This is an optimization exercise on Yosys and OpenROAD, whose aim is small area, not a production implementation.
RTL that was checked went through simulation tests only; none was proved equivalent to the original.
Not every run is shown, and edits may drop behaviour that the tests do not exercise.
Only the layout flow was run in runs 8 to 10; the RTL was not checked for function there.
In run 14 the design's own scripts or RTL, not TritonCTS, make the clock network.
The clock port is modelled as an ideal driver, which makes a skipped or thinned clock tree look cheaper than it is; a real chip needs a root buffer or a tree.

===== flow/design.v =====
module Top_Circuit(clk, rst, start, start_addr, end_addr, max_diff, busy, scl, sda_out, sda_oe, sda_in);
input clk, rst, start;
input [7:0] start_addr, end_addr;
output [7:0] max_diff;
output reg busy;
output reg scl, sda_out, sda_oe;
input sda_in;
localparam IDLE = 3'd0, PRE = 3'd1, FRM = 3'd2, RX = 3'd3, FIN = 3'd4, STOP = 3'd5, DONE = 3'd6;
reg [2:0] ph;
reg [5:0] c;
reg [1:0] fr;
reg wp;
reg [7:0] sr, ia, mn, mx;
reg f2;
wire [7:0] diff = mx - mn;
assign max_diff = f2 ? diff : 8'd0;
wire lte = ia <= end_addr;
reg [7:0] byte_v;
always @* begin
	case (fr)
		2'd0: byte_v = 8'hA2;
		2'd1: byte_v = wp ? 8'hFF : {sr[7], 7'b0};
		2'd2: byte_v = 8'hA3;
		default: byte_v = diff;
	endcase
end
wire [2:0] bidx = ~c[4:2];
wire bitv = (fr == 2'd1 && !wp) ? sr[7] : byte_v[bidx];
reg busy_c, f1;
always @* begin
	scl = 1'b1; sda_oe = 1'b1; sda_out = 1'b1;
	busy_c = 1'b1; f1 = 1'b0;
	case (ph)
		IDLE: busy_c = 1'b0;
		PRE: sda_out = (c < 6'd7);
		FRM: begin
			f1 = wp;
			if (c < 6'd32) begin
				scl = c[1]; sda_out = bitv;
			end else begin
				sda_oe = 1'b0;
				scl = (c == 6'd35) || (c == 6'd36) || (fr == 2'd2 && c == 6'd37);
			end
		end
		RX: begin
			if (c == 6'd28) begin scl = 1'b1; sda_out = 1'b0; end
			else if (c == 6'd29) begin scl = 1'b0; sda_out = 1'b0; end
			else begin scl = 1'b0; sda_oe = 1'b0; end
		end
		FIN: begin
			f1 = (c >= 6'd21);
			case (c)
				6'd18: begin scl = 1'b0; sda_oe = 1'b0; end
				6'd23, 6'd27, 6'd30, 6'd31: sda_out = 1'b0;
				6'd25: scl = 1'b0;
				default: ;
			endcase
		end
		STOP: begin
			f1 = 1'b1;
			case (c)
				6'd0, 6'd4: sda_out = 1'b0;
				6'd2: scl = 1'b0;
				6'd5: busy_c = 1'b0;
				default: ;
			endcase
		end
		default: begin busy_c = 1'b0; f1 = 1'b1; end
	endcase
end
wire rx_shift = (ph == RX) && !c[0] && (c >= 6'd2) && (c <= 6'd16);
wire tx_shift = (ph == FRM) && (fr == 2'd1) && (c[1:0] == 2'b11);
always @(posedge clk) begin
	busy <= busy_c;
	f2 <= f1;
	if (ph == IDLE) sr <= start_addr;
	else if (rx_shift || tx_shift) sr <= {sr[6:0], sda_in};
	if (ph == PRE && c == 6'd0 && fr == 2'd0) ia <= start_addr;
	if (ph == IDLE) begin
		mn <= 8'hFF; mx <= 8'h00;
	end else if (ph == RX && c == 6'd17 && lte) begin
		ia <= ia + 8'd1;
		if (sr <= mn) mn <= sr;
		if (mx <= sr) mx <= sr;
	end
	if (rst) begin
		ph <= IDLE;
	end else begin
		c <= c + 6'd1;
		case (ph)
			IDLE: begin
				c <= 6'd0; fr <= 2'd0; wp <= 1'b0;
				if (start) ph <= PRE;
			end
			PRE: if (c == 6'd8) begin ph <= FRM; c <= 6'd0; end
			FRM: begin
				if (fr == 2'd2 && c == 6'd37) begin ph <= RX; c <= 6'd0; end
				else if (fr == 2'd1 && !wp && c == 6'd38) begin ph <= PRE; c <= 6'd6; fr <= 2'd2; end
				else if (fr == 2'd1 && wp && c == 6'd39) begin c <= 6'd0; fr <= 2'd3; end
				else if (fr == 2'd0 && c == 6'd38) begin c <= 6'd0; fr <= 2'd1; end
				else if (fr == 2'd3 && c == 6'd38) begin ph <= STOP; c <= 6'd0; end
			end
			RX: begin
				if (c == 6'd17 && !lte) ph <= FIN;
				if (c == 6'd29) c <= 6'd0;
			end
			FIN: if (c == 6'd31) begin ph <= FRM; c <= 6'd0; fr <= 2'd0; wp <= 1'b1; end
			STOP: if (c == 6'd5) ph <= DONE;
			default: ;
		endcase
	end
end
endmodule

===== flow/run.sh =====
#!/bin/bash
# synth_recipe.tcl (not shown) runs the flow's synth.tcl, then flattens the netlist and writes it again
# the make line also repeats each setting of config.mk as NAME=value (left out here)
make -C /OpenROAD-flow-scripts/flow DESIGN_CONFIG=/design/flow/config.mk WORK_HOME=/design/flow/orfs CLKGATE_MAP_FILE= SYNTH_SCRIPT=/design/flow/synth_recipe.tcl finish

===== flow/config.mk =====
export PLATFORM = sky130hd
export DESIGN_NAME = Top_Circuit
export DESIGN_NICKNAME = Top_Circuit
export VERILOG_FILES = /design/flow/design.v
export SDC_FILE = /design/flow/constraint.sdc
export NUM_CORES = 4
export LEC_CHECK = 0
export CAP_MARGIN = 20
export CORE_MARGIN = 2
export CORE_UTILIZATION = 40
export PLACE_DENSITY = 0.6
export SLEW_MARGIN = 20

===== flow/constraint.sdc =====
create_clock -name core_clock -period 5.0 [get_ports {clk}]
set_input_delay 1.0000 -clock core_clock [delete_from_list [all_inputs] [get_ports {clk}]]
set_output_delay 1.0000 -clock core_clock [all_outputs]
set_load 0.01 [all_outputs]

run_1/pdn.png
Pins as bars on the die edge.
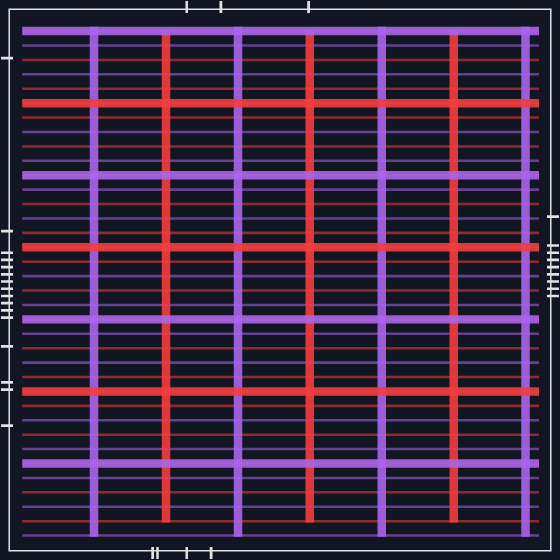
| net | color |
|---|---|
| VDD | red |
| VSS | purple |
signal pins: 32
met5 straps: 7
core area: 0.00928 mm^2
DIE HEIGHT: 102 um

run_1/cell_classes.png
Scale bar: 20 um.
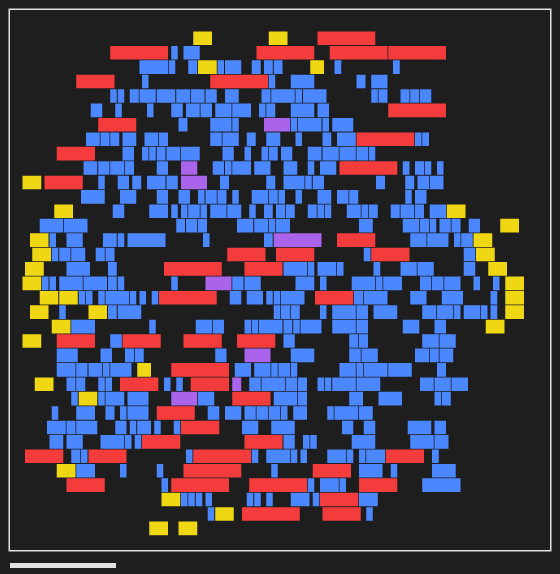
| class | color | cells |
|---|---|---|
| clock drivers and dummy loads | purple | 8 |
| flip-flops | red | 46 |
| other buffers and delay cells | yellow | 33 |
| all other logic | blue | 400 |

run_1/clock_map.png
Scale bar: 20 um.
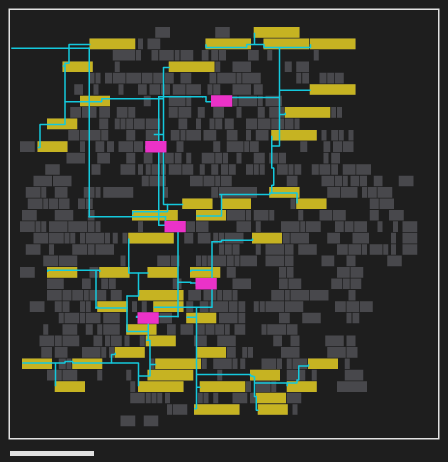
[clock wires] cyan | length: 649 um
[flip-flops] yellow | count: 46
[cells driving clock nets] magenta | count: 5
routed clock nets: 6

==> flow_metrics.py, run 1 <==
metrics = {
    "global_routing": {
        "antenna_found_initial": 0,
        "grt_util_met2_pct": 30.3,
        "grt_usage_pct": 19.4,
        "grt_pass1_vias": 3285,
        "grt_util_met3_pct": 2.39,
        "grt.overflow.total": 0,
        "grt_max_degree": 24,
    },
    "synthesis": {
        "ys_ff_latch": 46,
        "synthesis.nets": 527,
        "synth_top_family_by_area": "simple AND/OR/NAND/NOR gates",
        "synth_edf_count": 17,
        "async_flop_share_pct": 0,
        "synth_xor_area_share_pct": 2.28,
        "synth_fa_ha_area_share_pct": 12.9,
        "synthCells": 468,
        "ys_warn_count": 1,
        "yosysSeqAreaShare_pct": 28.5,
    },
    "placement": {
        "port_buffers": 31,
        "dp_cells": 608,
        "dp_hpwl_mm": 7.43,
    },
    "timing": {
        "final.min_clock_period_ns": 4.06,
        "setup_viol": 0,
        "skew_ns": 0.00474,
        "worst_pin_slew_ns": 1.06,
        "hold_viol_final": 0,
        "fin_setup_tns_ns": 0,
        "final_max_slew_viol_count": 0,
        "slew_headroom_pct": 29.0,
        "worst_slack_ns": 0.941,
    },
    "critical_path": {
        "endpoint_kind": "primary output",
        "reg2reg_from": "ph[0]$_SDFFE_PP0P_",
        "start_kind": "register",
        "slowest_stage": "clkdlybuf4s50_1",
        "path_delay_family": "compound AO/OA/AOI/OAI gates",
        "endpoint": "sda_out",
        "setup.worst_path.start": "mn[0]$_SDFFE_PP1P_",
        "worstPathRequired_ns": 4.00,
        "cp.depth": 10,
        "crit_type": "reg -> out",
        "worstPathCellList": "ha_1 -> inv_1 -> fa_1 -> a21o_1 -> a21oi_1 -> xnor2_1 -> a211o_1 -> a2111oi_0 -> o31ai_1 -> clkdlybuf4s50_1",
        "arrival_ns": 3.06,
    },
    "min_path": {
        "min_path_cells": 2,
        "min_to": "mx[0]$_SDFFE_PP0P_",
        "min_from": "mx[0]$_SDFFE_PP0P_",
    },
    "final_layout": {
        "stdcell_area_mm2": 0.00433,
        "diodes": 0,
        "nFillCells": 921,
        "layout_commonest_cell": "nand2_1",
        "area_growth_pct": 13.0,
        "final_util_pct": 46.7,
        "drive_gt1_share_pct": 4.93,
        "layout_common_cells": "nand2_1, ha_1, inv_1",
    },
    "detailed_routing": {
        "totalWireLength_mm": 9.80,
        "ant_nets": 0,
        "highest-signal-layer": "met4",
        "vias_per_cell": 5.63,
        "wl_met1_mm": 4.88,
        "wl_met2_mm": 4.27,
    },
    "run": {
        "max_cap_viol_count": 0,
    },
    "floorplan": {
        "start_util_pct": 41.3,
        "die_area_mm2": 0.0104,
        "die_x_um": 102,
    },
    "run_status": {
        "run_status": "no timing/DRC/antenna violations",
    },
    "clock_tree": {
        "clock_latency_ns": 0.31,
        "hold_buffers": 0,
        "cts_tree": "yes",
        "cts.clk_slew.worst_paths_ns": 0.09,
        "cts_sinks": 46,
        "cts-root-buf": "clkbuf_8",
        "h-tree-depth": 2,
    },
}
run 1: area by class of cell:
cell class	count	area, um^2	area share, %
inverters	38	143	3.29
clock inverters	2	13.8	0.318
multi-input cells	362	2500	57.8
flip-flops and latches	46	1090	25.2
clock buffers	6	93.8	2.17
repair buffers	33	325	7.51
well taps	129	161	3.73
run 1: flip-flops by register name (all words and copies together), names as in the netlist:
signal / cells
ia: 8
sr: 8
wp: 1
mx: 8
ph: 3
c: 6
f2: 1
mn: 8
fr: 2
busy: 1
run 1: Yosys cell counts, types with 8 or more instances:
master | count | share of area [%]
clkbuf_1 | 11 | 1.1
nand2_1 | 66 | 6.5
a21oi_1 | 27 | 3.5
a211o_1 | 11 | 2.5
edfxtp_1 | 17 | 13
nand4_1 | 8 | 1.3
nand3_1 | 15 | 2.0
nor2b_1 | 10 | 1.6
o21ai_0 | 17 | 2.2
dfxtp_1 | 29 | 15
inv_1 | 37 | 3.6
mux2i_1 | 15 | 3.9
ha_1 | 38 | 12
and3_1 | 13 | 2.1
nor2_1 | 27 | 2.6
--- run 2 (diff from run 1) ---
==> flow/design.v (replaced) <==
module Top_Circuit(clk, rst, start, start_addr, end_addr, max_diff, busy, scl, sda_out, sda_oe, sda_in);
input clk, rst, start;
input [7:0] start_addr, end_addr;
output [7:0] max_diff;
output reg busy;
output reg scl, sda_out, sda_oe;
input sda_in;
localparam IDLE = 3'd0, PRE = 3'd1, FRM = 3'd2, RX = 3'd3, FIN = 3'd4, STOP = 3'd5;
reg [2:0] ph;
reg [5:0] c;
reg [1:0] fr;
reg wp;
reg [7:0] sr, ia, mn, mx;
reg f2;
reg [7:0] diff, ia_inc;
reg [5:0] c_inc;
reg lte, sr_le_mn, mx_le_sr, cy;
integer k;
always @* begin
	cy = 1'b1;
	for (k = 0; k < 8; k = k + 1) begin
		diff[k] = mx[k] ^ ~mn[k] ^ cy;
		cy = (mx[k] & ~mn[k]) | (cy & (mx[k] ^ ~mn[k]));
	end
	cy = 1'b1;
	for (k = 0; k < 8; k = k + 1) begin
		ia_inc[k] = ia[k] ^ cy;
		cy = cy & ia[k];
	end
	cy = 1'b1;
	for (k = 0; k < 6; k = k + 1) begin
		c_inc[k] = c[k] ^ cy;
		cy = cy & c[k];
	end
	lte = 1'b1; sr_le_mn = 1'b1; mx_le_sr = 1'b1;
	for (k = 0; k < 8; k = k + 1) begin
		lte = (~ia[k] & end_addr[k]) | (~ia[k] & lte) | (end_addr[k] & lte);
		sr_le_mn = (~sr[k] & mn[k]) | (~sr[k] & sr_le_mn) | (mn[k] & sr_le_mn);
		mx_le_sr = (~mx[k] & sr[k]) | (~mx[k] & mx_le_sr) | (sr[k] & mx_le_sr);
	end
end
assign max_diff = f2 ? diff : 8'd0;
wire [2:0] kb = c[4:2];
reg bitv;
always @* begin
	case (fr)
		2'd1: bitv = wp | sr[7];
		2'd3: bitv = diff[~kb];
		default: bitv = (kb == 3'd0) || (kb == 3'd2) || (kb == 3'd6) || (kb == 3'd7 && fr[1]);
	endcase
end
reg busy_c;
always @* begin
	scl = 1'b1; sda_oe = 1'b1; sda_out = 1'b1;
	busy_c = 1'b1;
	case (ph)
		IDLE: busy_c = 1'b0;
		PRE: sda_out = (c < 6'd7);
		FRM: begin
			if (!c[5]) begin
				scl = c[1]; sda_out = bitv;
			end else begin
				sda_oe = 1'b0;
				scl = (c == 6'd35) || (c == 6'd36) || (fr == 2'd2 && c == 6'd37);
			end
		end
		RX: begin
			if (c == 6'd28) begin scl = 1'b1; sda_out = 1'b0; end
			else if (c == 6'd29) begin scl = 1'b0; sda_out = 1'b0; end
			else begin scl = 1'b0; sda_oe = 1'b0; end
		end
		FIN: if (c == 6'd18) begin scl = 1'b0; sda_oe = 1'b0; end
		STOP: begin
			case (c)
				6'd0, 6'd4: sda_out = 1'b0;
				6'd2: scl = 1'b0;
				6'd5: busy_c = (fr != 2'd3);
				default: ;
			endcase
		end
		default: ;
	endcase
end
wire rx_shift = (ph == RX) && !c[0] && (c >= 6'd2) && (c <= 6'd16);
wire tx_shift = (ph == FRM) && (fr == 2'd1) && (c[1:0] == 2'b11);
always @(posedge clk) begin
	busy <= busy_c;
	f2 <= wp;
	if (ph == IDLE) sr <= start_addr;
	else if (rx_shift || tx_shift) sr <= {sr[6:0], sda_in};
	if (ph == PRE && c == 6'd0) ia <= start_addr;
	if (ph == IDLE) begin
		mn <= 8'hFF; mx <= 8'h00;
	end else if (ph == RX && c == 6'd17 && lte) begin
		ia <= ia_inc;
		if (sr_le_mn) mn <= sr;
		if (mx_le_sr) mx <= sr;
	end
	if (rst) begin
		ph <= IDLE; wp <= 1'b0;
	end else begin
		c <= c_inc;
		case (ph)
			IDLE: begin
				c <= 6'd0; fr <= 2'd0; wp <= 1'b0;
				if (start) ph <= PRE;
			end
			PRE: if (c == 6'd8) begin ph <= FRM; c <= 6'd0; end
			FRM: if (c == 6'd38) begin
				case (fr)
					2'd0: begin c <= 6'd0; fr <= 2'd1; end
					2'd1: if (wp) begin c <= 6'd63; fr <= 2'd3; end
					      else begin ph <= PRE; c <= 6'd6; fr <= 2'd2; end
					2'd2: begin ph <= RX; c <= 6'd1; end
					default: begin ph <= STOP; c <= 6'd0; end
				endcase
			end
			RX: begin
				if (c == 6'd17 && !lte) ph <= FIN;
				if (c == 6'd29) c <= 6'd0;
			end
			FIN: begin
				if (c == 6'd20) wp <= 1'b1;
				if (c == 6'd22) begin ph <= STOP; c <= 6'd0; end
			end
			STOP: if (c == 6'd5) begin
				if (fr == 2'd3) c <= 6'd5;
				else begin ph <= PRE; c <= 6'd6; fr <= 2'd0; end
			end
			default: ;
		endcase
	end
end
endmodule
run_2/metal_stack.png
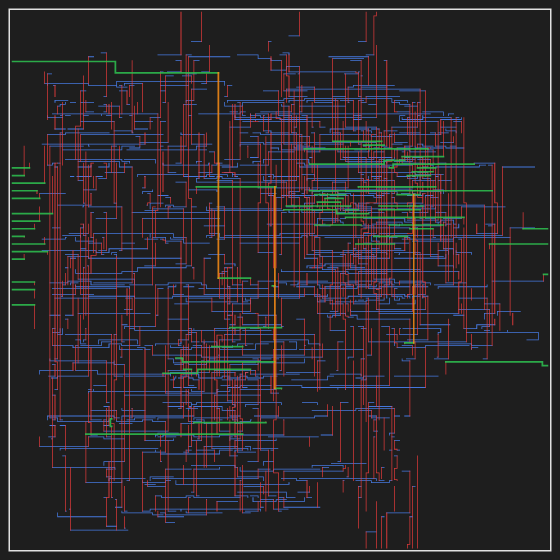
| layer | color | wire length |
|---|---|---|
| met1 | blue | 3880 um |
| met2 | red | 4080 um |
| met4 | orange | 99.3 um |
| met3 | green | 504 um |
WL per Instance: 16.3 um
GRT Util Overall: 19.5%
Routed WL: 8.56 mm
vias: 2953

==> run 2 against run 1 <==
- the layout now fails its checks (setup timing)
- sequential share of layout area is 2.1 points higher
- global-route usage increased by 0.081 points
- wire length shrank 13%
- clock skew increased by 0.0081 ns
- flip-flop and latch count unchanged
- utilization grew 1.5 points
- design area shrank 8.2%
- cell count decreased by 15%
- synthesized area decreased by 11%
- largest cell class unchanged
==> flow_metrics.py, run 2 <==
metrics = {
    "critical_path": {
        "arrival_ns": 4.33,
        "slowest_stage": "mux4_2",
        "rrSetupSlack_ns": 2.42,
        "worst-r2r-cell-count": 6,
        "path_max_fanout": 2,
        "worstPathCellList": "inv_1 -> ha_1 -> inv_1 -> fa_2 -> fa_2 -> fa_2 -> fa_2 -> inv_2 -> fa_1 -> inv_1 -> fa_2 -> xnor2_2 -> xnor2_1 -> mux4_2 -> o211ai_1 -> a32oi_1 -> a221o_1 -> buf_2",
        "worstPathRequired_ns": 4.00,
        "endpoint_kind": "primary output",
        "reg2reg_from": "ph[1]$_SDFFE_PP0P_",
        "path_delay_family": "adder cells",
        "setup.worst_path.start": "mx[0]$_SDFFE_PP0P_",
        "start_kind": "register",
        "cp.depth": 18,
        "crit_type": "reg -> out",
        "path_buf_inv": 5,
    },
    "clock_tree": {
        "cts_sinks": 46,
        "cts_buffer_depth": 2,
        "cts-root-buf": "clkbuf_8",
        "cts_buffers": 5,
        "cts.clk_slew.worst_paths_ns": 0.10,
        "clock_latency_ns": 0.31,
        "post_cts_buffers": 0,
        "h-tree-depth": 2,
        "hold_buffers": 0,
        "cts_tree": "yes",
    },
    "floorplan": {
        "tap_cells": 105,
        "die_x_um": 96.6,
        "start_util_pct": 41.5,
        "rows": 33,
        "ios": 32,
        "die_y_um": 96.6,
        "die_area_mm2": 0.00933,
    },
    "final_layout": {
        "clk_share_pct": 2.20,
        "final_util_pct": 48.2,
        "diodes": 0,
        "clkbuf_count": 5,
        "multi_input_area_mm2": 0.00218,
        "largest_class": "multi-input gates",
        "n_all_buffers": 39,
        "multi_input_area_share_pct": 54.7,
        "nFillCells": 819,
        "layout_common_cells": "nand2_1, inv_1, nor2_1, clkdlybuf4s50_1, dfxtp_1",
        "layout_commonest_cell": "nand2_1",
        "buf_share_pct": 9.25,
        "stdcell_area_mm2": 0.00398,
        "inv_count": 35,
        "drive_gt1_share_pct": 11.6,
        "area_growth_pct": 16.0,
        "seq_area_mm2": 0.00108,
        "sh_seq_area_pct": 27.2,
        "multi_input_gates": 293,
        "seq_cell_count": 46,
    },
    "timing": {
        "slew_headroom_pct": 53.2,
        "hold_viol_final": 0,
        "whs_ns": 0.475,
        "worst_slack_ns": -0.328,
        "setup_viol": 1,
        "fin_setup_tns_ns": -0.328,
        "final.min_clock_period_ns": 5.33,
        "skew_ns": 0.0128,
        "final_max_slew_viol_count": 0,
        "worst_pin_slew_ns": 0.701,
    },
    "synthesis": {
        "synthCells": 388,
        "ys_ff_latch": 46,
        "synth_xor_area_share_pct": 1.02,
        "synth-simple-area-share_pct": 24.4,
        "yosysMostFrequentCell": "nand2_1",
        "muxShareOfSynthArea_pct": 7.77,
        "synth_fa_ha_area_share_pct": 12.1,
        "synth_top_area_cell": "dfxtp_1",
        "synth_top_area_share_pct": 17.5,
        "synth_edf_count": 16,
        "yosysSeqAreaShare_pct": 31.5,
        "ys_warn_count": 1,
        "synthesis.nets": 435,
        "synth-main-ff-cell": "dfxtp_1",
        "yosys-top-cells-count": "nand2_1, inv_1, dfxtp_1, nor2_1, a21oi_1",
        "synth_top_family_by_area": "simple AND/OR/NAND/NOR gates",
        "synth_cell_types": 68,
        "async_flop_share_pct": 0,
        "synth_area_leaders": "dfxtp_1, edfxtp_1, ha_1, nand2_1, mux2i_1",
    },
    "placement": {
        "port_buffers": 31,
        "post-place-ws_ns": -0.537,
        "dp_cells": 518,
        "placed_cell_area_mm2": 0.00387,
        "dp_hpwl_mm": 6.63,
    },
    "global_routing": {
        "grt_max_degree": 21,
        "antenna_found_initial": 0,
        "grt_pass1_vias": 2858,
        "grt.overflow.total": 0,
        "top_usage_layer": "met2",
        "grt_util_met2_pct": 33.6,
        "grt_util_met3_pct": 2.72,
    },
    "detailed_routing": {
        "drc": 0,
        "vias_per_cell": 5.61,
        "first_pass_iters": 4,
        "ant_nets": 0,
        "drt_iter0_drc": 151,
    },
    "run": {
        "max_cap_viol_count": 0,
    },
    "min_path": {
        "min_from": "mx[5]$_SDFFE_PP0P_",
        "min_path_cells": 2,
    },
    "run_status": {
        "so.violations": "setup timing",
        "run_status": "complete, but fails checks",
    },
}
run_2/pdn.png
Pins as bars on the die edge.
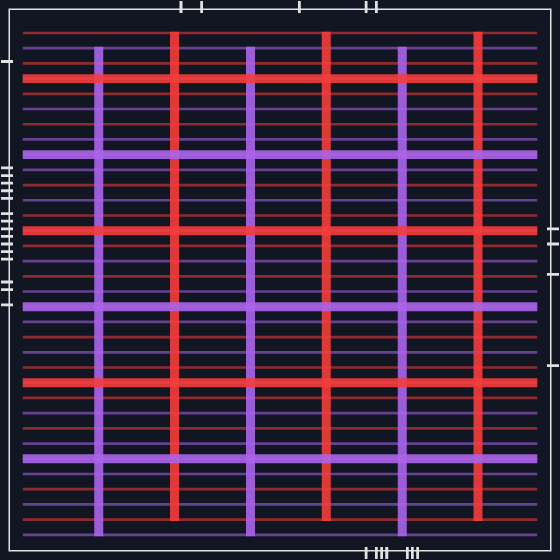
| net | color |
|---|---|
| VDD | red |
| VSS | purple |
met5 straps: 6
met1 rails: 34
met4 straps: 6
rows: 33
signal pins: 32
core area: 0.00826 mm^2

==> run 2: cell count changes after synthesis, sizes merged, moves of 5 or more <==
cell,before,now
nor3,6,13
ha,38,21
buf,11,3
nand2,68,50
a211o,11,0
nand2b,5,12
fa,1,6
o21ai,17,3
and3,13,2
a211oi,6,1
==> run 2: worst register-to-register path, stage by stage (launching register included) <==
cell and delay, ns:
dfxtp_1 0.65, nor2b_1 0.28, nand2_1 0.27, nor3_1 0.30, a32oi_1 0.14, a211oi_4 0.49
mux2_4 0.34
==> run 2: final timing paths <==
path | end
min reg2reg | mx[5]$_SDFFE_PP0P_
max reg2reg | mn[1]$_SDFFE_PP1P_
max | sda_out
min | mx[5]$_SDFFE_PP0P_
==> run 2: routing by layer <==
metal | vias to the layer above | part of all wire, % | wire, um
met5 | - | 0 | 0
met4 | 0 | 1.2 | 99
met3 | 8 | 5.9 | 504
met2 | 102 | 48 | 4080
met1 | 1404 | 45 | 3880
li1 | 1439 | - | -
--- run 3 (diff from run 2) ---
--- a/flow/design.v
+++ b/flow/design.v
@@ -13,6 +13,7 @@
 reg [7:0] sr, ia, mn, mx;
-reg f2;
+reg dbit;
 reg [7:0] diff, ia_inc;
 reg [5:0] c_inc;
-reg lte, sr_le_mn, mx_le_sr, cy;
+reg lte, sr_le_y, cy;
+wire [7:0] y = c[1] ? mx : mn;
 integer k;
@@ -34,10 +35,9 @@
 	end
-	lte = 1'b1; sr_le_mn = 1'b1; mx_le_sr = 1'b1;
+	lte = 1'b1; sr_le_y = ~c[1];
 	for (k = 0; k < 8; k = k + 1) begin
 		lte = (~ia[k] & end_addr[k]) | (~ia[k] & lte) | (end_addr[k] & lte);
-		sr_le_mn = (~sr[k] & mn[k]) | (~sr[k] & sr_le_mn) | (mn[k] & sr_le_mn);
-		mx_le_sr = (~mx[k] & sr[k]) | (~mx[k] & mx_le_sr) | (sr[k] & mx_le_sr);
+		sr_le_y = (~sr[k] & y[k]) | (~sr[k] & sr_le_y) | (y[k] & sr_le_y);
 	end
 end
-assign max_diff = f2 ? diff : 8'd0;
+assign max_diff = wp ? diff : 8'd0;
 wire [2:0] kb = c[4:2];
@@ -47,3 +47,3 @@
 		2'd1: bitv = wp | sr[7];
-		2'd3: bitv = diff[~kb];
+		2'd3: bitv = dbit;
 		default: bitv = (kb == 3'd0) || (kb == 3'd2) || (kb == 3'd6) || (kb == 3'd7 && fr[1]);
@@ -87,3 +87,5 @@
 	busy <= busy_c;
-	f2 <= wp;
+	dbit <= diff[~c_inc[4:2]];
+	if (ph == IDLE) wp <= 1'b0;
+	else if (ph == FIN && c == 6'd21) wp <= 1'b1;
 	if (ph == IDLE) sr <= start_addr;
@@ -95,7 +97,6 @@
 		ia <= ia_inc;
-		if (sr_le_mn) mn <= sr;
-		if (mx_le_sr) mx <= sr;
-	end
+		if (sr_le_y) mn <= sr;
+	end else if (ph == RX && c == 6'd18 && !sr_le_y) mx <= sr;
 	if (rst) begin
-		ph <= IDLE; wp <= 1'b0;
+		ph <= IDLE;
 	end else begin
@@ -104,3 +105,3 @@
 			IDLE: begin
-				c <= 6'd0; fr <= 2'd0; wp <= 1'b0;
+				c <= 6'd0; fr <= 2'd0;
 				if (start) ph <= PRE;
@@ -122,3 +123,2 @@
 			FIN: begin
-				if (c == 6'd20) wp <= 1'b1;
 				if (c == 6'd22) begin ph <= STOP; c <= 6'd0; end
run_3/cell_classes.png
Scale bar: 20 um.
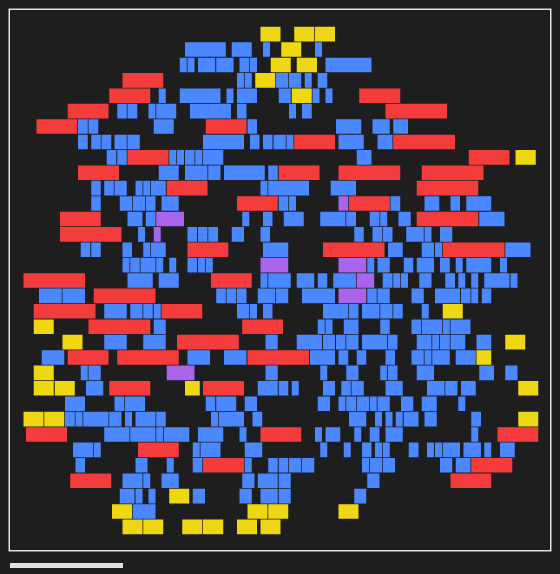
| class | color | cells |
|---|---|---|
| all other logic | blue | 323 |
| flip-flops | red | 46 |
| other buffers and delay cells | yellow | 33 |
| clock drivers and dummy loads | purple | 8 |
core area: 0.00818 mm^2
fraction of area in registers: 28.5%
fin area: 0.00379 mm^2
utilization after layout: 46.4%
# rows: 33

==> run 3 against run 2 <==
- the run now finishes clean
- cell count fell by 2.1%
- worst setup slack gained 0.62 ns
- synthesized area down 2.6%
- critical path type unchanged
- synthesized cell count shrank 0.26%
- highest routed layer unchanged
- clock-buffer cell count grew 1
- die area fell by 2.5%
- via count grew 0.20%
==> flow_metrics.py, run 3 <==
metrics = {
    "detailed_routing": {
        "drt_iter0_drc": 112,
        "wl_met1_mm": 3.87,
        "highest-signal-layer": "met4",
        "dr_wl_met3_um": 368,
        "totalWireLength_mm": 8.58,
        "wire_per_inst_um": 16.7,
        "vias_per_cell": 5.75,
        "wl_met2_mm": 4.19,
        "first_pass_iters": 5,
        "drc": 0,
        "vias": 2959,
        "ant_nets": 0,
    },
    "synthesis": {
        "synth_top_family_by_area": "compound AO/OA/AOI/OAI gates",
        "synth_fa_ha_area_share_pct": 12.4,
        "synth_edf_count": 16,
        "ys_ff_latch": 46,
        "yosysMostFrequentCell": "a21oi_1",
        "synthCells": 387,
        "synth_top_area_cell": "dfxtp_1",
        "synth_top_area_share_pct": 18.0,
        "muxShareOfSynthArea_pct": 7.57,
        "synth_area_leaders": "dfxtp_1, edfxtp_1, ha_1, a21oi_1, mux2i_1",
        "synth.avg_cell_area_um2": 8.63,
        "async_flop_share_pct": 0,
        "synth-main-ff-cell": "dfxtp_1",
        "synthesis.nets": 434,
        "synth_cell_types": 61,
        "synth-simple-area-share_pct": 18.4,
        "yosys-top-cells-count": "a21oi_1, dfxtp_1, nand2_1, inv_1",
        "synth_xor_area_share_pct": 1.05,
        "yosysSeqAreaShare_pct": 32.4,
        "ys_warn_count": 1,
    },
    "critical_path": {
        "arrival_ns": 3.71,
        "endpoint_kind": "primary output",
        "path_max_fanout": 2,
        "worstPathRequired_ns": 4.00,
        "worst-r2r-cell-count": 14,
        "path_delay_family": "adder cells",
        "path_buf_inv": 4,
        "worstPathCellList": "inv_1 -> ha_1 -> fa_1 -> inv_1 -> fa_1 -> fa_1 -> fa_1 -> fa_1 -> inv_1 -> fa_1 -> xor2_1 -> xnor2_1 -> nor2_1 -> clkdlybuf4s50_1",
        "reg2reg_from": "mx[0]$_SDFFE_PP0P_",
        "slowest_stage": "clkdlybuf4s50_1",
        "rrSetupSlack_ns": 1.47,
        "r2r-end": "dbit$_DFF_P_",
        "crit_type": "reg -> out",
        "start_kind": "register",
    },
    "timing": {
        "fin_setup_tns_ns": 0,
        "setup_viol": 0,
        "final.min_clock_period_ns": 4.71,
        "final_max_slew_viol_count": 0,
        "worst_slack_ns": 0.288,
        "slew_headroom_pct": 33.6,
        "skew_ns": 0.0102,
        "whs_ns": 0.491,
        "max_clock_freq_ghz": 0.212,
        "hold_viol_final": 0,
        "worst_pin_slew_ns": 0.986,
    },
    "final_layout": {
        "n_all_buffers": 33,
        "multi_input_area_share_pct": 54.4,
        "clk_share_pct": 2.28,
        "multi_input_area_mm2": 0.00206,
        "seq_cell_count": 46,
        "nFillCells": 810,
        "layout_common_cells": "a21oi_1, clkdlybuf4s50_1, dfxtp_1",
        "seq_area_mm2": 0.00108,
        "clkbuf_count": 6,
        "largest_class": "multi-input gates",
        "multi_input_gates": 295,
        "layout_commonest_cell": "a21oi_1",
        "drive_gt1_share_pct": 6.83,
        "area_growth_pct": 13.6,
        "inv_count": 28,
        "diodes": 0,
        "buf_share_pct": 8.58,
    },
    "global_routing": {
        "grt.overflow.total": 0,
        "grt_usage_pct": 20.0,
        "grt_pass1_vias": 2805,
        "grt_max_degree": 28,
        "grt_util_met3_pct": 3.08,
        "antenna_found_initial": 0,
        "grt_util_met2_pct": 34.4,
        "top_usage_layer": "met2",
        "met1_usage_pct": 26.0,
    },
    "min_path": {
        "min_path_cells": 2,
        "min_to": "mx[0]$_SDFFE_PP0P_",
        "hold_path.class": "reg -> reg",
        "min_from": "mx[0]$_SDFFE_PP0P_",
    },
    "clock_tree": {
        "cts.clk_slew.worst_paths_ns": 0.09,
        "h-tree-depth": 2,
        "cts_buffer_depth": 2,
        "hold_buffers": 0,
        "post_cts_buffers": 0,
        "cts-root-buf": "clkbuf_8",
        "cts_buffers": 5,
        "cts_tree": "yes",
        "cts_sinks": 46,
        "clock_latency_ns": 0.31,
    },
    "placement": {
        "dp_hpwl_mm": 6.39,
        "dp_cells": 507,
        "place.gp.congestion": 0.903,
        "placed_cell_area_mm2": 0.00371,
        "post-place-ws_ns": 0.615,
        "port_buffers": 31,
    },
    "run_status": {
        "run_status": "no timing/DRC/antenna violations",
    },
    "floorplan": {
        "ios": 32,
        "tap_cells": 105,
        "start_util_pct": 40.9,
        "die_y_um": 95.4,
        "die_x_um": 95.4,
        "die_area_mm2": 0.00910,
    },
    "run": {
        "max_cap_viol_count": 0,
    },
}
run_3/clock_map.png
Scale bar: 20 um.
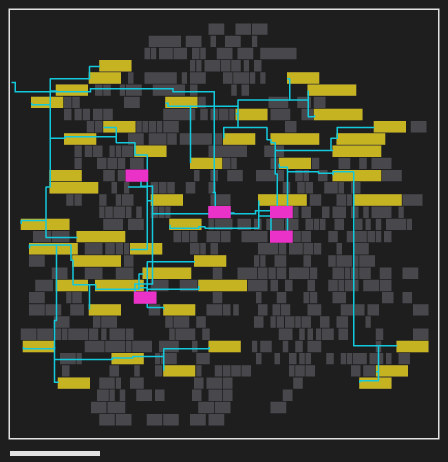
[cells driving clock nets] magenta | count: 5
[clock wires] cyan | length: 698 um
[flip-flops] yellow | count: 46
routed clock nets: 6

[run 3: cell count changes after synthesis, moves of 5 or more]
cell | before | now
buf_2 | 1 | 6
a21oi_1 | 24 | 33
nand3_1 | 10 | 17
nor3_1 | 12 | 2
mux2_2 | 1 | 8
nand2_1 | 50 | 29
a31oi_1 | 2 | 10
inv_1 | 35 | 28
o21ai_0 | 3 | 27
[run 3: how the worst max path moves through the flow]
stage | cells past startpoint | slack [ns] | startpoint | endpoint
6_report | 14 | 0.29 | mx[0]$_SDFFE_PP0P_ | max_diff[7]
5_1_grt | 13 | 0.12 | mn[0]$_SDFFE_PP1P_ | max_diff[7]
4_1_cts | 14 | 0.27 | mx[0]$_SDFFE_PP0P_ | max_diff[7]
3_5_place_dp | 14 | 0.62 | mx[0]$_SDFFE_PP0P_ | max_diff[7]
3_3_place_gp | 14 | 0.62 | mx[0]$_SDFFE_PP0P_ | max_diff[7]
2_1_floorplan | 11 | 1.18 | mx[0]$_SDFFE_PP0P_ | max_diff[6]
--- run 4 (diff from run 3) ---
==> flow/flow/run.sh (new file) <==
#!/bin/bash
# Standard ORFS layout, with the port buffers made from the smallest buffer cell.
set -euo pipefail
export BUFFER_PORTS_ARGS="-buffer_cell sky130_fd_sc_hd__buf_1"
bash standard.sh > standard_flow.log 2>&1
==> flow/standard.sh (new file) <==
#!/bin/bash
# synth_recipe.tcl (not shown) runs the flow's synth.tcl, then flattens the netlist and writes it again
# the make line also repeats each setting of config.mk as NAME=value (left out here)
make -C /OpenROAD-flow-scripts/flow DESIGN_CONFIG=/design/flow/config.mk WORK_HOME=/design/flow/orfs CLKGATE_MAP_FILE= SYNTH_SCRIPT=/design/flow/synth_recipe.tcl "${@:-finish}"
removed: flow/run.sh
run_4/metal_stack.png
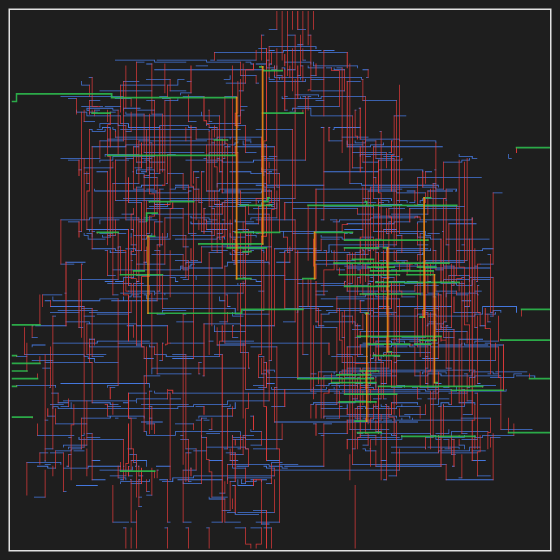
| layer | color | wire length |
|---|---|---|
| met2 | red | 4210 um |
| met1 | blue | 3650 um |
| met3 | green | 504 um |
| met4 | orange | 163 um |
vias: 3009
Routed WL: 8.53 mm
WL per Instance: 16.6 um
GRT Util Overall: 20.1%

==> run 4 against run 3 <==
- first-iteration DRC count up 33%
- worst setup slack gained 0.28 ns
- wire length down 0.61%
==> flow_metrics.py, run 4 <==
metrics = {
    "final_layout": {
        "diodes": 0,
        "multi_input_area_mm2": 0.00207,
        "buf_share_pct": 3.64,
        "clkbuf_count": 6,
        "clk_share_pct": 2.39,
        "drive_gt1_share_pct": 6.83,
        "stdcell_area_mm2": 0.00361,
        "seq_area_mm2": 0.00108,
        "largest_class": "multi-input gates",
        "inv_count": 28,
        "final_util_pct": 44.1,
        "seq_cell_count": 46,
        "n_all_buffers": 33,
        "sh_seq_area_pct": 30.0,
        "nFillCells": 847,
        "multi_input_area_share_pct": 57.4,
    },
    "placement": {
        "place.gp.congestion": 0.927,
        "post-place-ws_ns": 0.935,
        "placed_cell_area_mm2": 0.00352,
        "dp_cells": 507,
        "port_buffers": 31,
    },
    "run_status": {
        "run_status": "no timing/DRC/antenna violations",
    },
    "clock_tree": {
        "h-tree-depth": 2,
        "cts-root-buf": "clkbuf_8",
        "cts_sinks": 46,
        "cts_buffer_depth": 2,
        "cts_buffers": 5,
        "clock_latency_ns": 0.30,
        "hold_buffers": 0,
        "cts_tree": "yes",
    },
    "synthesis": {
        "synth.avg_cell_area_um2": 8.63,
        "synth_top_family_by_area": "compound AO/OA/AOI/OAI gates",
        "synth_top_area_share_pct": 18.0,
        "synth-main-ff-cell": "dfxtp_1",
        "yosysMostFrequentCell": "a21oi_1",
        "synth_area_leaders": "dfxtp_1, edfxtp_1, ha_1, a21oi_1, mux2i_1",
        "async_flop_share_pct": 0,
        "synth_fa_ha_area_share_pct": 12.4,
        "synth_cell_types": 61,
        "ys_warn_count": 1,
        "synth_xor_area_share_pct": 1.05,
        "synth_top_area_cell": "dfxtp_1",
        "synthCells": 387,
        "ys_ff_latch": 46,
        "yosysSeqAreaShare_pct": 32.4,
        "synth-simple-area-share_pct": 18.4,
        "synth_edf_count": 16,
    },
    "detailed_routing": {
        "wl_met1_mm": 3.65,
        "highest-signal-layer": "met4",
        "drt_iter0_drc": 149,
        "dr_wl_met3_um": 503,
        "vias_per_cell": 5.84,
        "wl_met2_mm": 4.21,
        "ant_nets": 0,
        "first_pass_iters": 5,
        "drc": 0,
    },
    "global_routing": {
        "grt_pass1_vias": 2891,
        "antenna_found_initial": 0,
        "grt_max_degree": 28,
        "grt.overflow.total": 0,
    },
    "timing": {
        "hold_viol_final": 0,
        "fin_setup_tns_ns": 0,
        "setup_viol": 0,
        "worst_pin_slew_ns": 0.986,
        "slew_headroom_pct": 33.5,
        "final_max_slew_viol_count": 0,
        "worst_slack_ns": 0.567,
        "max_clock_freq_ghz": 0.226,
        "whs_ns": 0.489,
        "final.min_clock_period_ns": 4.43,
    },
    "critical_path": {
        "path_max_fanout": 2,
        "start_kind": "register",
        "arrival_ns": 3.43,
        "worstPathRequired_ns": 4.00,
        "path_delay_family": "adder cells",
        "path_buf_inv": 4,
        "endpoint_kind": "primary output",
    },
    "floorplan": {
        "ios": 32,
        "start_util_pct": 40.9,
        "core_mm2": 0.00818,
        "die_y_um": 95.4,
    },
    "min_path": {
        "hold_path.class": "reg -> reg",
    },
    "run": {
        "max_cap_viol_count": 0,
    },
}
run_4/cell_classes.png
Scale bar: 20 um.
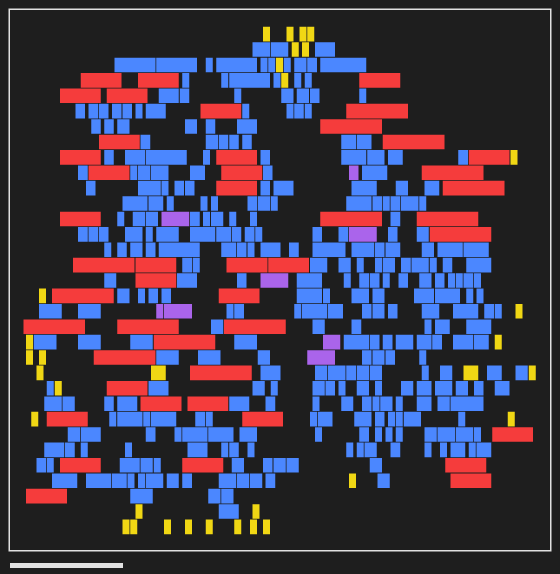
| class | color | cells |
|---|---|---|
| other buffers and delay cells | yellow | 33 |
| flip-flops | red | 46 |
| clock drivers and dummy loads | purple | 8 |
| all other logic | blue | 323 |

==> run 4: metal layers <==
layer | vias up | global-route usage, %
met1 | 1413 | 25.5
li1 | 1453 | -
met4 | 0 | 6.90
met2 | 126 | 34.8
met3 | 17 | 3.16
met5 | - | 0
==> run 4: final timing paths <==
kind	to	startpoint	depth (start not counted)	slack, ns
max	max_diff[7]	mx[0]$_SDFFE_PP0P_	14	0.57
min	mx[0]$_SDFFE_PP0P_	mx[0]$_SDFFE_PP0P_	2	0.49
max reg2reg	dbit$_DFF_P_	mx[0]$_SDFFE_PP0P_	14	1.40
min reg2reg	mx[0]$_SDFFE_PP0P_	mx[0]$_SDFFE_PP0P_	2	0.49
--- run 5 (diff from run 4) ---
==> flow/flow/run.sh (replaced) <==
#!/bin/bash
# The standard ORFS layout (standard.sh) with changes that only affect which cells are
# chosen: synthesis maps logic with an area-oriented abc script and leaves adders as plain
# gates for abc (no half/full adder cells), and port buffers use the smallest buffer cell.
set -euo pipefail
here=$PWD
export BUFFER_PORTS_ARGS="-buffer_cell sky130_fd_sc_hd__buf_1"
export ADDER_MAP_FILE=
export AREA_ABC_SCRIPT=$here/flow/area.abc
export FLOW_SYNTH_TCL=$here/synth_recipe.tcl
sed "s|SYNTH_SCRIPT=[^ ]*|SYNTH_SCRIPT=$here/flow/synth_area.tcl|" standard.sh > standard_area_synth.sh
bash standard_area_synth.sh synth > synth_flow.log 2>&1
bash standard.sh > standard_flow.log 2>&1
==> flow/flow/area.abc (new file) <==
strash; ifraig; scorr; dc2; strash; dch -f; map -a; strash; dch -f; map -a; strash; dch -f; map -a; topo
==> flow/flow/synth_area.tcl (new file) <==
# The standard synthesis (synth_recipe.tcl, sourced unchanged below) with one change:
# abc maps the logic with an area-oriented script (flow/area.abc) instead of ORFS's
# abc_speed/abc_area script. Registers are untouched by abc, so their names and cells stay
# those of the standard synthesis.
proc abc {args} {
  set i [lsearch -exact $args -script]
  if { $i >= 0 } { lset args [expr { $i + 1 }] $::env(AREA_ABC_SCRIPT) }
  yosys abc {*}$args
}
source $::env(FLOW_SYNTH_TCL)
--- a/flow/config.mk
+++ b/flow/config.mk
@@ -10,2 +10,5 @@
 export CORE_UTILIZATION = 40
+export CTS_BUF_LIST = sky130_fd_sc_hd__clkbuf_16
+export CTS_CLUSTER_DIAMETER = 200
+export CTS_CLUSTER_SIZE = 50
 export PLACE_DENSITY = 0.6
run_5/final_placement.png
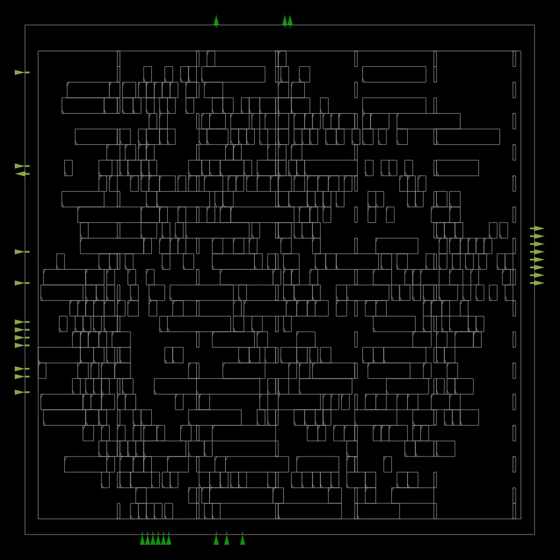
FFs & Latches: 46
Well Taps: 96
core area: 0.00687 mm^2

==> run 5 against run 4 <==
- first-iteration DRC count rose by 130%
- utilization rose by 3.7 points
- synthesized cell count rose by 9.6%
- design area fell by 9.0%
- maximum frequency rose by 25%
- non-clock buffer count rose by 1
- via count fell by 1.7%
- worst setup slack improved by 0.89 ns
- cell count rose by 9.1%
==> flow_metrics.py, run 5 <==
metrics = {
    "run_status": {
        "run_status": "no timing/DRC/antenna violations",
    },
    "min_path": {
        "min_to": "mn[2]$_SDFFE_PP1P_",
        "hold_path.class": "reg -> reg",
        "min_from": "mn[2]$_SDFFE_PP1P_",
        "min_path_cells": 2,
    },
    "global_routing": {
        "grt_util_met3_pct": 4.20,
        "antenna_found_initial": 0,
        "grt.overflow.total": 0,
        "grt_util_met2_pct": 30.9,
        "top_usage_layer": "met1",
        "grt_max_degree": 29,
        "grt_pass1_wl_mm": 12.9,
        "met1_usage_pct": 31.3,
        "grt_pass1_vias": 2662,
        "grt_usage_pct": 21.2,
    },
    "timing": {
        "fin_setup_tns_ns": 0,
        "worst_pin_slew_ns": 0.941,
        "hold_viol_final": 0,
        "rsz0062_at_grt": "false",
        "final_max_slew_viol_count": 0,
        "slew_headroom_pct": 36.9,
        "setup_viol": 0,
        "worst_slack_ns": 1.46,
        "final.min_clock_period_ns": 3.54,
        "whs_ns": 0.510,
        "skew_ns": 0.00492,
        "fin_crit_sh_pct": 70.9,
        "max_clock_freq_ghz": 0.282,
    },
    "critical_path": {
        "r2r-end": "mn[7]$_SDFFE_PP1P_",
        "start_kind": "register",
        "slowest_stage": "maj3_1",
        "path_max_fanout": 3,
        "cp_common_cell": "a21oi_1",
        "worstPathCellList": "clkinv_1 -> maj3_1 -> a21oi_1 -> nand2_1 -> o21ai_0 -> clkinv_1 -> nor2_1 -> a21oi_1 -> a21oi_1 -> a21oi_1 -> xnor2_1 -> nor2_1 -> buf_1",
        "slowest_delay_ns": 0.38,
        "endpoint": "max_diff[7]",
        "path_buf_inv": 3,
        "worst-r2r-cell-count": 13,
        "cp.depth": 13,
        "setup.worst_path.start": "mx[1]$_SDFFE_PP0P_",
        "rrSetupSlack_ns": 1.81,
        "reg2reg_from": "c[1]$_DFFE_PN_",
        "endpoint_kind": "primary output",
        "worstPathRequired_ns": 4.00,
        "arrival_ns": 2.54,
        "path_delay_family": "compound AO/OA/AOI/OAI gates",
        "crit_type": "reg -> out",
    },
    "detailed_routing": {
        "first_pass_iters": 5,
        "highest-signal-layer": "met4",
        "dr_wl_met3_um": 481,
        "wire_per_inst_um": 13.8,
        "drc": 0,
        "drt_iter0_drc": 341,
        "vias_per_cell": 5.26,
        "wl_met2_mm": 3.26,
        "ant_nets": 0,
        "wl_met1_mm": 3.90,
        "totalWireLength_mm": 7.75,
        "vias": 2957,
    },
    "placement": {
        "place.gp.congestion": 1.03,
        "placed_cell_area_mm2": 0.00314,
        "dp_cells": 554,
        "dp_hpwl_mm": 6.01,
        "post-place-ws_ns": 1.44,
        "port_buffers": 31,
    },
    "clock_tree": {
        "cts_sinks": 46,
        "cts_buffers": 5,
        "cts-root-buf": "clkbuf_16",
        "hold_buffers": 0,
        "cts.clk_slew.worst_paths_ns": 0.06,
        "post_cts_buffers": 0,
        "cts_tree": "yes",
        "cts_buffer_depth": 2,
        "h-tree-depth": 2,
        "clock_latency_ns": 0.29,
        "cts_resized": 0,
    },
    "synthesis": {
        "async_flop_share_pct": 0,
        "synth_cell_types": 30,
        "yosysMostFrequentCell": "clkinv_1",
        "synthCells": 424,
        "yosys-top-cells-count": "clkinv_1, nor2_1, o21ai_0, a21oi_1, nand2_1",
        "ys_ff_latch": 46,
        "yosysSeqAreaShare_pct": 37.5,
        "ys_warn_count": 1,
        "synth.avg_cell_area_um2": 6.79,
        "synth_edf_count": 16,
        "synth_top_area_share_pct": 20.9,
        "synth-main-ff-cell": "dfxtp_1",
        "synth_area_leaders": "dfxtp_1, edfxtp_1, clkinv_1, nor2_1, o21ai_0",
        "synth_top_area_cell": "dfxtp_1",
        "synth_area_mm2": 0.00288,
        "synthesis.nets": 444,
    },
    "final_layout": {
        "drive_gt1_share_pct": 2.58,
        "area_growth_pct": 14.0,
        "multi_input_area_mm2": 0.00151,
        "layout_commonest_cell": "clkinv_1",
        "seq_area_mm2": 0.00108,
        "nFillCells": 723,
        "layoutNonFillerInstCount": 562,
        "layout_common_cells": "clkinv_1, nor2_1, o21ai_0",
        "diodes": 0,
        "stdcell_area_mm2": 0.00328,
        "final_util_pct": 47.8,
        "finalNetCount": 485,
    },
    "run": {
        "max_cap_viol_count": 0,
    },
    "floorplan": {
        "die_area_mm2": 0.00790,
        "die_y_um": 88.9,
        "rows": 30,
        "die_x_um": 88.9,
        "start_util_pct": 41.9,
        "ios": 32,
    },
}
run_5/pdn.png
Pins as bars on the die edge.
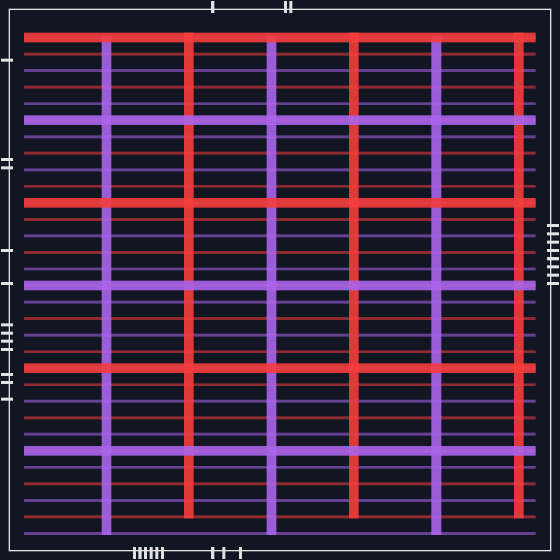
| net | color |
|---|---|
| VDD | red |
| VSS | purple |
met4 straps: 6
met5 straps: 6

run 5: cells by family (layout without fill, tap and decap cells):
logic type | count (synthesis) | in the layout | share of synthesized area (%)
flops | 46 | 46 | 37.5
fa+ha+maj | 2 | 2 | 0.695
compound gates | 135 | 135 | 26.5
simple gates | 147 | 147 | 20.3
buf+inv | 79 | 121 | 10.3
mux | 1 | 1 | 0.348
xor+xnor | 14 | 14 | 4.26
run 5: layout make-up:
cell class | instances | area share [%]
well taps | 96 | 3.66
repair buffers | 34 | 4.23
clock buffers | 5 | 3.81
flip-flops and latches | 46 | 32.9
inverters | 79 | 9.03
clock inverters | 3 | 0.419
multi-input cells | 299 | 45.9
run 5: worst reg2reg max path: cells and delay by family, from the launching register on:
kind                   cells  cell delay, ns
AO/OA/AOI/OAI              8            1.29
flip-flops                 1            0.80
AND/OR/NAND/NOR            3            0.61
buffers and inverters      2            0.38
--- run 6 (diff from run 5) ---
--- a/flow/config.mk
+++ b/flow/config.mk
@@ -10,5 +10,2 @@
 export CORE_UTILIZATION = 40
-export CTS_BUF_LIST = sky130_fd_sc_hd__clkbuf_16
-export CTS_CLUSTER_DIAMETER = 200
-export CTS_CLUSTER_SIZE = 50
 export PLACE_DENSITY = 0.6
run_6/cell_classes.png
Scale bar: 20 um.
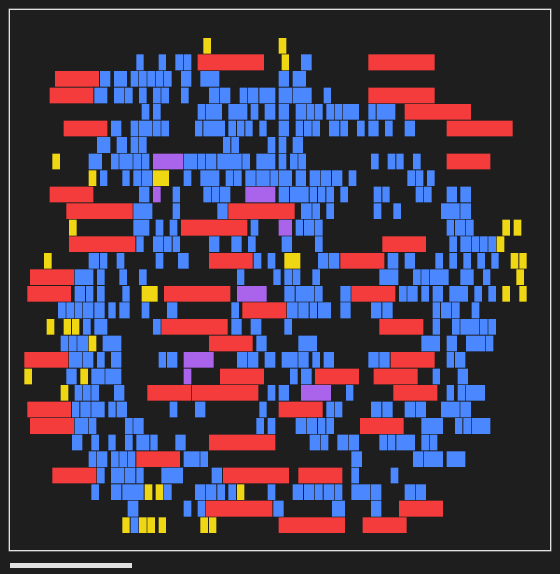
| class | color | cells |
|---|---|---|
| clock drivers and dummy loads | purple | 8 |
| all other logic | blue | 378 |
| flip-flops | red | 46 |
| other buffers and delay cells | yellow | 34 |
utilization after layout: 47.0%
fraction of area in registers: 33.5%
# rows: 30

==> run 6 against run 5 <==
- synthesized area unchanged
- clock skew grew 0.0029 ns
- hold slack gained 0.0010 ns
- utilization shrank 0.82 points
- register-to-register slack barely moved
- cell count did not move
- die area stayed put
- worst setup slack lost 0.022 ns
- clock-buffer cell count is 2 higher
- wire length is 0.40% lower
- highest routed layer unchanged
==> flow_metrics.py, run 6 <==
metrics = {
    "clock_tree": {
        "cts_buffer_depth": 2,
        "hold_buffers": 0,
        "cts_tree": "yes",
        "h-tree-depth": 2,
        "cts.clk_slew.worst_paths_ns": 0.09,
        "post_cts_buffers": 0,
        "cts_sinks": 46,
        "cts_buffers": 5,
        "cts_resized": 0,
        "cts-root-buf": "clkbuf_8",
    },
    "synthesis": {
        "synth-main-ff-cell": "dfxtp_1",
        "ys_ff_latch": 46,
        "async_flop_share_pct": 0,
        "synth_area_mm2": 0.00288,
        "synth_top_family_by_area": "compound AO/OA/AOI/OAI gates",
        "synth-compound-area-share_pct": 26.5,
        "synth_top_area_share_pct": 20.9,
        "synth.avg_cell_area_um2": 6.79,
        "synth_area_leaders": "dfxtp_1, edfxtp_1, clkinv_1, nor2_1, o21ai_0",
        "muxShareOfSynthArea_pct": 0.348,
        "synth_fa_ha_area_share_pct": 0.695,
        "yosysMostFrequentCell": "clkinv_1",
        "synth_edf_count": 16,
        "synth-simple-area-share_pct": 20.3,
        "synthCells": 424,
        "synth_top_area_cell": "dfxtp_1",
        "yosys-top-cells-count": "clkinv_1, nor2_1, o21ai_0, a21oi_1, nand2_1",
        "synth_cell_types": 30,
        "ys_warn_count": 1,
        "yosysSeqAreaShare_pct": 37.5,
        "synthesis.nets": 444,
        "synth_xor_area_share_pct": 4.26,
    },
    "critical_path": {
        "slowest_stage": "dfxtp_1",
        "slowest_delay_ns": 0.38,
        "worstPathRequired_ns": 4.00,
        "path_max_fanout": 3,
        "path_buf_inv": 3,
        "worstPathCellList": "clkinv_1 -> maj3_1 -> a21oi_1 -> nand2_1 -> o21ai_0 -> clkinv_1 -> nor2_1 -> a21oi_1 -> a21oi_1 -> a21oi_1 -> xnor2_1 -> nor2_1 -> buf_1",
        "crit_type": "reg -> out",
        "path_delay_family": "compound AO/OA/AOI/OAI gates",
        "setup.worst_path.start": "mx[1]$_SDFFE_PP0P_",
        "arrival_ns": 2.57,
        "cp_common_cell": "a21oi_1",
        "endpoint_kind": "primary output",
        "start_kind": "register",
        "reg2reg_from": "c[1]$_DFFE_PN_",
    },
    "detailed_routing": {
        "wl_met2_mm": 3.22,
        "dr_wl_met3_um": 506,
        "vias": 2978,
        "wl_met1_mm": 3.87,
        "drt_iter0_drc": 369,
        "highest-signal-layer": "met4",
        "drc": 0,
        "wire_per_inst_um": 13.7,
        "totalWireLength_mm": 7.71,
        "first_pass_iters": 5,
        "ant_nets": 0,
        "vias_per_cell": 5.30,
    },
    "timing": {
        "final.min_clock_period_ns": 3.57,
        "worst_pin_slew_ns": 0.956,
        "fin_setup_tns_ns": 0,
        "rsz0062_at_grt": "false",
        "slew_headroom_pct": 35.9,
        "fin_crit_sh_pct": 71.3,
        "final_max_slew_viol_count": 0,
        "hold_viol_final": 0,
        "max_clock_freq_ghz": 0.280,
        "setup_viol": 0,
    },
    "global_routing": {
        "grt_max_degree": 29,
        "top_usage_layer": "met1",
        "grt_pass1_vias": 2651,
        "antenna_found_initial": 0,
        "grt_util_met2_pct": 30.9,
        "met1_usage_pct": 31.3,
        "grt_util_met3_pct": 3.92,
        "grt_pass1_wl_mm": 12.9,
        "grt_usage_pct": 21.1,
        "grt.overflow.total": 0,
    },
    "placement": {
        "place.gp.congestion": 1.03,
        "dp_hpwl_mm": 6.01,
        "port_buffers": 31,
        "dp_cells": 554,
    },
    "final_layout": {
        "layout_commonest_cell": "clkinv_1",
        "layoutNonFillerInstCount": 562,
        "area_growth_pct": 12.0,
        "layout_common_cells": "clkinv_1, nor2_1, o21ai_0",
        "finalNetCount": 485,
        "drive_gt1_share_pct": 2.58,
        "diodes": 0,
    },
    "floorplan": {
        "core_mm2": 0.00687,
        "ios": 32,
        "die_x_um": 88.9,
        "die_area_mm2": 0.00790,
        "die_y_um": 88.9,
        "start_util_pct": 41.9,
    },
    "run_status": {
        "run_status": "no timing/DRC/antenna violations",
    },
    "min_path": {
        "hold_path.class": "reg -> reg",
        "min_from": "sr[4]$_DFFE_PP_",
    },
    "run": {
        "max_cap_viol_count": 0,
    },
}
run_6/clock_map.png
Scale bar: 20 um.
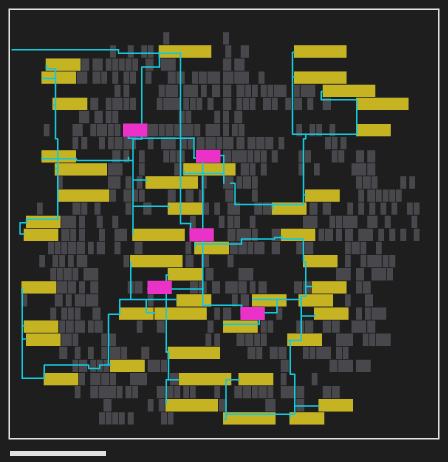
[clock wires] cyan | length: 619 um
[flip-flops] yellow | count: 46
[cells driving clock nets] magenta | count: 5
flops lie: widely spread
Skew-Pair Late Insertion Delay: 0.30 ns
final setup skew: 0.00786 ns

run 6: cell counts after synthesis:
Identical to the previous run, type by type.
run 6: stage by stage:
step / setup slack, ns / util [%] / instance area (um^2) / hold slack [ns]
5_1_grt: 1.07 / 47.0 / 3230 / 0.543
3_5_place_dp: 1.44 / 45.8 / 3140 / 0.492
6_report: 1.43 / 47.0 / 3230 / 0.511
2_1_floorplan: 1.61 / - / 2880 / 0.466
4_1_cts: 1.40 / 47.0 / 3230 / 0.513
3_3_place_gp: 1.56 / 45.8 / 3140 / 0.484
run 6: final cells by class:
class                           instances  area, um^2
Fill cell                             731        3640
Clock inverter                          1        6.26
Sequential cell                        46        1080
Clock buffer                            7        76.3
Timing Repair Buffer                   34         139
Inverter                               79         297
Tap cell                               96         120
Multi-Input combinational cell        299        1510
run 6: path summary, 6_finish.rpt:
check                  endpoint  slack, ns  cells after the start
max                 max_diff[7]       1.43                     13
min          mn[4]$_SDFFE_PP1P_       0.51                      2
max reg2reg  mn[7]$_SDFFE_PP1P_       1.82                     13
min reg2reg  mn[4]$_SDFFE_PP1P_       0.51                      2
--- run 7 (diff from run 6) ---
--- a/flow/config.mk
+++ b/flow/config.mk
@@ -10,2 +10,5 @@
 export CORE_UTILIZATION = 40
+export CTS_BUF_LIST = sky130_fd_sc_hd__clkbuf_8
+export CTS_CLUSTER_DIAMETER = 100
+export CTS_CLUSTER_SIZE = 30
 export PLACE_DENSITY = 0.6
run_7/final_placement.png
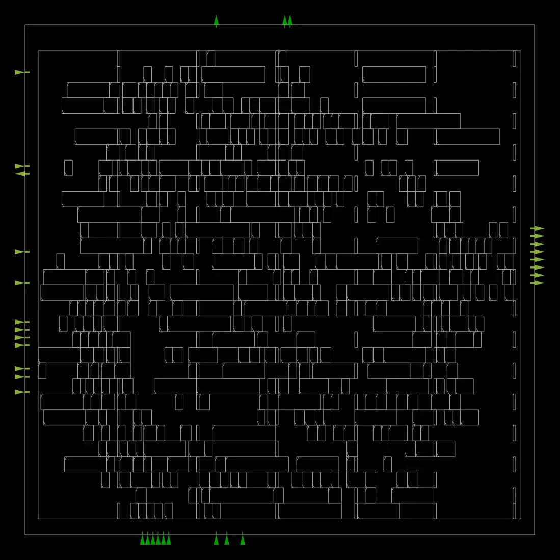
Finished Layout Cells: 562
filler instances: 731

==> run 7 against run 6 <==
- still clean on timing, DRC and antenna
- via count up 0.34%
- design area unchanged
- die area unchanged
- non-clock buffer count unchanged
- first-iteration DRC count down 2.7%
- wire length up 0.38%
- critical path type unchanged
- largest cell class unchanged
- highest routed layer unchanged
==> flow_metrics.py, run 7 <==
metrics = {
    "floorplan": {
        "die_x_um": 88.9,
        "core_mm2": 0.00687,
        "start_util_pct": 41.9,
        "rows": 30,
        "die_y_um": 88.9,
    },
    "synthesis": {
        "yosysSeqAreaShare_pct": 37.5,
        "ys_ff_latch": 46,
        "synth_area_mm2": 0.00288,
        "async_flop_share_pct": 0,
        "synth_fa_ha_area_share_pct": 0.695,
        "synth-simple-area-share_pct": 20.3,
        "synth_edf_count": 16,
        "synth_top_area_cell": "dfxtp_1",
        "synth_area_leaders": "dfxtp_1, edfxtp_1, clkinv_1, nor2_1, o21ai_0",
        "yosysMostFrequentCell": "clkinv_1",
        "synth_top_area_share_pct": 20.9,
        "synth-compound-area-share_pct": 26.5,
        "muxShareOfSynthArea_pct": 0.348,
        "synthesis.nets": 444,
        "yosys-top-cells-count": "clkinv_1, nor2_1, o21ai_0, a21oi_1, nand2_1",
    },
    "global_routing": {
        "grt_util_met3_pct": 3.92,
        "grt_pass1_vias": 2651,
        "grt_usage_pct": 21.1,
        "grt_max_degree": 29,
        "grt_pass1_wl_mm": 12.9,
    },
    "critical_path": {
        "path_buf_inv": 3,
        "path_delay_family": "compound AO/OA/AOI/OAI gates",
        "slowest_delay_ns": 0.38,
        "endpoint_kind": "primary output",
        "crit_type": "reg -> out",
        "cp_common_cell": "a21oi_1",
        "arrival_ns": 2.57,
        "worstPathCellList": "clkinv_1 -> maj3_1 -> a21oi_1 -> nand2_1 -> o21ai_0 -> clkinv_1 -> nor2_1 -> a21oi_1 -> a21oi_1 -> a21oi_1 -> xnor2_1 -> nor2_1 -> buf_1",
    },
    "detailed_routing": {
        "wire_per_inst_um": 13.8,
        "drt_iter0_drc": 359,
        "wl_met2_mm": 3.27,
        "highest-signal-layer": "met4",
        "dr_wl_met3_um": 477,
        "totalWireLength_mm": 7.74,
        "vias_per_cell": 5.32,
    },
    "run": {
        "max_cap_viol_count": 0,
    },
    "timing": {
        "worst_pin_slew_ns": 0.950,
        "final.min_clock_period_ns": 3.57,
        "max_clock_freq_ghz": 0.280,
        "rsz0062_at_grt": "false",
        "fin_crit_sh_pct": 71.4,
        "final_max_slew_viol_count": 0,
    },
    "clock_tree": {
        "cts.clk_slew.worst_paths_ns": 0.09,
        "post_cts_buffers": 0,
        "cts_sinks": 46,
        "clock_latency_ns": 0.30,
    },
    "final_layout": {
        "drive_gt1_share_pct": 2.58,
        "area_growth_pct": 12.0,
        "layout_common_cells": "clkinv_1, nor2_1, o21ai_0",
    },
    "placement": {
        "place.gp.congestion": 1.03,
    },
    "run_status": {
        "run_status": "no timing/DRC/antenna violations",
    },
}
run_7/clock_map.png
Scale bar: 20 um.
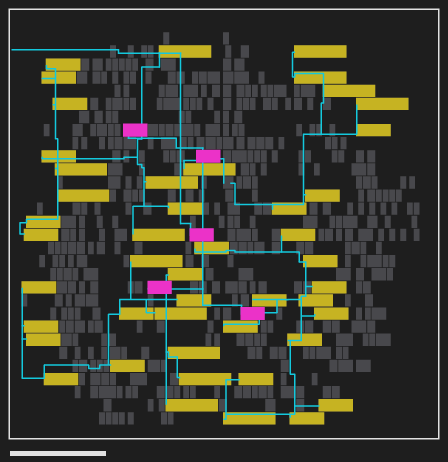
[cells driving clock nets] magenta | count: 5
[flip-flops] yellow | count: 46
[clock wires] cyan | length: 614 um
routed clock nets: 6
flops lie: widely spread
final setup skew: 0.00960 ns

==> run 7: worst paths after layout <==
check                        to  slack, ns  cells after the start          startpoint
max reg2reg  mn[7]$_SDFFE_PP1P_       1.79                     13      c[1]$_DFFE_PN_
min reg2reg  mn[2]$_SDFFE_PP1P_       0.51                      2  mn[2]$_SDFFE_PP1P_
min          mn[2]$_SDFFE_PP1P_       0.51                      2  mn[2]$_SDFFE_PP1P_
max                 max_diff[7]       1.43                     13  mx[1]$_SDFFE_PP0P_
==> run 7: metrics by stage <==
stage / instances / hold slack, ns / setup slack (ns) / instance area (um^2) / util (%)
final: 562 / 0.511 / 1.43 / 3230 / 47.0
after CTS: 562 / 0.513 / 1.40 / 3230 / 47.0
after global placement: 554 / 0.484 / 1.56 / 3140 / 45.8
after global routing: 562 / 0.543 / 1.07 / 3230 / 47.0
after floorplan: 424 / 0.466 / 1.61 / 2880 / -
after detailed placement: 554 / 0.492 / 1.44 / 3140 / 45.8
==> run 7: cell type report <==
cell class              count  area [um^2]
inverters                  79          297
multi-input cells         299         1510
well taps                  96          120
clock inverters             3         13.8
clock buffers               5         68.8
fillers                   731         3640
repair buffers             34          139
flip-flops and latches     46         1080
--- run 8 (diff from run 7) ---
--- a/flow/design.v
+++ b/flow/design.v
@@ -13,3 +13,2 @@
 reg [7:0] sr, ia, mn, mx;
-reg dbit;
 reg [7:0] diff, ia_inc;
@@ -47,3 +46,3 @@
 		2'd1: bitv = wp | sr[7];
-		2'd3: bitv = dbit;
+		2'd3: bitv = sr[7];
 		default: bitv = (kb == 3'd0) || (kb == 3'd2) || (kb == 3'd6) || (kb == 3'd7 && fr[1]);
@@ -84,6 +83,5 @@
 wire rx_shift = (ph == RX) && !c[0] && (c >= 6'd2) && (c <= 6'd16);
-wire tx_shift = (ph == FRM) && (fr == 2'd1) && (c[1:0] == 2'b11);
+wire tx_shift = (ph == FRM) && fr[0] && !c[5] && (c[1:0] == 2'b11);
 always @(posedge clk) begin
 	busy <= busy_c;
-	dbit <= diff[~c_inc[4:2]];
 	if (ph == IDLE) wp <= 1'b0;
@@ -91,2 +89,3 @@
 	if (ph == IDLE) sr <= start_addr;
+	else if (ph == FRM && fr == 2'd1 && wp) sr <= diff;
 	else if (rx_shift || tx_shift) sr <= {sr[6:0], sda_in};
--- a/flow/config.mk
+++ b/flow/config.mk
@@ -10,5 +10,2 @@
 export CORE_UTILIZATION = 40
-export CTS_BUF_LIST = sky130_fd_sc_hd__clkbuf_8
-export CTS_CLUSTER_DIAMETER = 100
-export CTS_CLUSTER_SIZE = 30
 export PLACE_DENSITY = 0.6
run_8/final_placement.png
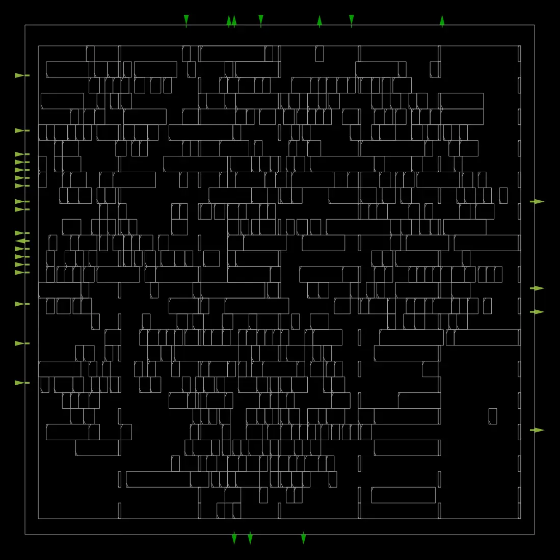
fraction of area in registers: 33.1%
Finished Layout Cells: 549
filler instances: 718
core area: 0.00679 mm^2
utilization after layout: 47.1%

==> run 8 against run 7 <==
- sequential share of layout area shrank 0.38 points
- die area shrank 2.1%
- still clean on timing, DRC and antenna
- first-iteration DRC count shrank 23%
- non-clock buffer count grew 1
- via count grew 0.47%
- design area shrank 0.74%
- critical path type unchanged
- critical endpoint is now max_diff[6]
- flip-flop and latch count shrank 1
==> flow_metrics.py, run 8 <==
metrics = {
    "synthesis": {
        "yosysMostFrequentCell": "clkinv_1",
        "synth_top_area_share_pct": 20.6,
        "async_flop_share_pct": 0,
        "yosys-top-cells-count": "clkinv_1, nand2_1, o21ai_0, nor2_1, a21oi_1",
        "ys_ff_latch": 45,
        "synth_cell_types": 32,
        "synth.avg_cell_area_um2": 6.87,
        "synthCells": 410,
        "synthesis.nets": 430,
        "synth_edf_count": 16,
        "yosysSeqAreaShare_pct": 37.7,
        "synth_top_area_cell": "dfxtp_1",
        "synth_area_leaders": "dfxtp_1, edfxtp_1, o21ai_0, clkinv_1, nand2_1",
        "synth-main-ff-cell": "dfxtp_1",
        "synth_area_mm2": 0.00282,
        "ys_warn_count": 1,
    },
    "detailed_routing": {
        "vias_per_cell": 5.47,
        "drt_iter0_drc": 276,
        "vias": 3002,
        "wire_per_inst_um": 14.8,
        "first_pass_iters": 5,
        "totalWireLength_mm": 8.15,
        "ant_nets": 0,
        "drc": 0,
    },
    "timing": {
        "hold_viol_final": 0,
        "skew_ns": 0.0132,
        "worst_slack_ns": 1.17,
        "max_clock_freq_ghz": 0.261,
        "fin_setup_tns_ns": 0,
        "final_max_slew_viol_count": 0,
        "slew_headroom_pct": 38.1,
        "setup_viol": 0,
        "worst_pin_slew_ns": 0.926,
        "final.min_clock_period_ns": 3.83,
        "fin_crit_sh_pct": 76.6,
        "whs_ns": 0.483,
        "rsz0062_at_grt": "false",
    },
    "final_layout": {
        "area_growth_pct": 13.7,
        "layout_common_cells": "clkinv_1, nand2_1, o21ai_0",
        "layout_commonest_cell": "clkinv_1",
        "diodes": 0,
        "seq_area_mm2": 0.00106,
        "finalNetCount": 472,
        "drive_gt1_share_pct": 3.31,
        "multi_input_area_mm2": 0.00148,
    },
    "critical_path": {
        "worstPathRequired_ns": 4.00,
        "path_buf_inv": 4,
        "reg2reg_from": "ph[0]$_SDFFE_PP0P_",
        "path_delay_family": "compound AO/OA/AOI/OAI gates",
        "start_kind": "register",
        "crit_type": "reg -> out",
        "cp.depth": 17,
        "rrSetupSlack_ns": 1.94,
        "worstPathCellList": "clkinv_1 -> or2_2 -> nand2_1 -> o21ai_0 -> clkinv_1 -> nor2_1 -> a21oi_1 -> nor2_1 -> a21oi_1 -> nor2_1 -> a21oi_1 -> nor2_1 -> a21oi_1 -> xor2_1 -> clkinv_1 -> nor2_1 -> buf_1",
        "r2r-end": "ph[2]$_SDFFE_PP0P_",
        "slowest_delay_ns": 0.35,
        "path_max_fanout": 3,
        "setup.worst_path.start": "mx[1]$_SDFFE_PP0P_",
        "cp_common_cell": "nor2_1",
        "slowest_stage": "dfxtp_1",
        "endpoint_kind": "primary output",
        "arrival_ns": 2.83,
        "endpoint": "max_diff[6]",
        "worst-r2r-cell-count": 11,
    },
    "global_routing": {
        "grt_pass1_vias": 2669,
        "grt_pass1_wl_mm": 13.3,
        "antenna_found_initial": 0,
        "grt_max_degree": 21,
        "grt.overflow.total": 0,
        "grt_usage_pct": 22.4,
    },
    "placement": {
        "dp_cells": 541,
        "placed_cell_area_mm2": 0.00309,
        "dp_hpwl_mm": 6.41,
        "port_buffers": 31,
        "place.gp.congestion": 0.952,
        "post-place-ws_ns": 1.50,
    },
    "clock_tree": {
        "cts_resized": 0,
        "cts_buffers": 5,
        "post_cts_buffers": 0,
        "cts_sinks": 45,
        "h-tree-depth": 2,
        "cts.clk_slew.worst_paths_ns": 0.09,
        "clock_latency_ns": 0.30,
        "cts-root-buf": "clkbuf_8",
        "cts_tree": "yes",
        "hold_buffers": 0,
        "cts_buffer_depth": 2,
    },
    "min_path": {
        "min_from": "mx[0]$_SDFFE_PP0P_",
        "min_to": "mx[0]$_SDFFE_PP0P_",
        "min_path_cells": 2,
        "hold_path.class": "reg -> reg",
    },
    "floorplan": {
        "die_y_um": 87.9,
        "rows": 30,
        "start_util_pct": 41.5,
        "ios": 32,
        "die_x_um": 87.9,
        "die_area_mm2": 0.00773,
    },
    "run": {
        "max_cap_viol_count": 0,
    },
    "run_status": {
        "run_status": "no timing/DRC/antenna violations",
    },
}
run_8/cell_classes.png
Scale bar: 20 um.
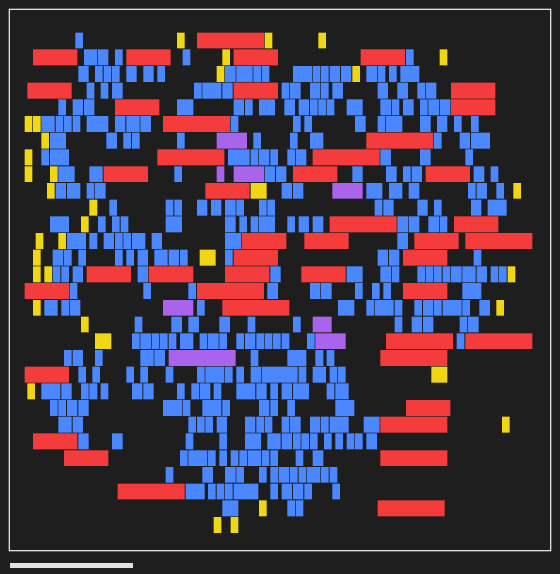
| class | color | cells |
|---|---|---|
| flip-flops | red | 45 |
| other buffers and delay cells | yellow | 35 |
| clock drivers and dummy loads | purple | 8 |
| all other logic | blue | 365 |
fin area: 0.00320 mm^2

run 8: cell types whose count changed in the layout (fill, tap and decap cells not counted), sizes merged, moves of 5 or more:
cell,delta
a21oi,-9
xor2,-5
nor2,-22
o21ai,+6
a22oi,+9
nand2,+10
run 8: kinds of logic (layout without fill, tap and decap cells):
| kind of cell | count (synthesis) | after routing | synth area share, % |
|---|---|---|---|
| AO/OA/AOI/OAI | 141 | 141 | 29.2 |
| AND/OR/NAND/NOR | 139 | 139 | 19.9 |
| buffers and inverters | 75 | 118 | 9.99 |
| flip-flops | 45 | 45 | 37.7 |
| XOR/XNOR | 8 | 8 | 2.49 |
| adder cells (fa/ha/maj) | 1 | 1 | 0.355 |
| multiplexers | 1 | 1 | 0.355 |
run 8: cell type report:
type / instances / share of cell area [%]
Clock buffer: 6 / 2.27
Clock inverter: 2 / 1.21
Inverter: 75 / 8.79
Multi-Input combinational cell: 290 / 46.3
Sequential cell: 45 / 33.1
Tap cell: 96 / 3.75
Timing Repair Buffer: 35 / 4.57
run 8: layer usage:
metal	wire [um]	track usage, %	up-vias
li1	-	-	1520
met1	4010	34.0	1374
met2	3550	32.9	98
met3	478	3.86	10
met4	114	5.31	0
met5	0	0	-
--- run 9 (diff from run 8) ---
==> flow/flow/area.abc (replaced) <==
strash; &get -n; &st; &synch2; &dch -f; &put; amap; topo
run_9/cell_classes.png
Scale bar: 20 um.
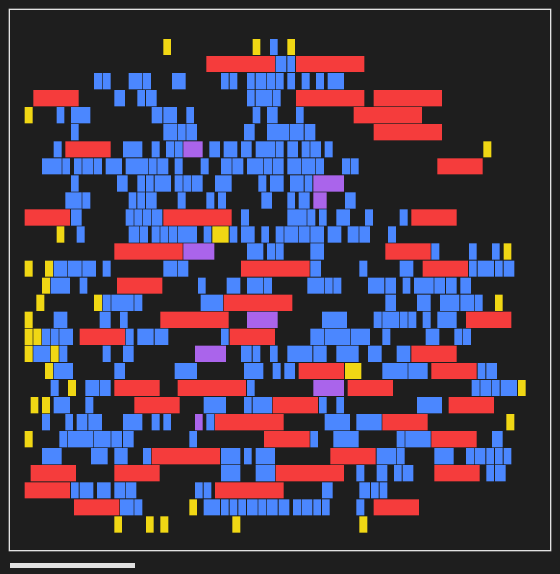
| class | color | cells |
|---|---|---|
| clock drivers and dummy loads | purple | 8 |
| all other logic | blue | 308 |
| flip-flops | red | 45 |
| other buffers and delay cells | yellow | 33 |

==> run 9 against run 8 <==
- still clean
- worst setup slack worse by 0.24 ns
- cell count is 14% lower
- design area is 5.9% lower
- first-iteration DRC count is 38% higher
- clock skew is 0.0013 ns higher
- critical path type unchanged
- highest routed layer unchanged
==> flow_metrics.py, run 9 <==
metrics = {
    "run_status": {
        "run_status": "no timing/DRC/antenna violations",
    },
    "final_layout": {
        "layout_commonest_cell": "clkinv_1",
        "clk_share_pct": 2.91,
        "largest_class": "multi-input gates",
        "sh_seq_area_pct": 35.2,
        "nFillCells": 648,
        "seq_area_mm2": 0.00106,
        "diodes": 0,
        "layout_common_cells": "clkinv_1, nor2_1, nand2_1",
        "seq_cell_count": 45,
        "layoutNonFillerInstCount": 471,
        "finalNetCount": 413,
        "inv_count": 57,
        "n_all_buffers": 33,
        "buf_share_pct": 4.36,
        "clkbuf_count": 6,
    },
    "timing": {
        "fin_setup_tns_ns": 0,
        "final_max_slew_viol_count": 0,
        "slew_headroom_pct": 44.4,
        "max_clock_freq_ghz": 0.246,
        "final.min_clock_period_ns": 4.07,
        "hold_viol_final": 0,
        "skew_ns": 0.0144,
        "setup_viol": 0,
        "whs_ns": 0.500,
        "fin_crit_sh_pct": 81.3,
    },
    "detailed_routing": {
        "ant_nets": 0,
        "first_pass_iters": 5,
        "drt_iter0_drc": 381,
        "vias": 2853,
        "drc": 0,
    },
    "critical_path": {
        "arrival_ns": 3.07,
        "cp.depth": 18,
        "endpoint_kind": "primary output",
        "crit_type": "reg -> out",
        "path_buf_inv": 3,
        "slowest_stage": "dfxtp_1",
        "r2r-end": "mx[2]$_SDFFE_PP0P_",
        "path_delay_family": "compound AO/OA/AOI/OAI gates",
        "slowest_delay_ns": 0.32,
        "start_kind": "register",
        "setup.worst_path.start": "mn[0]$_SDFFE_PP1P_",
        "rrSetupSlack_ns": 1.37,
    },
    "synthesis": {
        "synth_edf_count": 16,
        "synth_top_area_share_pct": 21.5,
        "synth_area_mm2": 0.00270,
        "synthCells": 353,
        "synth_cell_types": 35,
        "async_flop_share_pct": 0,
        "synth.avg_cell_area_um2": 7.65,
        "ys_warn_count": 1,
    },
    "clock_tree": {
        "cts_tree": "yes",
        "hold_buffers": 0,
        "cts_resized": 0,
        "clock_latency_ns": 0.31,
        "cts.clk_slew.worst_paths_ns": 0.10,
        "cts_buffer_depth": 2,
        "cts-root-buf": "clkbuf_8",
    },
    "min_path": {
        "hold_path.class": "reg -> reg",
    },
    "placement": {
        "dp_cells": 463,
        "port_buffers": 31,
        "placed_cell_area_mm2": 0.00293,
        "place.gp.congestion": 0.964,
        "dp_hpwl_mm": 6.14,
    },
    "floorplan": {
        "start_util_pct": 42.0,
        "die_y_um": 86.1,
    },
    "global_routing": {
        "grt_max_degree": 21,
        "grt_pass1_vias": 2588,
    },
}
run_9/metal_stack.png
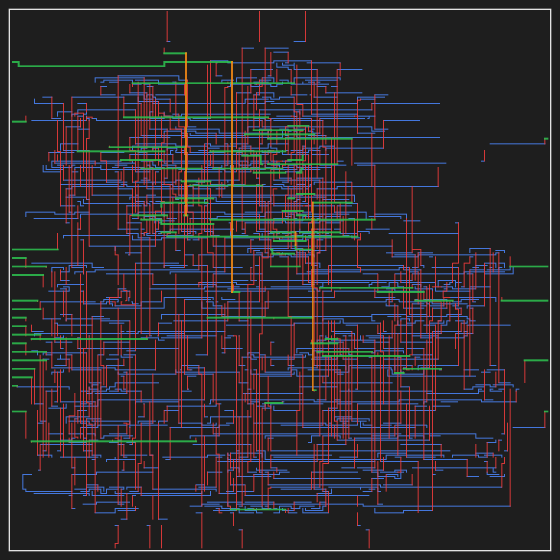
| layer | color | wire length |
|---|---|---|
| met1 | blue | 3930 um |
| met2 | red | 3390 um |
| met4 | orange | 94.5 um |
| met3 | green | 579 um |

[run 9: kinds of logic (layout without fill, tap and decap cells)]
logic type	count (synthesis)	after routing	synth area share, %
buf+inv	57	98	7.93
simple gates	132	132	21.6
compound gates	119	119	31.2
flops	45	45	39.3
[run 9: worst min-delay path by stage]
stage                     slack, ns            endpoint  cells after the start
after detailed placement       0.48       ia[7]$_DFF_P_                      1
after floorplan                0.45       ia[7]$_DFF_P_                      1
final                          0.50       ia[7]$_DFF_P_                      1
after CTS                      0.50       ia[7]$_DFF_P_                      1
after global routing           0.53  mx[7]$_SDFFE_PP0P_                      2
after global placement         0.47       ia[7]$_DFF_P_                      1
[run 9: through the flow]
step                utilization (%)  worst slack (ns)
global placement               45.6              1.29
floorplan                         -              1.62
CTS                            46.9             0.932
detailed placement             45.6              1.15
global route                   46.9             0.572
finish                         46.9             0.933
[run 9: metal layers]
metal	up-vias	global-route usage, %	wire length [um]
li1	1403	-	-
met1	1307	34.0	3930
met2	134	33.1	3390
met3	9	2.98	579
met4	0	6.93	94
met5	-	0	0
--- run 10 (diff from run 9) ---
--- a/flow/config.mk
+++ b/flow/config.mk
@@ -10,2 +10,4 @@
 export CORE_UTILIZATION = 40
+export CTS_BUF_LIST = sky130_fd_sc_hd__clkbuf_4 sky130_fd_sc_hd__clkbuf_8
+export CTS_CLUSTER_SIZE = 12
 export PLACE_DENSITY = 0.6
run_10/metal_stack.png
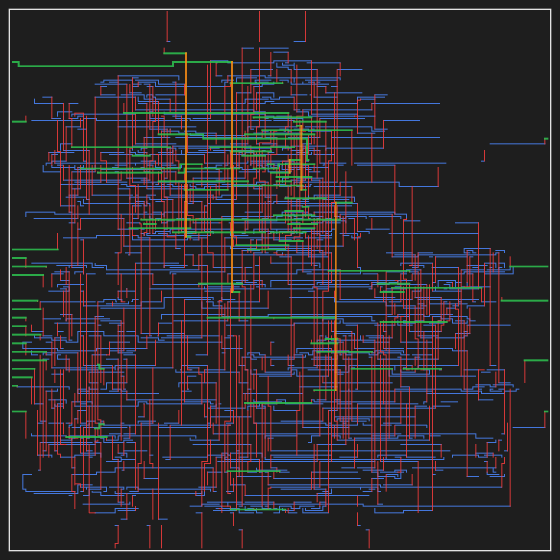
| layer | color | wire length |
|---|---|---|
| met4 | orange | 108 um |
| met3 | green | 611 um |
| met2 | red | 3360 um |
| met1 | blue | 3950 um |

==> run 10 against run 9 <==
- sequential share of layout area about the same
- via count increased by 0.39%
- maximum frequency about the same
- non-clock buffer count is the same
- clock skew increased by 0.0016 ns
- largest cell class unchanged
==> flow_metrics.py, run 10 <==
metrics = {
    "synthesis": {
        "synthCells": 353,
        "synth-main-ff-cell": "dfxtp_1",
        "yosys-top-cells-count": "clkinv_1, nor2_1, nand2_1, dfxtp_1, o21ai_0",
        "yosysSeqAreaShare_pct": 39.3,
        "synth.avg_cell_area_um2": 7.65,
        "async_flop_share_pct": 0,
        "synth_area_leaders": "dfxtp_1, edfxtp_1, clkinv_1, nor2_1, o21ai_0",
        "yosysMostFrequentCell": "clkinv_1",
        "synth_area_mm2": 0.00270,
        "ys_ff_latch": 45,
        "ys_warn_count": 1,
        "synthesis.nets": 373,
        "synth_top_area_cell": "dfxtp_1",
        "synth_cell_types": 35,
        "synth_top_area_share_pct": 21.5,
        "synth_edf_count": 16,
    },
    "final_layout": {
        "finalNetCount": 413,
        "layout_common_cells": "clkinv_1, nor2_1, nand2_1",
        "layout_commonest_cell": "clkinv_1",
        "stdcell_area_mm2": 0.00302,
        "diodes": 0,
        "drive_gt1_share_pct": 2.54,
        "area_growth_pct": 11.8,
    },
    "floorplan": {
        "start_util_pct": 42.0,
        "die_x_um": 86.1,
        "die_y_um": 86.1,
        "die_area_mm2": 0.00742,
        "ios": 32,
        "core_mm2": 0.00642,
        "rows": 29,
    },
    "clock_tree": {
        "h-tree-depth": 2,
        "post_cts_buffers": 0,
        "cts_sinks": 45,
        "cts-root-buf": "clkbuf_8",
        "cts_tree": "yes",
        "cts_buffers": 5,
        "cts_buffer_depth": 2,
        "cts_resized": 0,
        "cts.clk_slew.worst_paths_ns": 0.10,
        "hold_buffers": 0,
        "clock_latency_ns": 0.31,
    },
    "critical_path": {
        "path_delay_family": "compound AO/OA/AOI/OAI gates",
        "worstPathCellList": "clkinv_1 -> nor2_1 -> nand2_1 -> o21ai_0 -> nand2_1 -> o21ai_0 -> nand2_1 -> o21ai_0 -> nand2_1 -> o21ai_0 -> o21ai_0 -> nor2_1 -> clkinv_1 -> a22oi_1 -> nor2_1 -> a21oi_1 -> nor2_1 -> buf_1",
        "reg2reg_from": "c[1]$_DFFE_PN_",
        "path_max_fanout": 4,
        "slowest_stage": "dfxtp_1",
        "setup.worst_path.start": "mn[0]$_SDFFE_PP1P_",
        "r2r-end": "mx[2]$_SDFFE_PP0P_",
        "start_kind": "register",
        "path_buf_inv": 3,
        "endpoint": "max_diff[7]",
        "crit_type": "reg -> out",
        "arrival_ns": 3.07,
        "cp_common_cell": "o21ai_0",
        "worstPathRequired_ns": 4.00,
        "endpoint_kind": "primary output",
        "rrSetupSlack_ns": 1.35,
        "worst-r2r-cell-count": 13,
        "cp.depth": 18,
        "slowest_delay_ns": 0.32,
    },
    "min_path": {
        "hold_path.class": "reg -> reg",
        "min_from": "ia[7]$_DFF_P_",
        "min_to": "ia[7]$_DFF_P_",
        "min_path_cells": 1,
    },
    "detailed_routing": {
        "wl_met1_mm": 3.95,
        "highest-signal-layer": "met4",
        "dr_wl_met3_um": 611,
        "first_pass_iters": 5,
        "wire_per_inst_um": 17.0,
        "vias_per_cell": 6.08,
        "wl_met2_mm": 3.36,
        "vias": 2864,
        "drc": 0,
        "drt_iter0_drc": 388,
        "ant_nets": 0,
        "totalWireLength_mm": 8.03,
    },
    "global_routing": {
        "antenna_found_initial": 0,
        "grt.overflow.total": 0,
        "grt_util_met2_pct": 33.1,
        "met1_usage_pct": 34.0,
        "grt_pass1_vias": 2588,
        "grt_util_met3_pct": 2.98,
        "grt_pass1_wl_mm": 13.1,
        "grt_usage_pct": 22.5,
        "grt_max_degree": 21,
        "top_usage_layer": "met1",
    },
    "timing": {
        "fin_setup_tns_ns": 0,
        "slew_headroom_pct": 45.4,
        "setup_viol": 0,
        "final_max_slew_viol_count": 0,
        "final.min_clock_period_ns": 4.07,
        "skew_ns": 0.0160,
        "worst_slack_ns": 0.935,
        "hold_viol_final": 0,
        "rsz0062_at_grt": "false",
        "max_clock_freq_ghz": 0.246,
        "whs_ns": 0.492,
        "worst_pin_slew_ns": 0.816,
        "fin_crit_sh_pct": 81.3,
    },
    "placement": {
        "post-place-ws_ns": 1.15,
        "port_buffers": 31,
        "place.gp.congestion": 0.964,
        "dp_hpwl_mm": 6.14,
        "placed_cell_area_mm2": 0.00293,
        "dp_cells": 463,
    },
    "run_status": {
        "run_status": "no timing/DRC/antenna violations",
    },
    "run": {
        "max_cap_viol_count": 0,
    },
}
run_10/final_placement.png
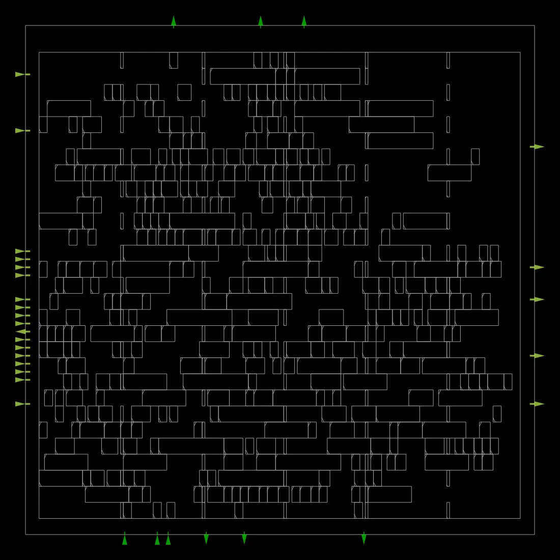
utilization after layout: 47.0%
filler instances: 646
Finished Layout Cells: 471
FFs & Latches: 45

[run 10: cell counts after synthesis]
Identical to the previous run, type by type.
[run 10: cell type report]
type / count / area [um^2]
clock buffers: 6 / 76.3
repair buffers: 33 / 131
clock inverters: 2 / 15.0
well taps: 77 / 96.3
inverters: 57 / 214
multi-input cells: 251 / 1420
fillers: 646 / 3400
flip-flops and latches: 45 / 1060
[run 10: worst register-to-register path: stages, from the launching register on]
cell and delay [ns]:
edfxtp_1 0.69, clkinv_1 0.48, o22ai_1 0.30, o221a_1 0.22, a221o_1 0.11, o221a_1 0.16, a221oi_1 0.05, o31ai_1 0.18
o21ai_0 0.11, a22oi_1 0.22, nor3b_1 0.27, buf_4 0.22, clkinv_1 0.22, o221a_1 0.32
[run 10: kinds of logic after synthesis]
family / after synthesis / synth area share [%]
simple gates: 132 / 21.6
buf+inv: 57 / 7.93
compound gates: 119 / 31.2
flops: 45 / 39.3
--- run 11 (diff from run 10) ---
==> flow/design.v (replaced) <==
module Top_Circuit(clk, rst, start, start_addr, end_addr, max_diff, busy, scl, sda_out, sda_oe, sda_in);
input clk, rst, start;
input [7:0] start_addr, end_addr;
output [7:0] max_diff;
output reg busy;
output reg scl, sda_out, sda_oe;
input sda_in;
localparam IDLE = 3'd0,   
           F0 = 3'd1,     
           F1 = 3'd2,     
           F23 = 3'd3,    
           RX = 3'd4,     
           STOP = 3'd5,   
           STOPF = 3'd6;  
reg [2:0] sg;
reg [5:0] c;
reg wp;                   
reg [7:0] sr, ia, mn, mx;
reg [7:0] diff, ia_inc;
reg [5:0] c_inc;
reg lte, sr_le_y, cy;
wire [7:0] y = c[1] ? mx : mn;
integer k;
always @* begin
	cy = 1'b1;
	for (k = 0; k < 8; k = k + 1) begin
		diff[k] = mx[k] ^ ~mn[k] ^ cy;
		cy = (mx[k] & ~mn[k]) | (cy & (mx[k] ^ ~mn[k]));
	end
	cy = 1'b1;
	for (k = 0; k < 8; k = k + 1) begin
		ia_inc[k] = ia[k] ^ cy;
		cy = cy & ia[k];
	end
	cy = 1'b1;
	for (k = 0; k < 6; k = k + 1) begin
		c_inc[k] = c[k] ^ cy;
		cy = cy & c[k];
	end
	lte = 1'b1; sr_le_y = ~c[1];
	for (k = 0; k < 8; k = k + 1) begin
		lte = (~ia[k] & end_addr[k]) | (~ia[k] & lte) | (end_addr[k] & lte);
		sr_le_y = (~sr[k] & y[k]) | (~sr[k] & sr_le_y) | (y[k] & sr_le_y);
	end
end
assign max_diff = wp ? diff : 8'd0;
wire [2:0] kb = c[4:2];
wire devbit = (kb == 3'd0) || (kb == 3'd2) || (kb == 3'd6) || (kb == 3'd7 && sg == F23);
reg busy_c;
always @* begin
	scl = 1'b1; sda_oe = 1'b1; sda_out = 1'b1;
	busy_c = 1'b1;
	case (sg)
		IDLE: busy_c = 1'b0;
		F0, F1, F23: begin
			if (!c[5]) begin
				scl = c[1];
				sda_out = (sg == F1) ? (wp | sr[7]) : (sg == F23 && wp) ? sr[7] : devbit;
			end else if (c[4]) begin
				sda_out = (c < 6'd62);
			end else begin
				sda_oe = 1'b0;
				scl = (c == 6'd35) || (c == 6'd36) || (sg == F23 && !wp && c == 6'd37);
			end
		end
		RX: begin
			if (c[5]) begin
				if (c == 6'd50) begin scl = 1'b0; sda_oe = 1'b0; end
			end else if (c == 6'd28) begin scl = 1'b1; sda_out = 1'b0; end
			else if (c == 6'd29) begin scl = 1'b0; sda_out = 1'b0; end
			else begin scl = 1'b0; sda_oe = 1'b0; end
		end
		default: begin
			case (c)
				6'd0, 6'd4: sda_out = 1'b0;
				6'd2: scl = 1'b0;
				6'd5: busy_c = (sg != STOPF);
				default: ;
			endcase
		end
	endcase
end
wire rx_shift = (sg == RX) && !c[5] && !c[0] && (c >= 6'd2) && (c <= 6'd16);
wire tx_shift = ((sg == F1 && !wp) || (sg == F23 && wp)) && !c[5] && (c[1:0] == 2'b11);
always @(posedge clk) begin
	busy <= busy_c;
	if (sg == IDLE) wp <= 1'b0;
	else if (sg == RX && c == 6'd53) wp <= 1'b1;
	if (sg == IDLE) sr <= start_addr;
	else if (sg == F1 && wp) sr <= diff;
	else if (rx_shift || tx_shift) sr <= {sr[6:0], sda_in};
	if (sg == F0 && c == 6'd55) ia <= start_addr;
	if (sg == IDLE) begin
		mn <= 8'hFF; mx <= 8'h00;
	end else if (sg == RX && c == 6'd17 && lte) begin
		ia <= ia_inc;
		if (sr_le_y) mn <= sr;
	end else if (sg == RX && c == 6'd18 && !sr_le_y) mx <= sr;
	if (rst) begin
		sg <= IDLE;
	end else begin
		c <= c_inc;
		case (sg)
			IDLE: begin
				c <= 6'd55;
				if (start) sg <= F0;
			end
			F0: if (c == 6'd38) begin sg <= F1; c <= 6'd0; end
			F1: if (!wp && c == 6'd38) begin sg <= F23; c <= 6'd61; end
			    else if (wp && c == 6'd39) begin sg <= F23; c <= 6'd0; end
			F23: if (c == 6'd38) begin
				if (wp) begin sg <= STOPF; c <= 6'd0; end
				else begin sg <= RX; c <= 6'd1; end
			end
			RX: begin
				if (c == 6'd17 && !lte) c <= 6'd50;
				if (c == 6'd29) c <= 6'd0;
				if (c == 6'd54) begin sg <= STOP; c <= 6'd0; end
			end
			STOP: if (c == 6'd5) begin sg <= F0; c <= 6'd61; end
			STOPF: if (c == 6'd5) c <= 6'd5;
			default: ;
		endcase
	end
end
endmodule
==> flow/flow/area.abc (replaced) <==
strash; ifraig; scorr; dc2; dc2; dch -f; amap; strash; &get -n; &st; &synch2; &put; dch -f; amap; strash; dch -f; amap; topo
--- a/flow/config.mk
+++ b/flow/config.mk
@@ -10,4 +10,2 @@
 export CORE_UTILIZATION = 40
-export CTS_BUF_LIST = sky130_fd_sc_hd__clkbuf_4 sky130_fd_sc_hd__clkbuf_8
-export CTS_CLUSTER_SIZE = 12
 export PLACE_DENSITY = 0.6
run_11/final_placement.png
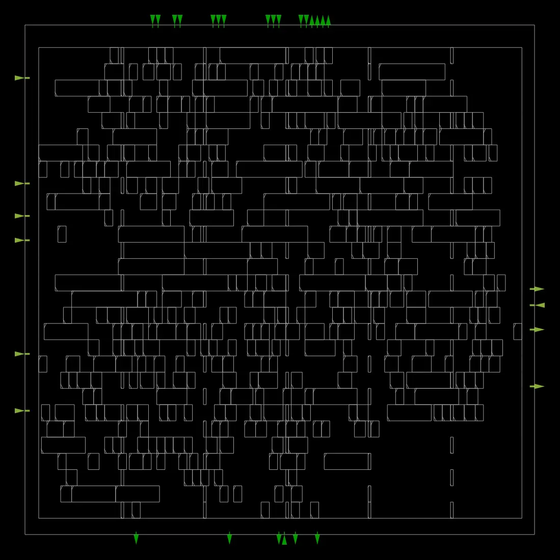
fraction of area in registers: 33.7%
# rows: 29
core area: 0.00639 mm^2
filler instances: 693
Well Taps: 77

==> run 11 against run 10 <==
- first-iteration DRC count decreased by 55%
- critical path type is now reg -> reg
- register-to-register slack worse by 0.31 ns
- design area down 1.6%
- critical endpoint is now mn[5]$_SDFFE_PP1P_
- utilization fell by 0.48 points
- via count grew 0.77%
- still clean
- wire length increased by 0.93%
- die area shrank 1.8%
==> flow_metrics.py, run 11 <==
metrics = {
    "timing": {
        "skew_ns": 0.00631,
        "hold_viol_final": 0,
        "whs_ns": 0.512,
        "setup_viol": 0,
        "rsz0062_at_grt": "false",
        "fin_crit_sh_pct": 79.3,
        "final_max_slew_viol_count": 0,
        "slew_headroom_pct": 45.1,
        "worst_slack_ns": 1.04,
        "worst_pin_slew_ns": 0.821,
        "fin_setup_tns_ns": 0,
        "max_clock_freq_ghz": 0.252,
        "final.min_clock_period_ns": 3.96,
    },
    "synthesis": {
        "yosysMostFrequentCell": "nor2_1",
        "synthesis.nets": 393,
        "yosysSeqAreaShare_pct": 37.8,
        "async_flop_share_pct": 0,
        "synth_top_area_share_pct": 21.9,
        "ys_warn_count": 1,
        "synth_edf_count": 14,
        "synthCells": 373,
        "synth_area_leaders": "dfxtp_1, edfxtp_1, nor2_1, clkinv_1, a21oi_1",
        "synth_top_area_cell": "dfxtp_1",
        "synth_area_mm2": 0.00265,
        "synth.avg_cell_area_um2": 7.10,
        "synth-main-ff-cell": "dfxtp_1",
        "synth_cell_types": 34,
        "ys_ff_latch": 43,
        "yosys-top-cells-count": "nor2_1, clkinv_1, a21oi_1, dfxtp_1, nand2_1",
    },
    "clock_tree": {
        "cts_tree": "yes",
        "post_cts_buffers": 0,
        "cts-root-buf": "clkbuf_8",
        "cts_buffers": 5,
        "cts.clk_slew.worst_paths_ns": 0.09,
        "clock_latency_ns": 0.31,
        "hold_buffers": 0,
        "cts_resized": 0,
        "cts_sinks": 43,
        "cts_buffer_depth": 2,
        "h-tree-depth": 2,
    },
    "critical_path": {
        "worstPathRequired_ns": 5.22,
        "path_delay_family": "compound AO/OA/AOI/OAI gates",
        "cp_common_cell": "clkinv_1",
        "arrival_ns": 4.18,
        "r2r-end": "mn[5]$_SDFFE_PP1P_",
        "start_kind": "register",
        "worst-r2r-cell-count": 17,
        "path_max_fanout": 16,
        "endpoint_kind": "register",
        "rrSetupSlack_ns": 1.04,
        "slowest_delay_ns": 0.69,
        "setup.worst_path.start": "c[1]$_DFFE_PN_",
        "worstPathCellList": "clkinv_1 -> o22ai_1 -> nand2_1 -> o211ai_1 -> o21ai_0 -> o21ai_0 -> a222oi_1 -> nor2_1 -> a21oi_1 -> a211oi_1 -> nor2_1 -> o21a_1 -> a21oi_1 -> clkinv_1 -> nor4_1 -> clkinv_1 -> o221ai_1",
        "slowest_stage": "edfxtp_1",
        "reg2reg_from": "c[1]$_DFFE_PN_",
        "path_buf_inv": 3,
        "crit_type": "reg -> reg",
        "endpoint": "mn[5]$_SDFFE_PP1P_",
        "cp.depth": 17,
    },
    "run_status": {
        "run_status": "no timing/DRC/antenna violations",
    },
    "placement": {
        "place.gp.congestion": 0.915,
        "port_buffers": 31,
        "post-place-ws_ns": 1.18,
        "dp_cells": 483,
        "dp_hpwl_mm": 6.16,
    },
    "floorplan": {
        "die_y_um": 85.4,
        "die_area_mm2": 0.00729,
        "ios": 32,
        "start_util_pct": 41.5,
        "die_x_um": 85.4,
    },
    "final_layout": {
        "area_growth_pct": 12.1,
        "layout_common_cells": "nor2_1, clkinv_1, a21oi_1",
        "diodes": 0,
        "layoutNonFillerInstCount": 491,
        "drive_gt1_share_pct": 2.42,
        "layout_commonest_cell": "nor2_1",
        "finalNetCount": 433,
        "multi_input_area_mm2": 0.00142,
        "seq_area_mm2": 0.00100,
    },
    "global_routing": {
        "grt_max_degree": 18,
        "grt_pass1_vias": 2668,
        "grt.overflow.total": 0,
        "grt_pass1_wl_mm": 13.3,
        "antenna_found_initial": 0,
    },
    "detailed_routing": {
        "drt_iter0_drc": 174,
        "drc": 0,
        "vias_per_cell": 5.88,
        "first_pass_iters": 5,
        "ant_nets": 0,
    },
    "min_path": {
        "min_path_cells": 2,
        "min_from": "mx[0]$_SDFFE_PP0P_",
        "min_to": "mx[0]$_SDFFE_PP0P_",
        "hold_path.class": "reg -> reg",
    },
    "run": {
        "max_cap_viol_count": 0,
    },
}
run_11/metal_stack.png
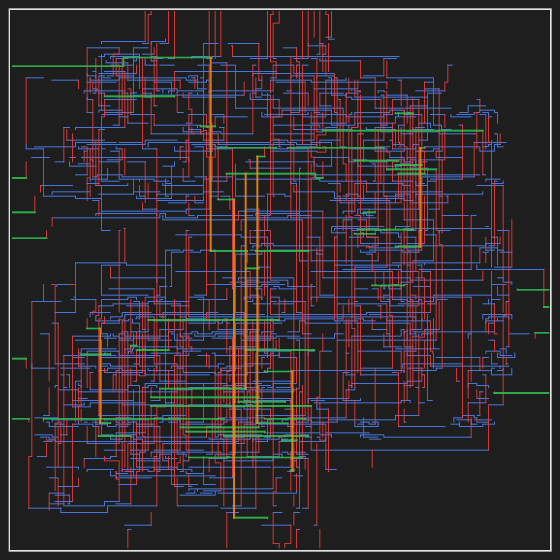
vias: 2886
Routed WL: 8.11 mm
WL per Instance: 16.5 um
GRT Util Overall: 22.9%

[run 11: changes by cell type after synthesis, sizes merged, moves of 5 or more]
cell and delta:
nor2 +22, nand2 -8, o22ai +5, nand3 +5, a221oi +6, o221a -10
o221ai -7, a21oi +17
[run 11: final cells by class]
class / count / area share (%)
well taps: 77 / 3.24
repair buffers: 33 / 4.42
clock inverters: 3 / 0.842
clock buffers: 5 / 2.32
multi-input cells: 270 / 47.9
inverters: 60 / 7.58
flip-flops and latches: 43 / 33.7
[run 11: through the flow]
step	util (%)	instance area (um^2)
after floorplan	-	2650
after global placement	45.0	2880
after detailed placement	45.0	2880
after CTS	46.5	2970
after global routing	46.5	2970
final	46.5	2970
[run 11: layer usage]
metal | vias up | wire length (um) | GRT usage (%)
li1 | 1440 | - | -
met1 | 1340 | 3720 | 31.9
met2 | 90 | 3750 | 35.8
met3 | 16 | 434 | 3.70
met4 | 0 | 203 | 8.23
met5 | - | 0 | 0
[run 11: cells by family after synthesis]
logic type             synth area share [%]
AOI/OAI and AO/OA                      31.1
and+or+nand+nor                        22.6
DFF                                    37.8
buffers and inverters                  8.50
--- run 12 (diff from run 11) ---
--- a/flow/config.mk
+++ b/flow/config.mk
@@ -9,4 +9,4 @@
 export CORE_MARGIN = 2
-export CORE_UTILIZATION = 40
-export PLACE_DENSITY = 0.6
+export CORE_UTILIZATION = 65
+export PLACE_DENSITY = 0.8
 export SLEW_MARGIN = 20
run_12/final_placement.png
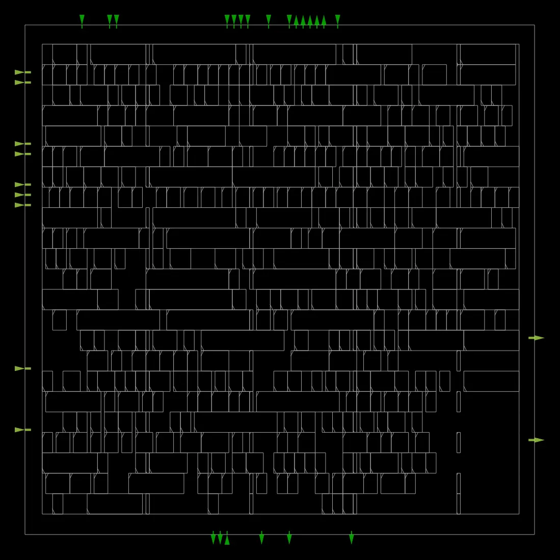
fraction of area in registers: 33.9%
utilization after layout: 74.4%
Well Taps: 50
FFs & Latches: 43
# rows: 23

==> run 12 against run 11 <==
- worst setup slack gained 0.024 ns
- synthesized area did not move
- utilization is 28 points higher
- critical path depth did not move
- cell count fell by 5.5%
- critical endpoint is now mn[4]$_SDFFE_PP1P_
- die area is 37% lower
- design area down 0.51%
- largest cell class unchanged
- flip-flop and latch count stayed put
- clock-buffer cell count stayed put
- non-clock buffer count unchanged
==> flow_metrics.py, run 12 <==
metrics = {
    "synthesis": {
        "synth_edf_count": 14,
        "synth-simple-area-share_pct": 22.6,
        "synth_top_area_cell": "dfxtp_1",
        "synth.avg_cell_area_um2": 7.10,
        "ys_ff_latch": 43,
        "synth_area_leaders": "dfxtp_1, edfxtp_1, nor2_1, clkinv_1, a21oi_1",
        "synth-compound-area-share_pct": 31.1,
        "async_flop_share_pct": 0,
        "synth_top_area_share_pct": 21.9,
        "synth_top_family_by_area": "compound AO/OA/AOI/OAI gates",
        "yosys-top-cells-count": "nor2_1, clkinv_1, a21oi_1, dfxtp_1, nand2_1",
        "muxShareOfSynthArea_pct": 0,
        "synth-main-ff-cell": "dfxtp_1",
        "synth_xor_area_share_pct": 0,
        "ys_warn_count": 1,
        "synthCells": 373,
        "synth_area_mm2": 0.00265,
        "yosysSeqAreaShare_pct": 37.8,
        "synthesis.nets": 393,
    },
    "final_layout": {
        "n_all_buffers": 33,
        "finalNetCount": 433,
        "layout_commonest_cell": "nor2_1",
        "inv_count": 60,
        "diodes": 0,
        "multi_input_area_mm2": 0.00142,
        "nFillCells": 329,
        "multi_input_area_share_pct": 48.1,
        "drive_gt1_share_pct": 2.42,
        "clkbuf_count": 5,
        "seq_area_mm2": 0.00100,
        "layout_common_cells": "nor2_1, clkinv_1, a21oi_1",
        "stdcell_area_mm2": 0.00296,
        "layoutNonFillerInstCount": 464,
        "area_growth_pct": 11.6,
    },
    "detailed_routing": {
        "highest-signal-layer": "met4",
        "dr_wl_met3_um": 847,
        "vias_per_cell": 6.59,
        "totalWireLength_mm": 7.82,
        "first_pass_iters": 6,
        "drc": 0,
        "vias": 3059,
        "wl_met2_mm": 3.34,
        "wl_met1_mm": 3.34,
        "wire_per_inst_um": 16.9,
    },
    "run_status": {
        "run_status": "no timing/DRC/antenna violations",
    },
    "timing": {
        "worst_pin_slew_ns": 0.800,
        "hold_viol_final": 0,
        "slew_headroom_pct": 46.3,
        "whs_ns": 0.517,
        "setup_viol": 0,
        "fin_setup_tns_ns": 0,
        "rsz0062_at_grt": "false",
        "fin_crit_sh_pct": 78.8,
        "worst_slack_ns": 1.06,
        "final_max_slew_viol_count": 0,
        "final.min_clock_period_ns": 3.94,
    },
    "min_path": {
        "min_path_cells": 2,
        "hold_path.class": "reg -> reg",
        "min_to": "ia[3]$_DFF_P_",
    },
    "clock_tree": {
        "cts.clk_slew.worst_paths_ns": 0.09,
        "cts_buffer_depth": 2,
        "h-tree-depth": 2,
        "post_cts_buffers": 0,
        "cts_resized": 0,
        "cts_buffers": 5,
        "cts-root-buf": "clkbuf_8",
        "cts_sinks": 43,
    },
    "floorplan": {
        "ios": 32,
        "core_mm2": 0.00397,
        "start_util_pct": 66.7,
        "die_area_mm2": 0.00460,
    },
    "critical_path": {
        "start_kind": "register",
        "cp.depth": 17,
        "setup.worst_path.start": "c[1]$_DFFE_PN_",
        "path_max_fanout": 16,
        "path_delay_family": "compound AO/OA/AOI/OAI gates",
        "arrival_ns": 4.16,
        "worst-r2r-cell-count": 17,
        "reg2reg_from": "c[1]$_DFFE_PN_",
        "endpoint": "mn[4]$_SDFFE_PP1P_",
        "path_buf_inv": 3,
        "worstPathCellList": "clkinv_1 -> o22ai_1 -> nand2_1 -> o211ai_1 -> o21ai_0 -> o21ai_0 -> a222oi_1 -> nor2_1 -> a21oi_1 -> a211oi_1 -> nor2_1 -> o21a_1 -> a21oi_1 -> clkinv_1 -> nor4_1 -> clkinv_1 -> o221ai_1",
        "slowest_stage": "edfxtp_1",
        "endpoint_kind": "register",
        "worstPathRequired_ns": 5.22,
        "cp_common_cell": "clkinv_1",
        "crit_type": "reg -> reg",
        "r2r-end": "mn[4]$_SDFFE_PP1P_",
        "slowest_delay_ns": 0.67,
    },
    "global_routing": {
        "grt_max_degree": 18,
        "grt_pass1_vias": 2511,
        "grt.overflow.total": 0,
        "antenna_found_initial": 0,
        "grt_pass1_wl_mm": 11.9,
        "grt_usage_pct": 34.8,
    },
    "placement": {
        "dp_cells": 456,
        "port_buffers": 31,
        "post-place-ws_ns": 1.24,
        "placed_cell_area_mm2": 0.00284,
    },
}
run_12/clock_map.png
Scale bar: 20 um.
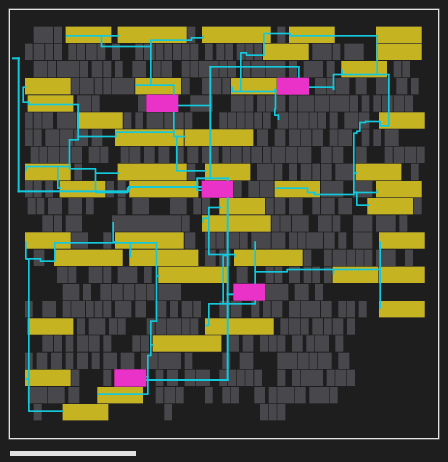
[flip-flops] yellow | count: 43
[cells driving clock nets] magenta | count: 5
[clock wires] cyan | length: 587 um
routed clock nets: 6
flops lie: widely spread
final setup skew: 0.0104 ns
Skew-Pair Late Insertion Delay: 0.32 ns

-- run 12: changes by cell type in the layout (fill, tap and decap cells not counted), sizes merged --
| cell | before | now |
|---|---|---|
| clkinvlp | 1 | 0 |
| bufinv | 0 | 1 |
-- run 12: kinds of logic (layout without fill, tap and decap cells) --
| group | count (synthesis) | after routing |
|---|---|---|
| DFF | 43 | 43 |
| buffers and inverters | 60 | 101 |
| AOI/OAI and AO/OA | 127 | 127 |
| and+or+nand+nor | 143 | 143 |
-- run 12: worst min-delay path: stages, from the launching register on --
cell and delay (ns):
dfxtp_1 0.32, clkinv_1 0.07, a311oi_1 0.08
-- run 12: per-layer routing --
layer  GRT usage, %  vias to the layer above
li1               -                     1436
met1           48.1                     1381
met2           50.6                      200
met3           11.2                       42
met4           13.5                        0
met5              0                        -
--- run 13 (diff from run 12) ---
==> flow/flow/area.abc (replaced) <==
strash; dc2; dc2; dch -f; amap; strash; dc2; dch -f; amap; strash; dc2; dch -f; amap; topo
--- a/flow/config.mk
+++ b/flow/config.mk
@@ -9,4 +9,4 @@
 export CORE_MARGIN = 2
-export CORE_UTILIZATION = 65
-export PLACE_DENSITY = 0.8
+export CORE_UTILIZATION = 40
+export PLACE_DENSITY = 0.6
 export SLEW_MARGIN = 20
run_13/cell_classes.png
Scale bar: 20 um.
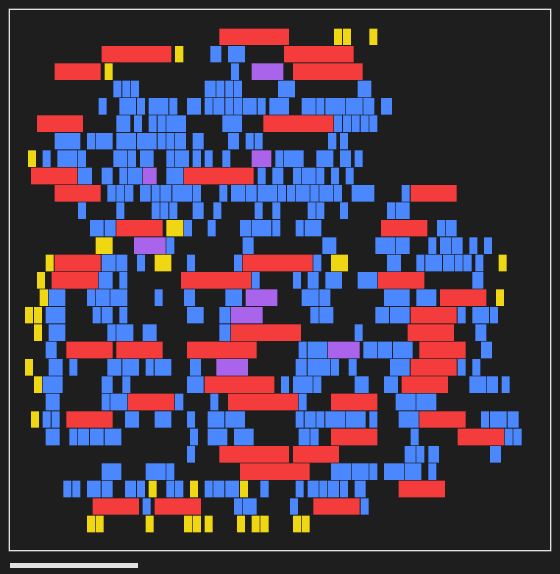
| class | color | cells |
|---|---|---|
| other buffers and delay cells | yellow | 35 |
| all other logic | blue | 299 |
| clock drivers and dummy loads | purple | 8 |
| flip-flops | red | 43 |
utilization after layout: 46.4%
fin area: 0.00293 mm^2
core area: 0.00631 mm^2

==> run 13 against run 12 <==
- worst setup slack improved by 0.18 ns
- global-route usage decreased by 14 points
- hold slack got worse by 0.020 ns
- clock-buffer cell count increased by 1
- first-iteration DRC count decreased by 62%
- synthesized area decreased by 2.3%
- critical path type is now reg -> out
- largest cell class unchanged
==> flow_metrics.py, run 13 <==
metrics = {
    "critical_path": {
        "setup.worst_path.start": "mx[1]$_SDFFE_PP0P_",
        "slowest_delay_ns": 0.38,
        "slowest_stage": "dfxtp_1",
        "path_delay_family": "compound AO/OA/AOI/OAI gates",
        "arrival_ns": 2.76,
        "start_kind": "register",
        "worst-r2r-cell-count": 13,
        "path_max_fanout": 3,
        "worstPathRequired_ns": 4.00,
        "endpoint_kind": "primary output",
        "worstPathCellList": "clkinv_1 -> a22oi_1 -> nand2_1 -> o21ai_0 -> nand2_1 -> o21ai_0 -> nand2_1 -> o21ai_0 -> nand2_1 -> o21ai_0 -> nand2_1 -> o21ai_0 -> nand2_1 -> o21ai_0 -> nor2_1 -> a21oi_1 -> nor2_1 -> buf_1",
        "rrSetupSlack_ns": 1.65,
        "crit_type": "reg -> out",
        "endpoint": "max_diff[7]",
    },
    "timing": {
        "whs_ns": 0.497,
        "fin_setup_tns_ns": 0,
        "max_clock_freq_ghz": 0.266,
        "skew_ns": 0.00552,
        "final.min_clock_period_ns": 3.76,
        "final_max_slew_viol_count": 0,
        "hold_viol_final": 0,
        "fin_crit_sh_pct": 75.1,
        "worst_pin_slew_ns": 1.05,
        "slew_headroom_pct": 29.2,
    },
    "placement": {
        "dp_hpwl_mm": 5.54,
        "placed_cell_area_mm2": 0.00283,
        "dp_cells": 454,
        "post-place-ws_ns": 1.61,
        "port_buffers": 31,
    },
    "detailed_routing": {
        "first_pass_iters": 6,
        "vias_per_cell": 6.00,
        "vias": 2771,
        "totalWireLength_mm": 7.23,
        "wire_per_inst_um": 15.7,
        "ant_nets": 0,
    },
    "clock_tree": {
        "h-tree-depth": 2,
        "clock_latency_ns": 0.30,
        "cts.clk_slew.worst_paths_ns": 0.09,
        "cts_buffer_depth": 2,
        "cts_buffers": 5,
        "cts_resized": 0,
        "cts_sinks": 43,
    },
    "global_routing": {
        "antenna_found_initial": 0,
        "grt_usage_pct": 21.3,
        "grt_pass1_wl_mm": 12.4,
    },
    "synthesis": {
        "synth_area_leaders": "dfxtp_1, edfxtp_1, nor2_1, clkinv_1, o21ai_0",
        "synth_cell_types": 33,
        "synth_xor_area_share_pct": 0,
        "synth_edf_count": 14,
        "synth-simple-area-share_pct": 17.4,
        "synth-main-ff-cell": "dfxtp_1",
        "synth_area_mm2": 0.00259,
        "synthCells": 342,
        "synth_top_area_share_pct": 22.4,
        "yosysSeqAreaShare_pct": 38.7,
        "ys_ff_latch": 43,
        "ys_warn_count": 1,
        "synth_top_family_by_area": "compound AO/OA/AOI/OAI gates",
        "synth.avg_cell_area_um2": 7.57,
        "yosysMostFrequentCell": "nor2_1",
        "synth-compound-area-share_pct": 36.1,
        "synth_top_area_cell": "dfxtp_1",
        "muxShareOfSynthArea_pct": 0,
        "synthesis.nets": 362,
    },
    "min_path": {
        "hold_path.class": "reg -> reg",
        "min_from": "ia[0]$_DFF_P_",
    },
    "final_layout": {
        "layout_commonest_cell": "nor2_1",
        "multi_input_area_mm2": 0.00138,
        "layout_common_cells": "nor2_1, clkinv_1, nand2_1",
        "area_growth_pct": 13.2,
        "diodes": 0,
        "nFillCells": 676,
        "finalNetCount": 404,
        "seq_area_mm2": 0.00100,
    },
    "run_status": {
        "run_status": "no timing/DRC/antenna violations",
    },
    "floorplan": {
        "rows": 29,
        "die_y_um": 84.4,
        "ios": 32,
        "start_util_pct": 41.0,
        "die_area_mm2": 0.00713,
    },
}
run_13/metal_stack.png
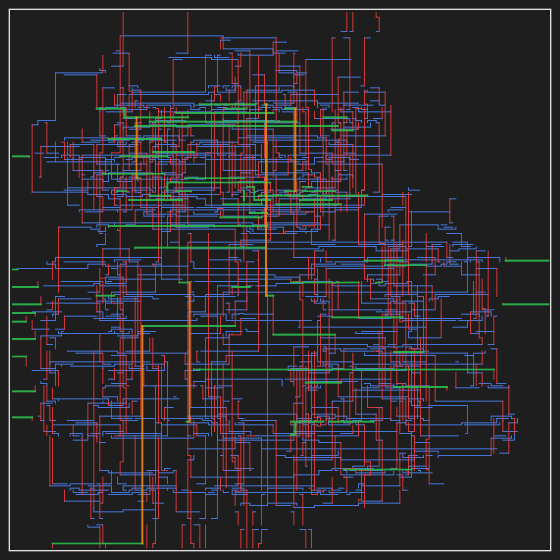
| layer | color | wire length |
|---|---|---|
| met1 | blue | 3540 um |
| met2 | red | 3080 um |
| met4 | orange | 108 um |
| met3 | green | 503 um |

## run 13: metal layers
layer	global-route usage, %	vias up	wire length [um]
met1	30.4	1264	3540
met2	32.3	117	3080
li1	-	1379	-
met3	4.62	11	502
met4	6.64	0	108
met5	0	-	0
## run 13: worst min path at each step
stage	end	slack (ns)	cells after the start
after floorplan	ia[0]$_DFF_P_	0.44	1
after global placement	ia[0]$_DFF_P_	0.47	1
after detailed placement	ia[0]$_DFF_P_	0.48	1
after CTS	ia[0]$_DFF_P_	0.50	1
after global routing	ia[0]$_DFF_P_	0.52	1
final	ia[0]$_DFF_P_	0.50	1
## run 13: area by class of cell
class	count	share of cell area, %
Sequential cell	43	34.2
Timing Repair Buffer	35	5.00
Multi-Input combinational cell	245	47.3
Inverter	54	6.92
Tap cell	77	3.29
Clock buffer	6	2.82
Clock inverter	2	0.513
## run 13: kinds of logic (layout without fill, tap and decap cells)
logic type	count (synthesis)	in the layout
buffers and inverters	54	97
DFF	43	43
AOI/OAI and AO/OA	136	136
and+or+nand+nor	109	109
--- run 14 (diff from run 13) ---
==> flow/flow/run.sh (replaced) <==
#!/bin/bash
# The standard ORFS layout (standard.sh) with changes that only affect which cells are
# chosen and how the clock is distributed:
#  - synthesis maps logic with an area-oriented abc script (flow/area.abc) and leaves adders
#    as plain gates for abc (no half/full adder cells); registers are untouched;
#  - port buffers use the smallest buffer cell;
#  - the clock port drives three leaf clock buffers, one per register cluster
#    (flow/manual_cts.tcl), instead of a root buffer and four leaves.
set -euo pipefail
here=$PWD
export BUFFER_PORTS_ARGS="-buffer_cell sky130_fd_sc_hd__buf_1"
export ADDER_MAP_FILE=
export AREA_ABC_SCRIPT=$here/flow/area.abc
export FLOW_SYNTH_TCL=$here/synth_recipe.tcl
export PRE_CTS_TCL=$here/flow/manual_cts.tcl
export MANUAL_CLK_K=3
export MANUAL_CLKBUF=sky130_fd_sc_hd__clkbuf_8
sed "s|SYNTH_SCRIPT=[^ ]*|SYNTH_SCRIPT=$here/flow/synth_area.tcl|" standard.sh > standard_area_synth.sh
bash standard_area_synth.sh synth > synth_flow.log 2>&1
bash standard.sh > standard_flow.log 2>&1
==> flow/flow/manual_clk.tcl (new file) <==
set block [ord::get_db_block]
set clknet [[$block findBTerm clk] getNet]
set master [[ord::get_db] findMaster $::env(MANUAL_CLKBUF)]
set K $::env(MANUAL_CLK_K)
set its {}
foreach it [$clknet getITerms] {
  set bb [[$it getInst] getBBox]
  lappend its [list $it [expr {([$bb xMin] + [$bb xMax]) / 2.0}] [expr {([$bb yMin] + [$bb yMax]) / 2.0}]]
}
set its [lsort -real -index 1 $its]
set n [llength $its]
# initial centers: spread along x
set cs {}
for {set k 0} {$k < $K} {incr k} {
  set e [lindex $its [expr {int(($k + 0.5) * $n / $K)}]]
  lappend cs [list [lindex $e 1] [lindex $e 2]]
}
for {set iter 0} {$iter < 50} {incr iter} {
  set asg {}
  foreach e $its {
    set best 0; set bd 1e30
    for {set k 0} {$k < $K} {incr k} {
      set c [lindex $cs $k]
      set d [expr {abs([lindex $e 1] - [lindex $c 0]) + abs([lindex $e 2] - [lindex $c 1])}]
      if {$d < $bd} { set bd $d; set best $k }
    }
    lappend asg $best
  }
  set ncs {}
  for {set k 0} {$k < $K} {incr k} {
    set sx 0; set sy 0; set m 0
    foreach e $its a $asg { if {$a == $k} { set sx [expr {$sx + [lindex $e 1]}]; set sy [expr {$sy + [lindex $e 2]}]; incr m } }
    if {$m > 0} { lappend ncs [list [expr {$sx / $m}] [expr {$sy / $m}]] } else { lappend ncs [lindex $cs $k] }
  }
  set cs $ncs
}
for {set k 0} {$k < $K} {incr k} {
  set inst [odb::dbInst_create $block $master clkbuf_leaf_$k]
  set net [odb::dbNet_create $block clknet_leaf_$k]
  $net setSigType CLOCK
  [$inst findITerm A] connect $clknet
  [$inst findITerm X] connect $net
  set m 0
  foreach e $its a $asg { if {$a == $k} { set it [lindex $e 0]; $it disconnect; $it connect $net; incr m } }
  set c [lindex $cs $k]
  $inst setLocation [expr {int([lindex $c 0])}] [expr {int([lindex $c 1])}]
  $inst setPlacementStatus PLACED
  puts "clock leaf $k: $::env(MANUAL_CLKBUF) drives $m sinks"
}
==> flow/flow/manual_cts.tcl (new file) <==
# PRE_CTS_TCL hook: the design has only a few dozen registers, so instead of TritonCTS's
# H-tree (a root buffer and four leaf buffers) the clock port drives a few leaf buffers
# directly, one per cluster of registers. The rest of ORFS's cts step (legalisation, timing
# repair) runs as usual.
source [file join [file dirname [info script]] manual_clk.tcl]
set_propagated_clock [all_clocks]
proc clock_tree_synthesis { args } {
  puts "clock tree: built by flow/manual_clk.tcl, TritonCTS not run"
}
run_14/clock_map.png
Scale bar: 20 um.
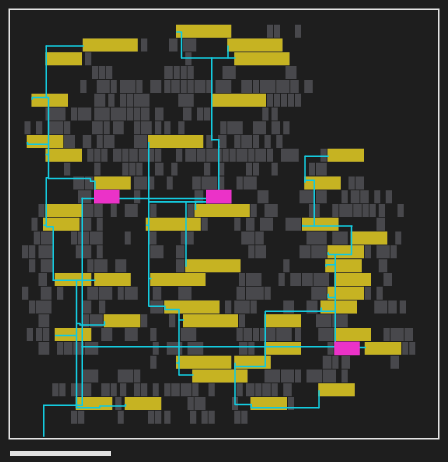
[clock wires] cyan | length: 530 um
[cells driving clock nets] magenta | count: 3
[flip-flops] yellow | count: 43
flops lie: widely spread
routed clock nets: 4
Skew-Pair Late Insertion Delay: 0.16 ns

==> run 14 against run 13 <==
- flip-flop and latch count stayed put
- cell count is 1.1% lower
- die area stayed put
- highest routed layer unchanged
==> flow_metrics.py, run 14 <==
metrics = {
    "run_status": {
        "run_status": "no timing/DRC/antenna violations",
    },
    "critical_path": {
        "path_max_fanout": 3,
        "path_delay_family": "compound AO/OA/AOI/OAI gates",
        "worst-r2r-cell-count": 13,
        "cp.depth": 18,
        "endpoint_kind": "primary output",
        "slowest_stage": "dfxtp_1",
        "endpoint": "max_diff[7]",
        "reg2reg_from": "c[1]$_DFFE_PN_",
        "path_buf_inv": 2,
        "r2r-end": "mn[7]$_SDFFE_PP1P_",
        "setup.worst_path.start": "mx[1]$_SDFFE_PP0P_",
        "worstPathRequired_ns": 4.00,
    },
    "timing": {
        "worst_pin_slew_ns": 1.10,
        "rsz0062_at_grt": "false",
        "worst_slack_ns": 1.40,
        "whs_ns": 0.499,
        "skew_ns": 0.00723,
        "fin_setup_tns_ns": 0,
        "max_clock_freq_ghz": 0.277,
        "fin_crit_sh_pct": 72.1,
    },
    "synthesis": {
        "synth_xor_area_share_pct": 0,
        "muxShareOfSynthArea_pct": 0,
        "yosysMostFrequentCell": "nor2_1",
        "ys_warn_count": 1,
        "yosysSeqAreaShare_pct": 38.7,
        "synth_top_area_cell": "dfxtp_1",
        "async_flop_share_pct": 0,
        "synthCells": 342,
        "synth_top_family_by_area": "compound AO/OA/AOI/OAI gates",
        "synth_edf_count": 14,
        "synth_fa_ha_area_share_pct": 0,
        "synthesis.nets": 362,
        "synth_cell_types": 33,
        "synth.avg_cell_area_um2": 7.57,
    },
    "final_layout": {
        "sh_seq_area_pct": 34.9,
        "diodes": 0,
        "final_util_pct": 45.5,
        "seq_area_mm2": 0.00100,
        "multi_input_gates": 245,
        "layoutNonFillerInstCount": 457,
        "multi_input_area_share_pct": 48.2,
        "inv_count": 54,
        "drive_gt1_share_pct": 1.84,
        "layout_commonest_cell": "nor2_1",
        "multi_input_area_mm2": 0.00138,
        "stdcell_area_mm2": 0.00287,
        "layout_common_cells": "nor2_1, clkinv_1, nand2_1",
        "nFillCells": 680,
    },
    "clock_tree": {
        "cts.clk_slew.worst_paths_ns": 0.10,
        "hold_buffers": 0,
        "post_cts_buffers": 0,
    },
    "floorplan": {
        "die_y_um": 84.4,
        "start_util_pct": 41.0,
        "tap_cells": 77,
        "core_mm2": 0.00631,
    },
    "detailed_routing": {
        "drc": 0,
        "ant_nets": 0,
        "drt_iter0_drc": 221,
        "wl_met1_mm": 3.51,
    },
    "placement": {
        "placed_cell_area_mm2": 0.00283,
        "port_buffers": 31,
        "place.gp.congestion": 0.953,
        "dp_cells": 454,
        "dp_hpwl_mm": 5.54,
    },
    "global_routing": {
        "grt.overflow.total": 0,
        "grt_pass1_wl_mm": 12.3,
    },
    "min_path": {
        "min_path_cells": 1,
        "hold_path.class": "reg -> reg",
    },
}
run_14/metal_stack.png
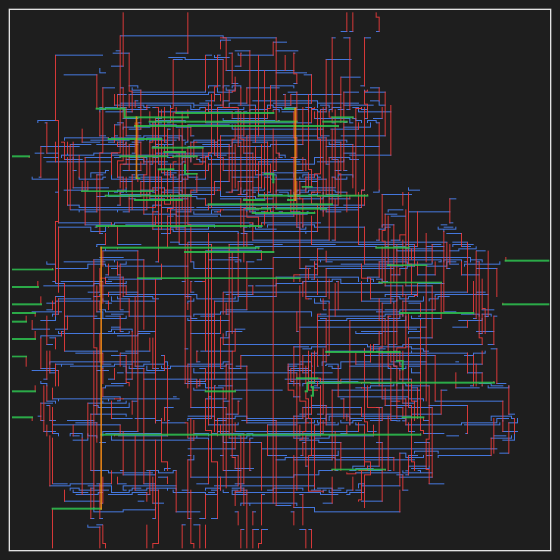
| layer | color | wire length |
|---|---|---|
| met4 | orange | 64.6 um |
| met3 | green | 520 um |
| met1 | blue | 3510 um |
| met2 | red | 3120 um |
WL per Instance: 15.8 um
GRT Util Overall: 20.3%
vias: 2732
Routed WL: 7.22 mm

[run 14: cell counts after synthesis]
Identical to the previous run, type by type.
[run 14: layer usage]
metal | vias to the layer above | GRT usage (%)
met5 | - | 0
met2 | 104 | 32.5
met1 | 1254 | 30.3
li1 | 1367 | -
met3 | 7 | 2.75
met4 | 0 | 2.02
[run 14: worst min-delay path by stage]
stage,start,to
2_1_floorplan,ia[0]$_DFF_P_,ia[0]$_DFF_P_
3_3_place_gp,ia[0]$_DFF_P_,ia[0]$_DFF_P_
3_5_place_dp,ia[0]$_DFF_P_,ia[0]$_DFF_P_
4_1_cts,ia[0]$_DFF_P_,ia[0]$_DFF_P_
5_1_grt,ia[0]$_DFF_P_,ia[0]$_DFF_P_
6_report,ia[0]$_DFF_P_,ia[0]$_DFF_P_

-- static timing again, ports no longer ideal --
No port has a modelled driver above. Below, the same layouts with a new extraction and two added sets of constraints. Step 1 sets driving cells, clkbuf_16 on the clock port and buf_2 on the other inputs (assumed; they add their load-dependent delay and slew). Step 2 moves the port delays by t, midway between the first and last clock arrival at a register: inputs arrive t later, outputs are due t later. That takes back most of the time a late clock gives input paths. a / b / c = no drivers / after step 1 / after step 2; a / b = the first two.
| run | t (ns) | setup slack, ns | hold slack, ns | worst setup path after step 2 | worst data-port slew with drivers (ns) |
|---|---|---|---|---|---|
| run 1 | 0.337 | 0.941 / 0.911 / 1.091 | 0.467 / 0.467 / 0.467 | input to register | 0.03 |
| run 2 | 0.336 | -0.328 / -0.359 / -0.023 | 0.475 / 0.475 / 0.475 | register to output | 0.03 |
| run 3 | 0.331 | 0.288 / 0.258 / 0.589 | 0.491 / 0.491 / 0.491 | register to output | 0.03 |
| run 4 | 0.331 | 0.567 / 0.537 / 0.868 | 0.489 / 0.489 / 0.489 | register to output | 0.03 |
| run 5 | 0.319 | 1.455 / 1.422 / 1.476 | 0.510 / 0.510 / 0.510 | input to register | 0.03 |
| run 6 | 0.327 | 1.433 / 1.403 / 1.487 | 0.511 / 0.511 / 0.511 | input to register | 0.03 |
| run 7 | 0.326 | 1.432 / 1.402 / 1.482 | 0.511 / 0.511 / 0.511 | input to register | 0.03 |
| run 8 | 0.323 | 1.171 / 1.145 / 1.467 | 0.483 / 0.483 / 0.483 | register to output | 0.03 |
| run 9 | 0.330 | 0.933 / 0.903 / 1.123 | 0.500 / 0.500 / 0.500 | input to register | 0.03 |
| run 10 | 0.331 | 0.935 / 0.904 / 1.151 | 0.492 / 0.492 / 0.492 | input to register | 0.03 |
| run 11 | 0.333 | 1.036 / 1.036 / 1.036 | 0.512 / 0.512 / 0.512 | register to register | 0.03 |
| run 12 | 0.337 | 1.060 / 1.060 / 1.060 | 0.517 / 0.517 / 0.517 | register to register | 0.03 |
| run 13 | 0.325 | 1.245 / 1.216 / 1.541 | 0.497 / 0.497 / 0.497 | register to output | 0.03 |
| run 14 | 0.205 | 1.395 / 1.342 / 1.547 | 0.499 / 0.499 / 0.499 | register to output | 0.03 |
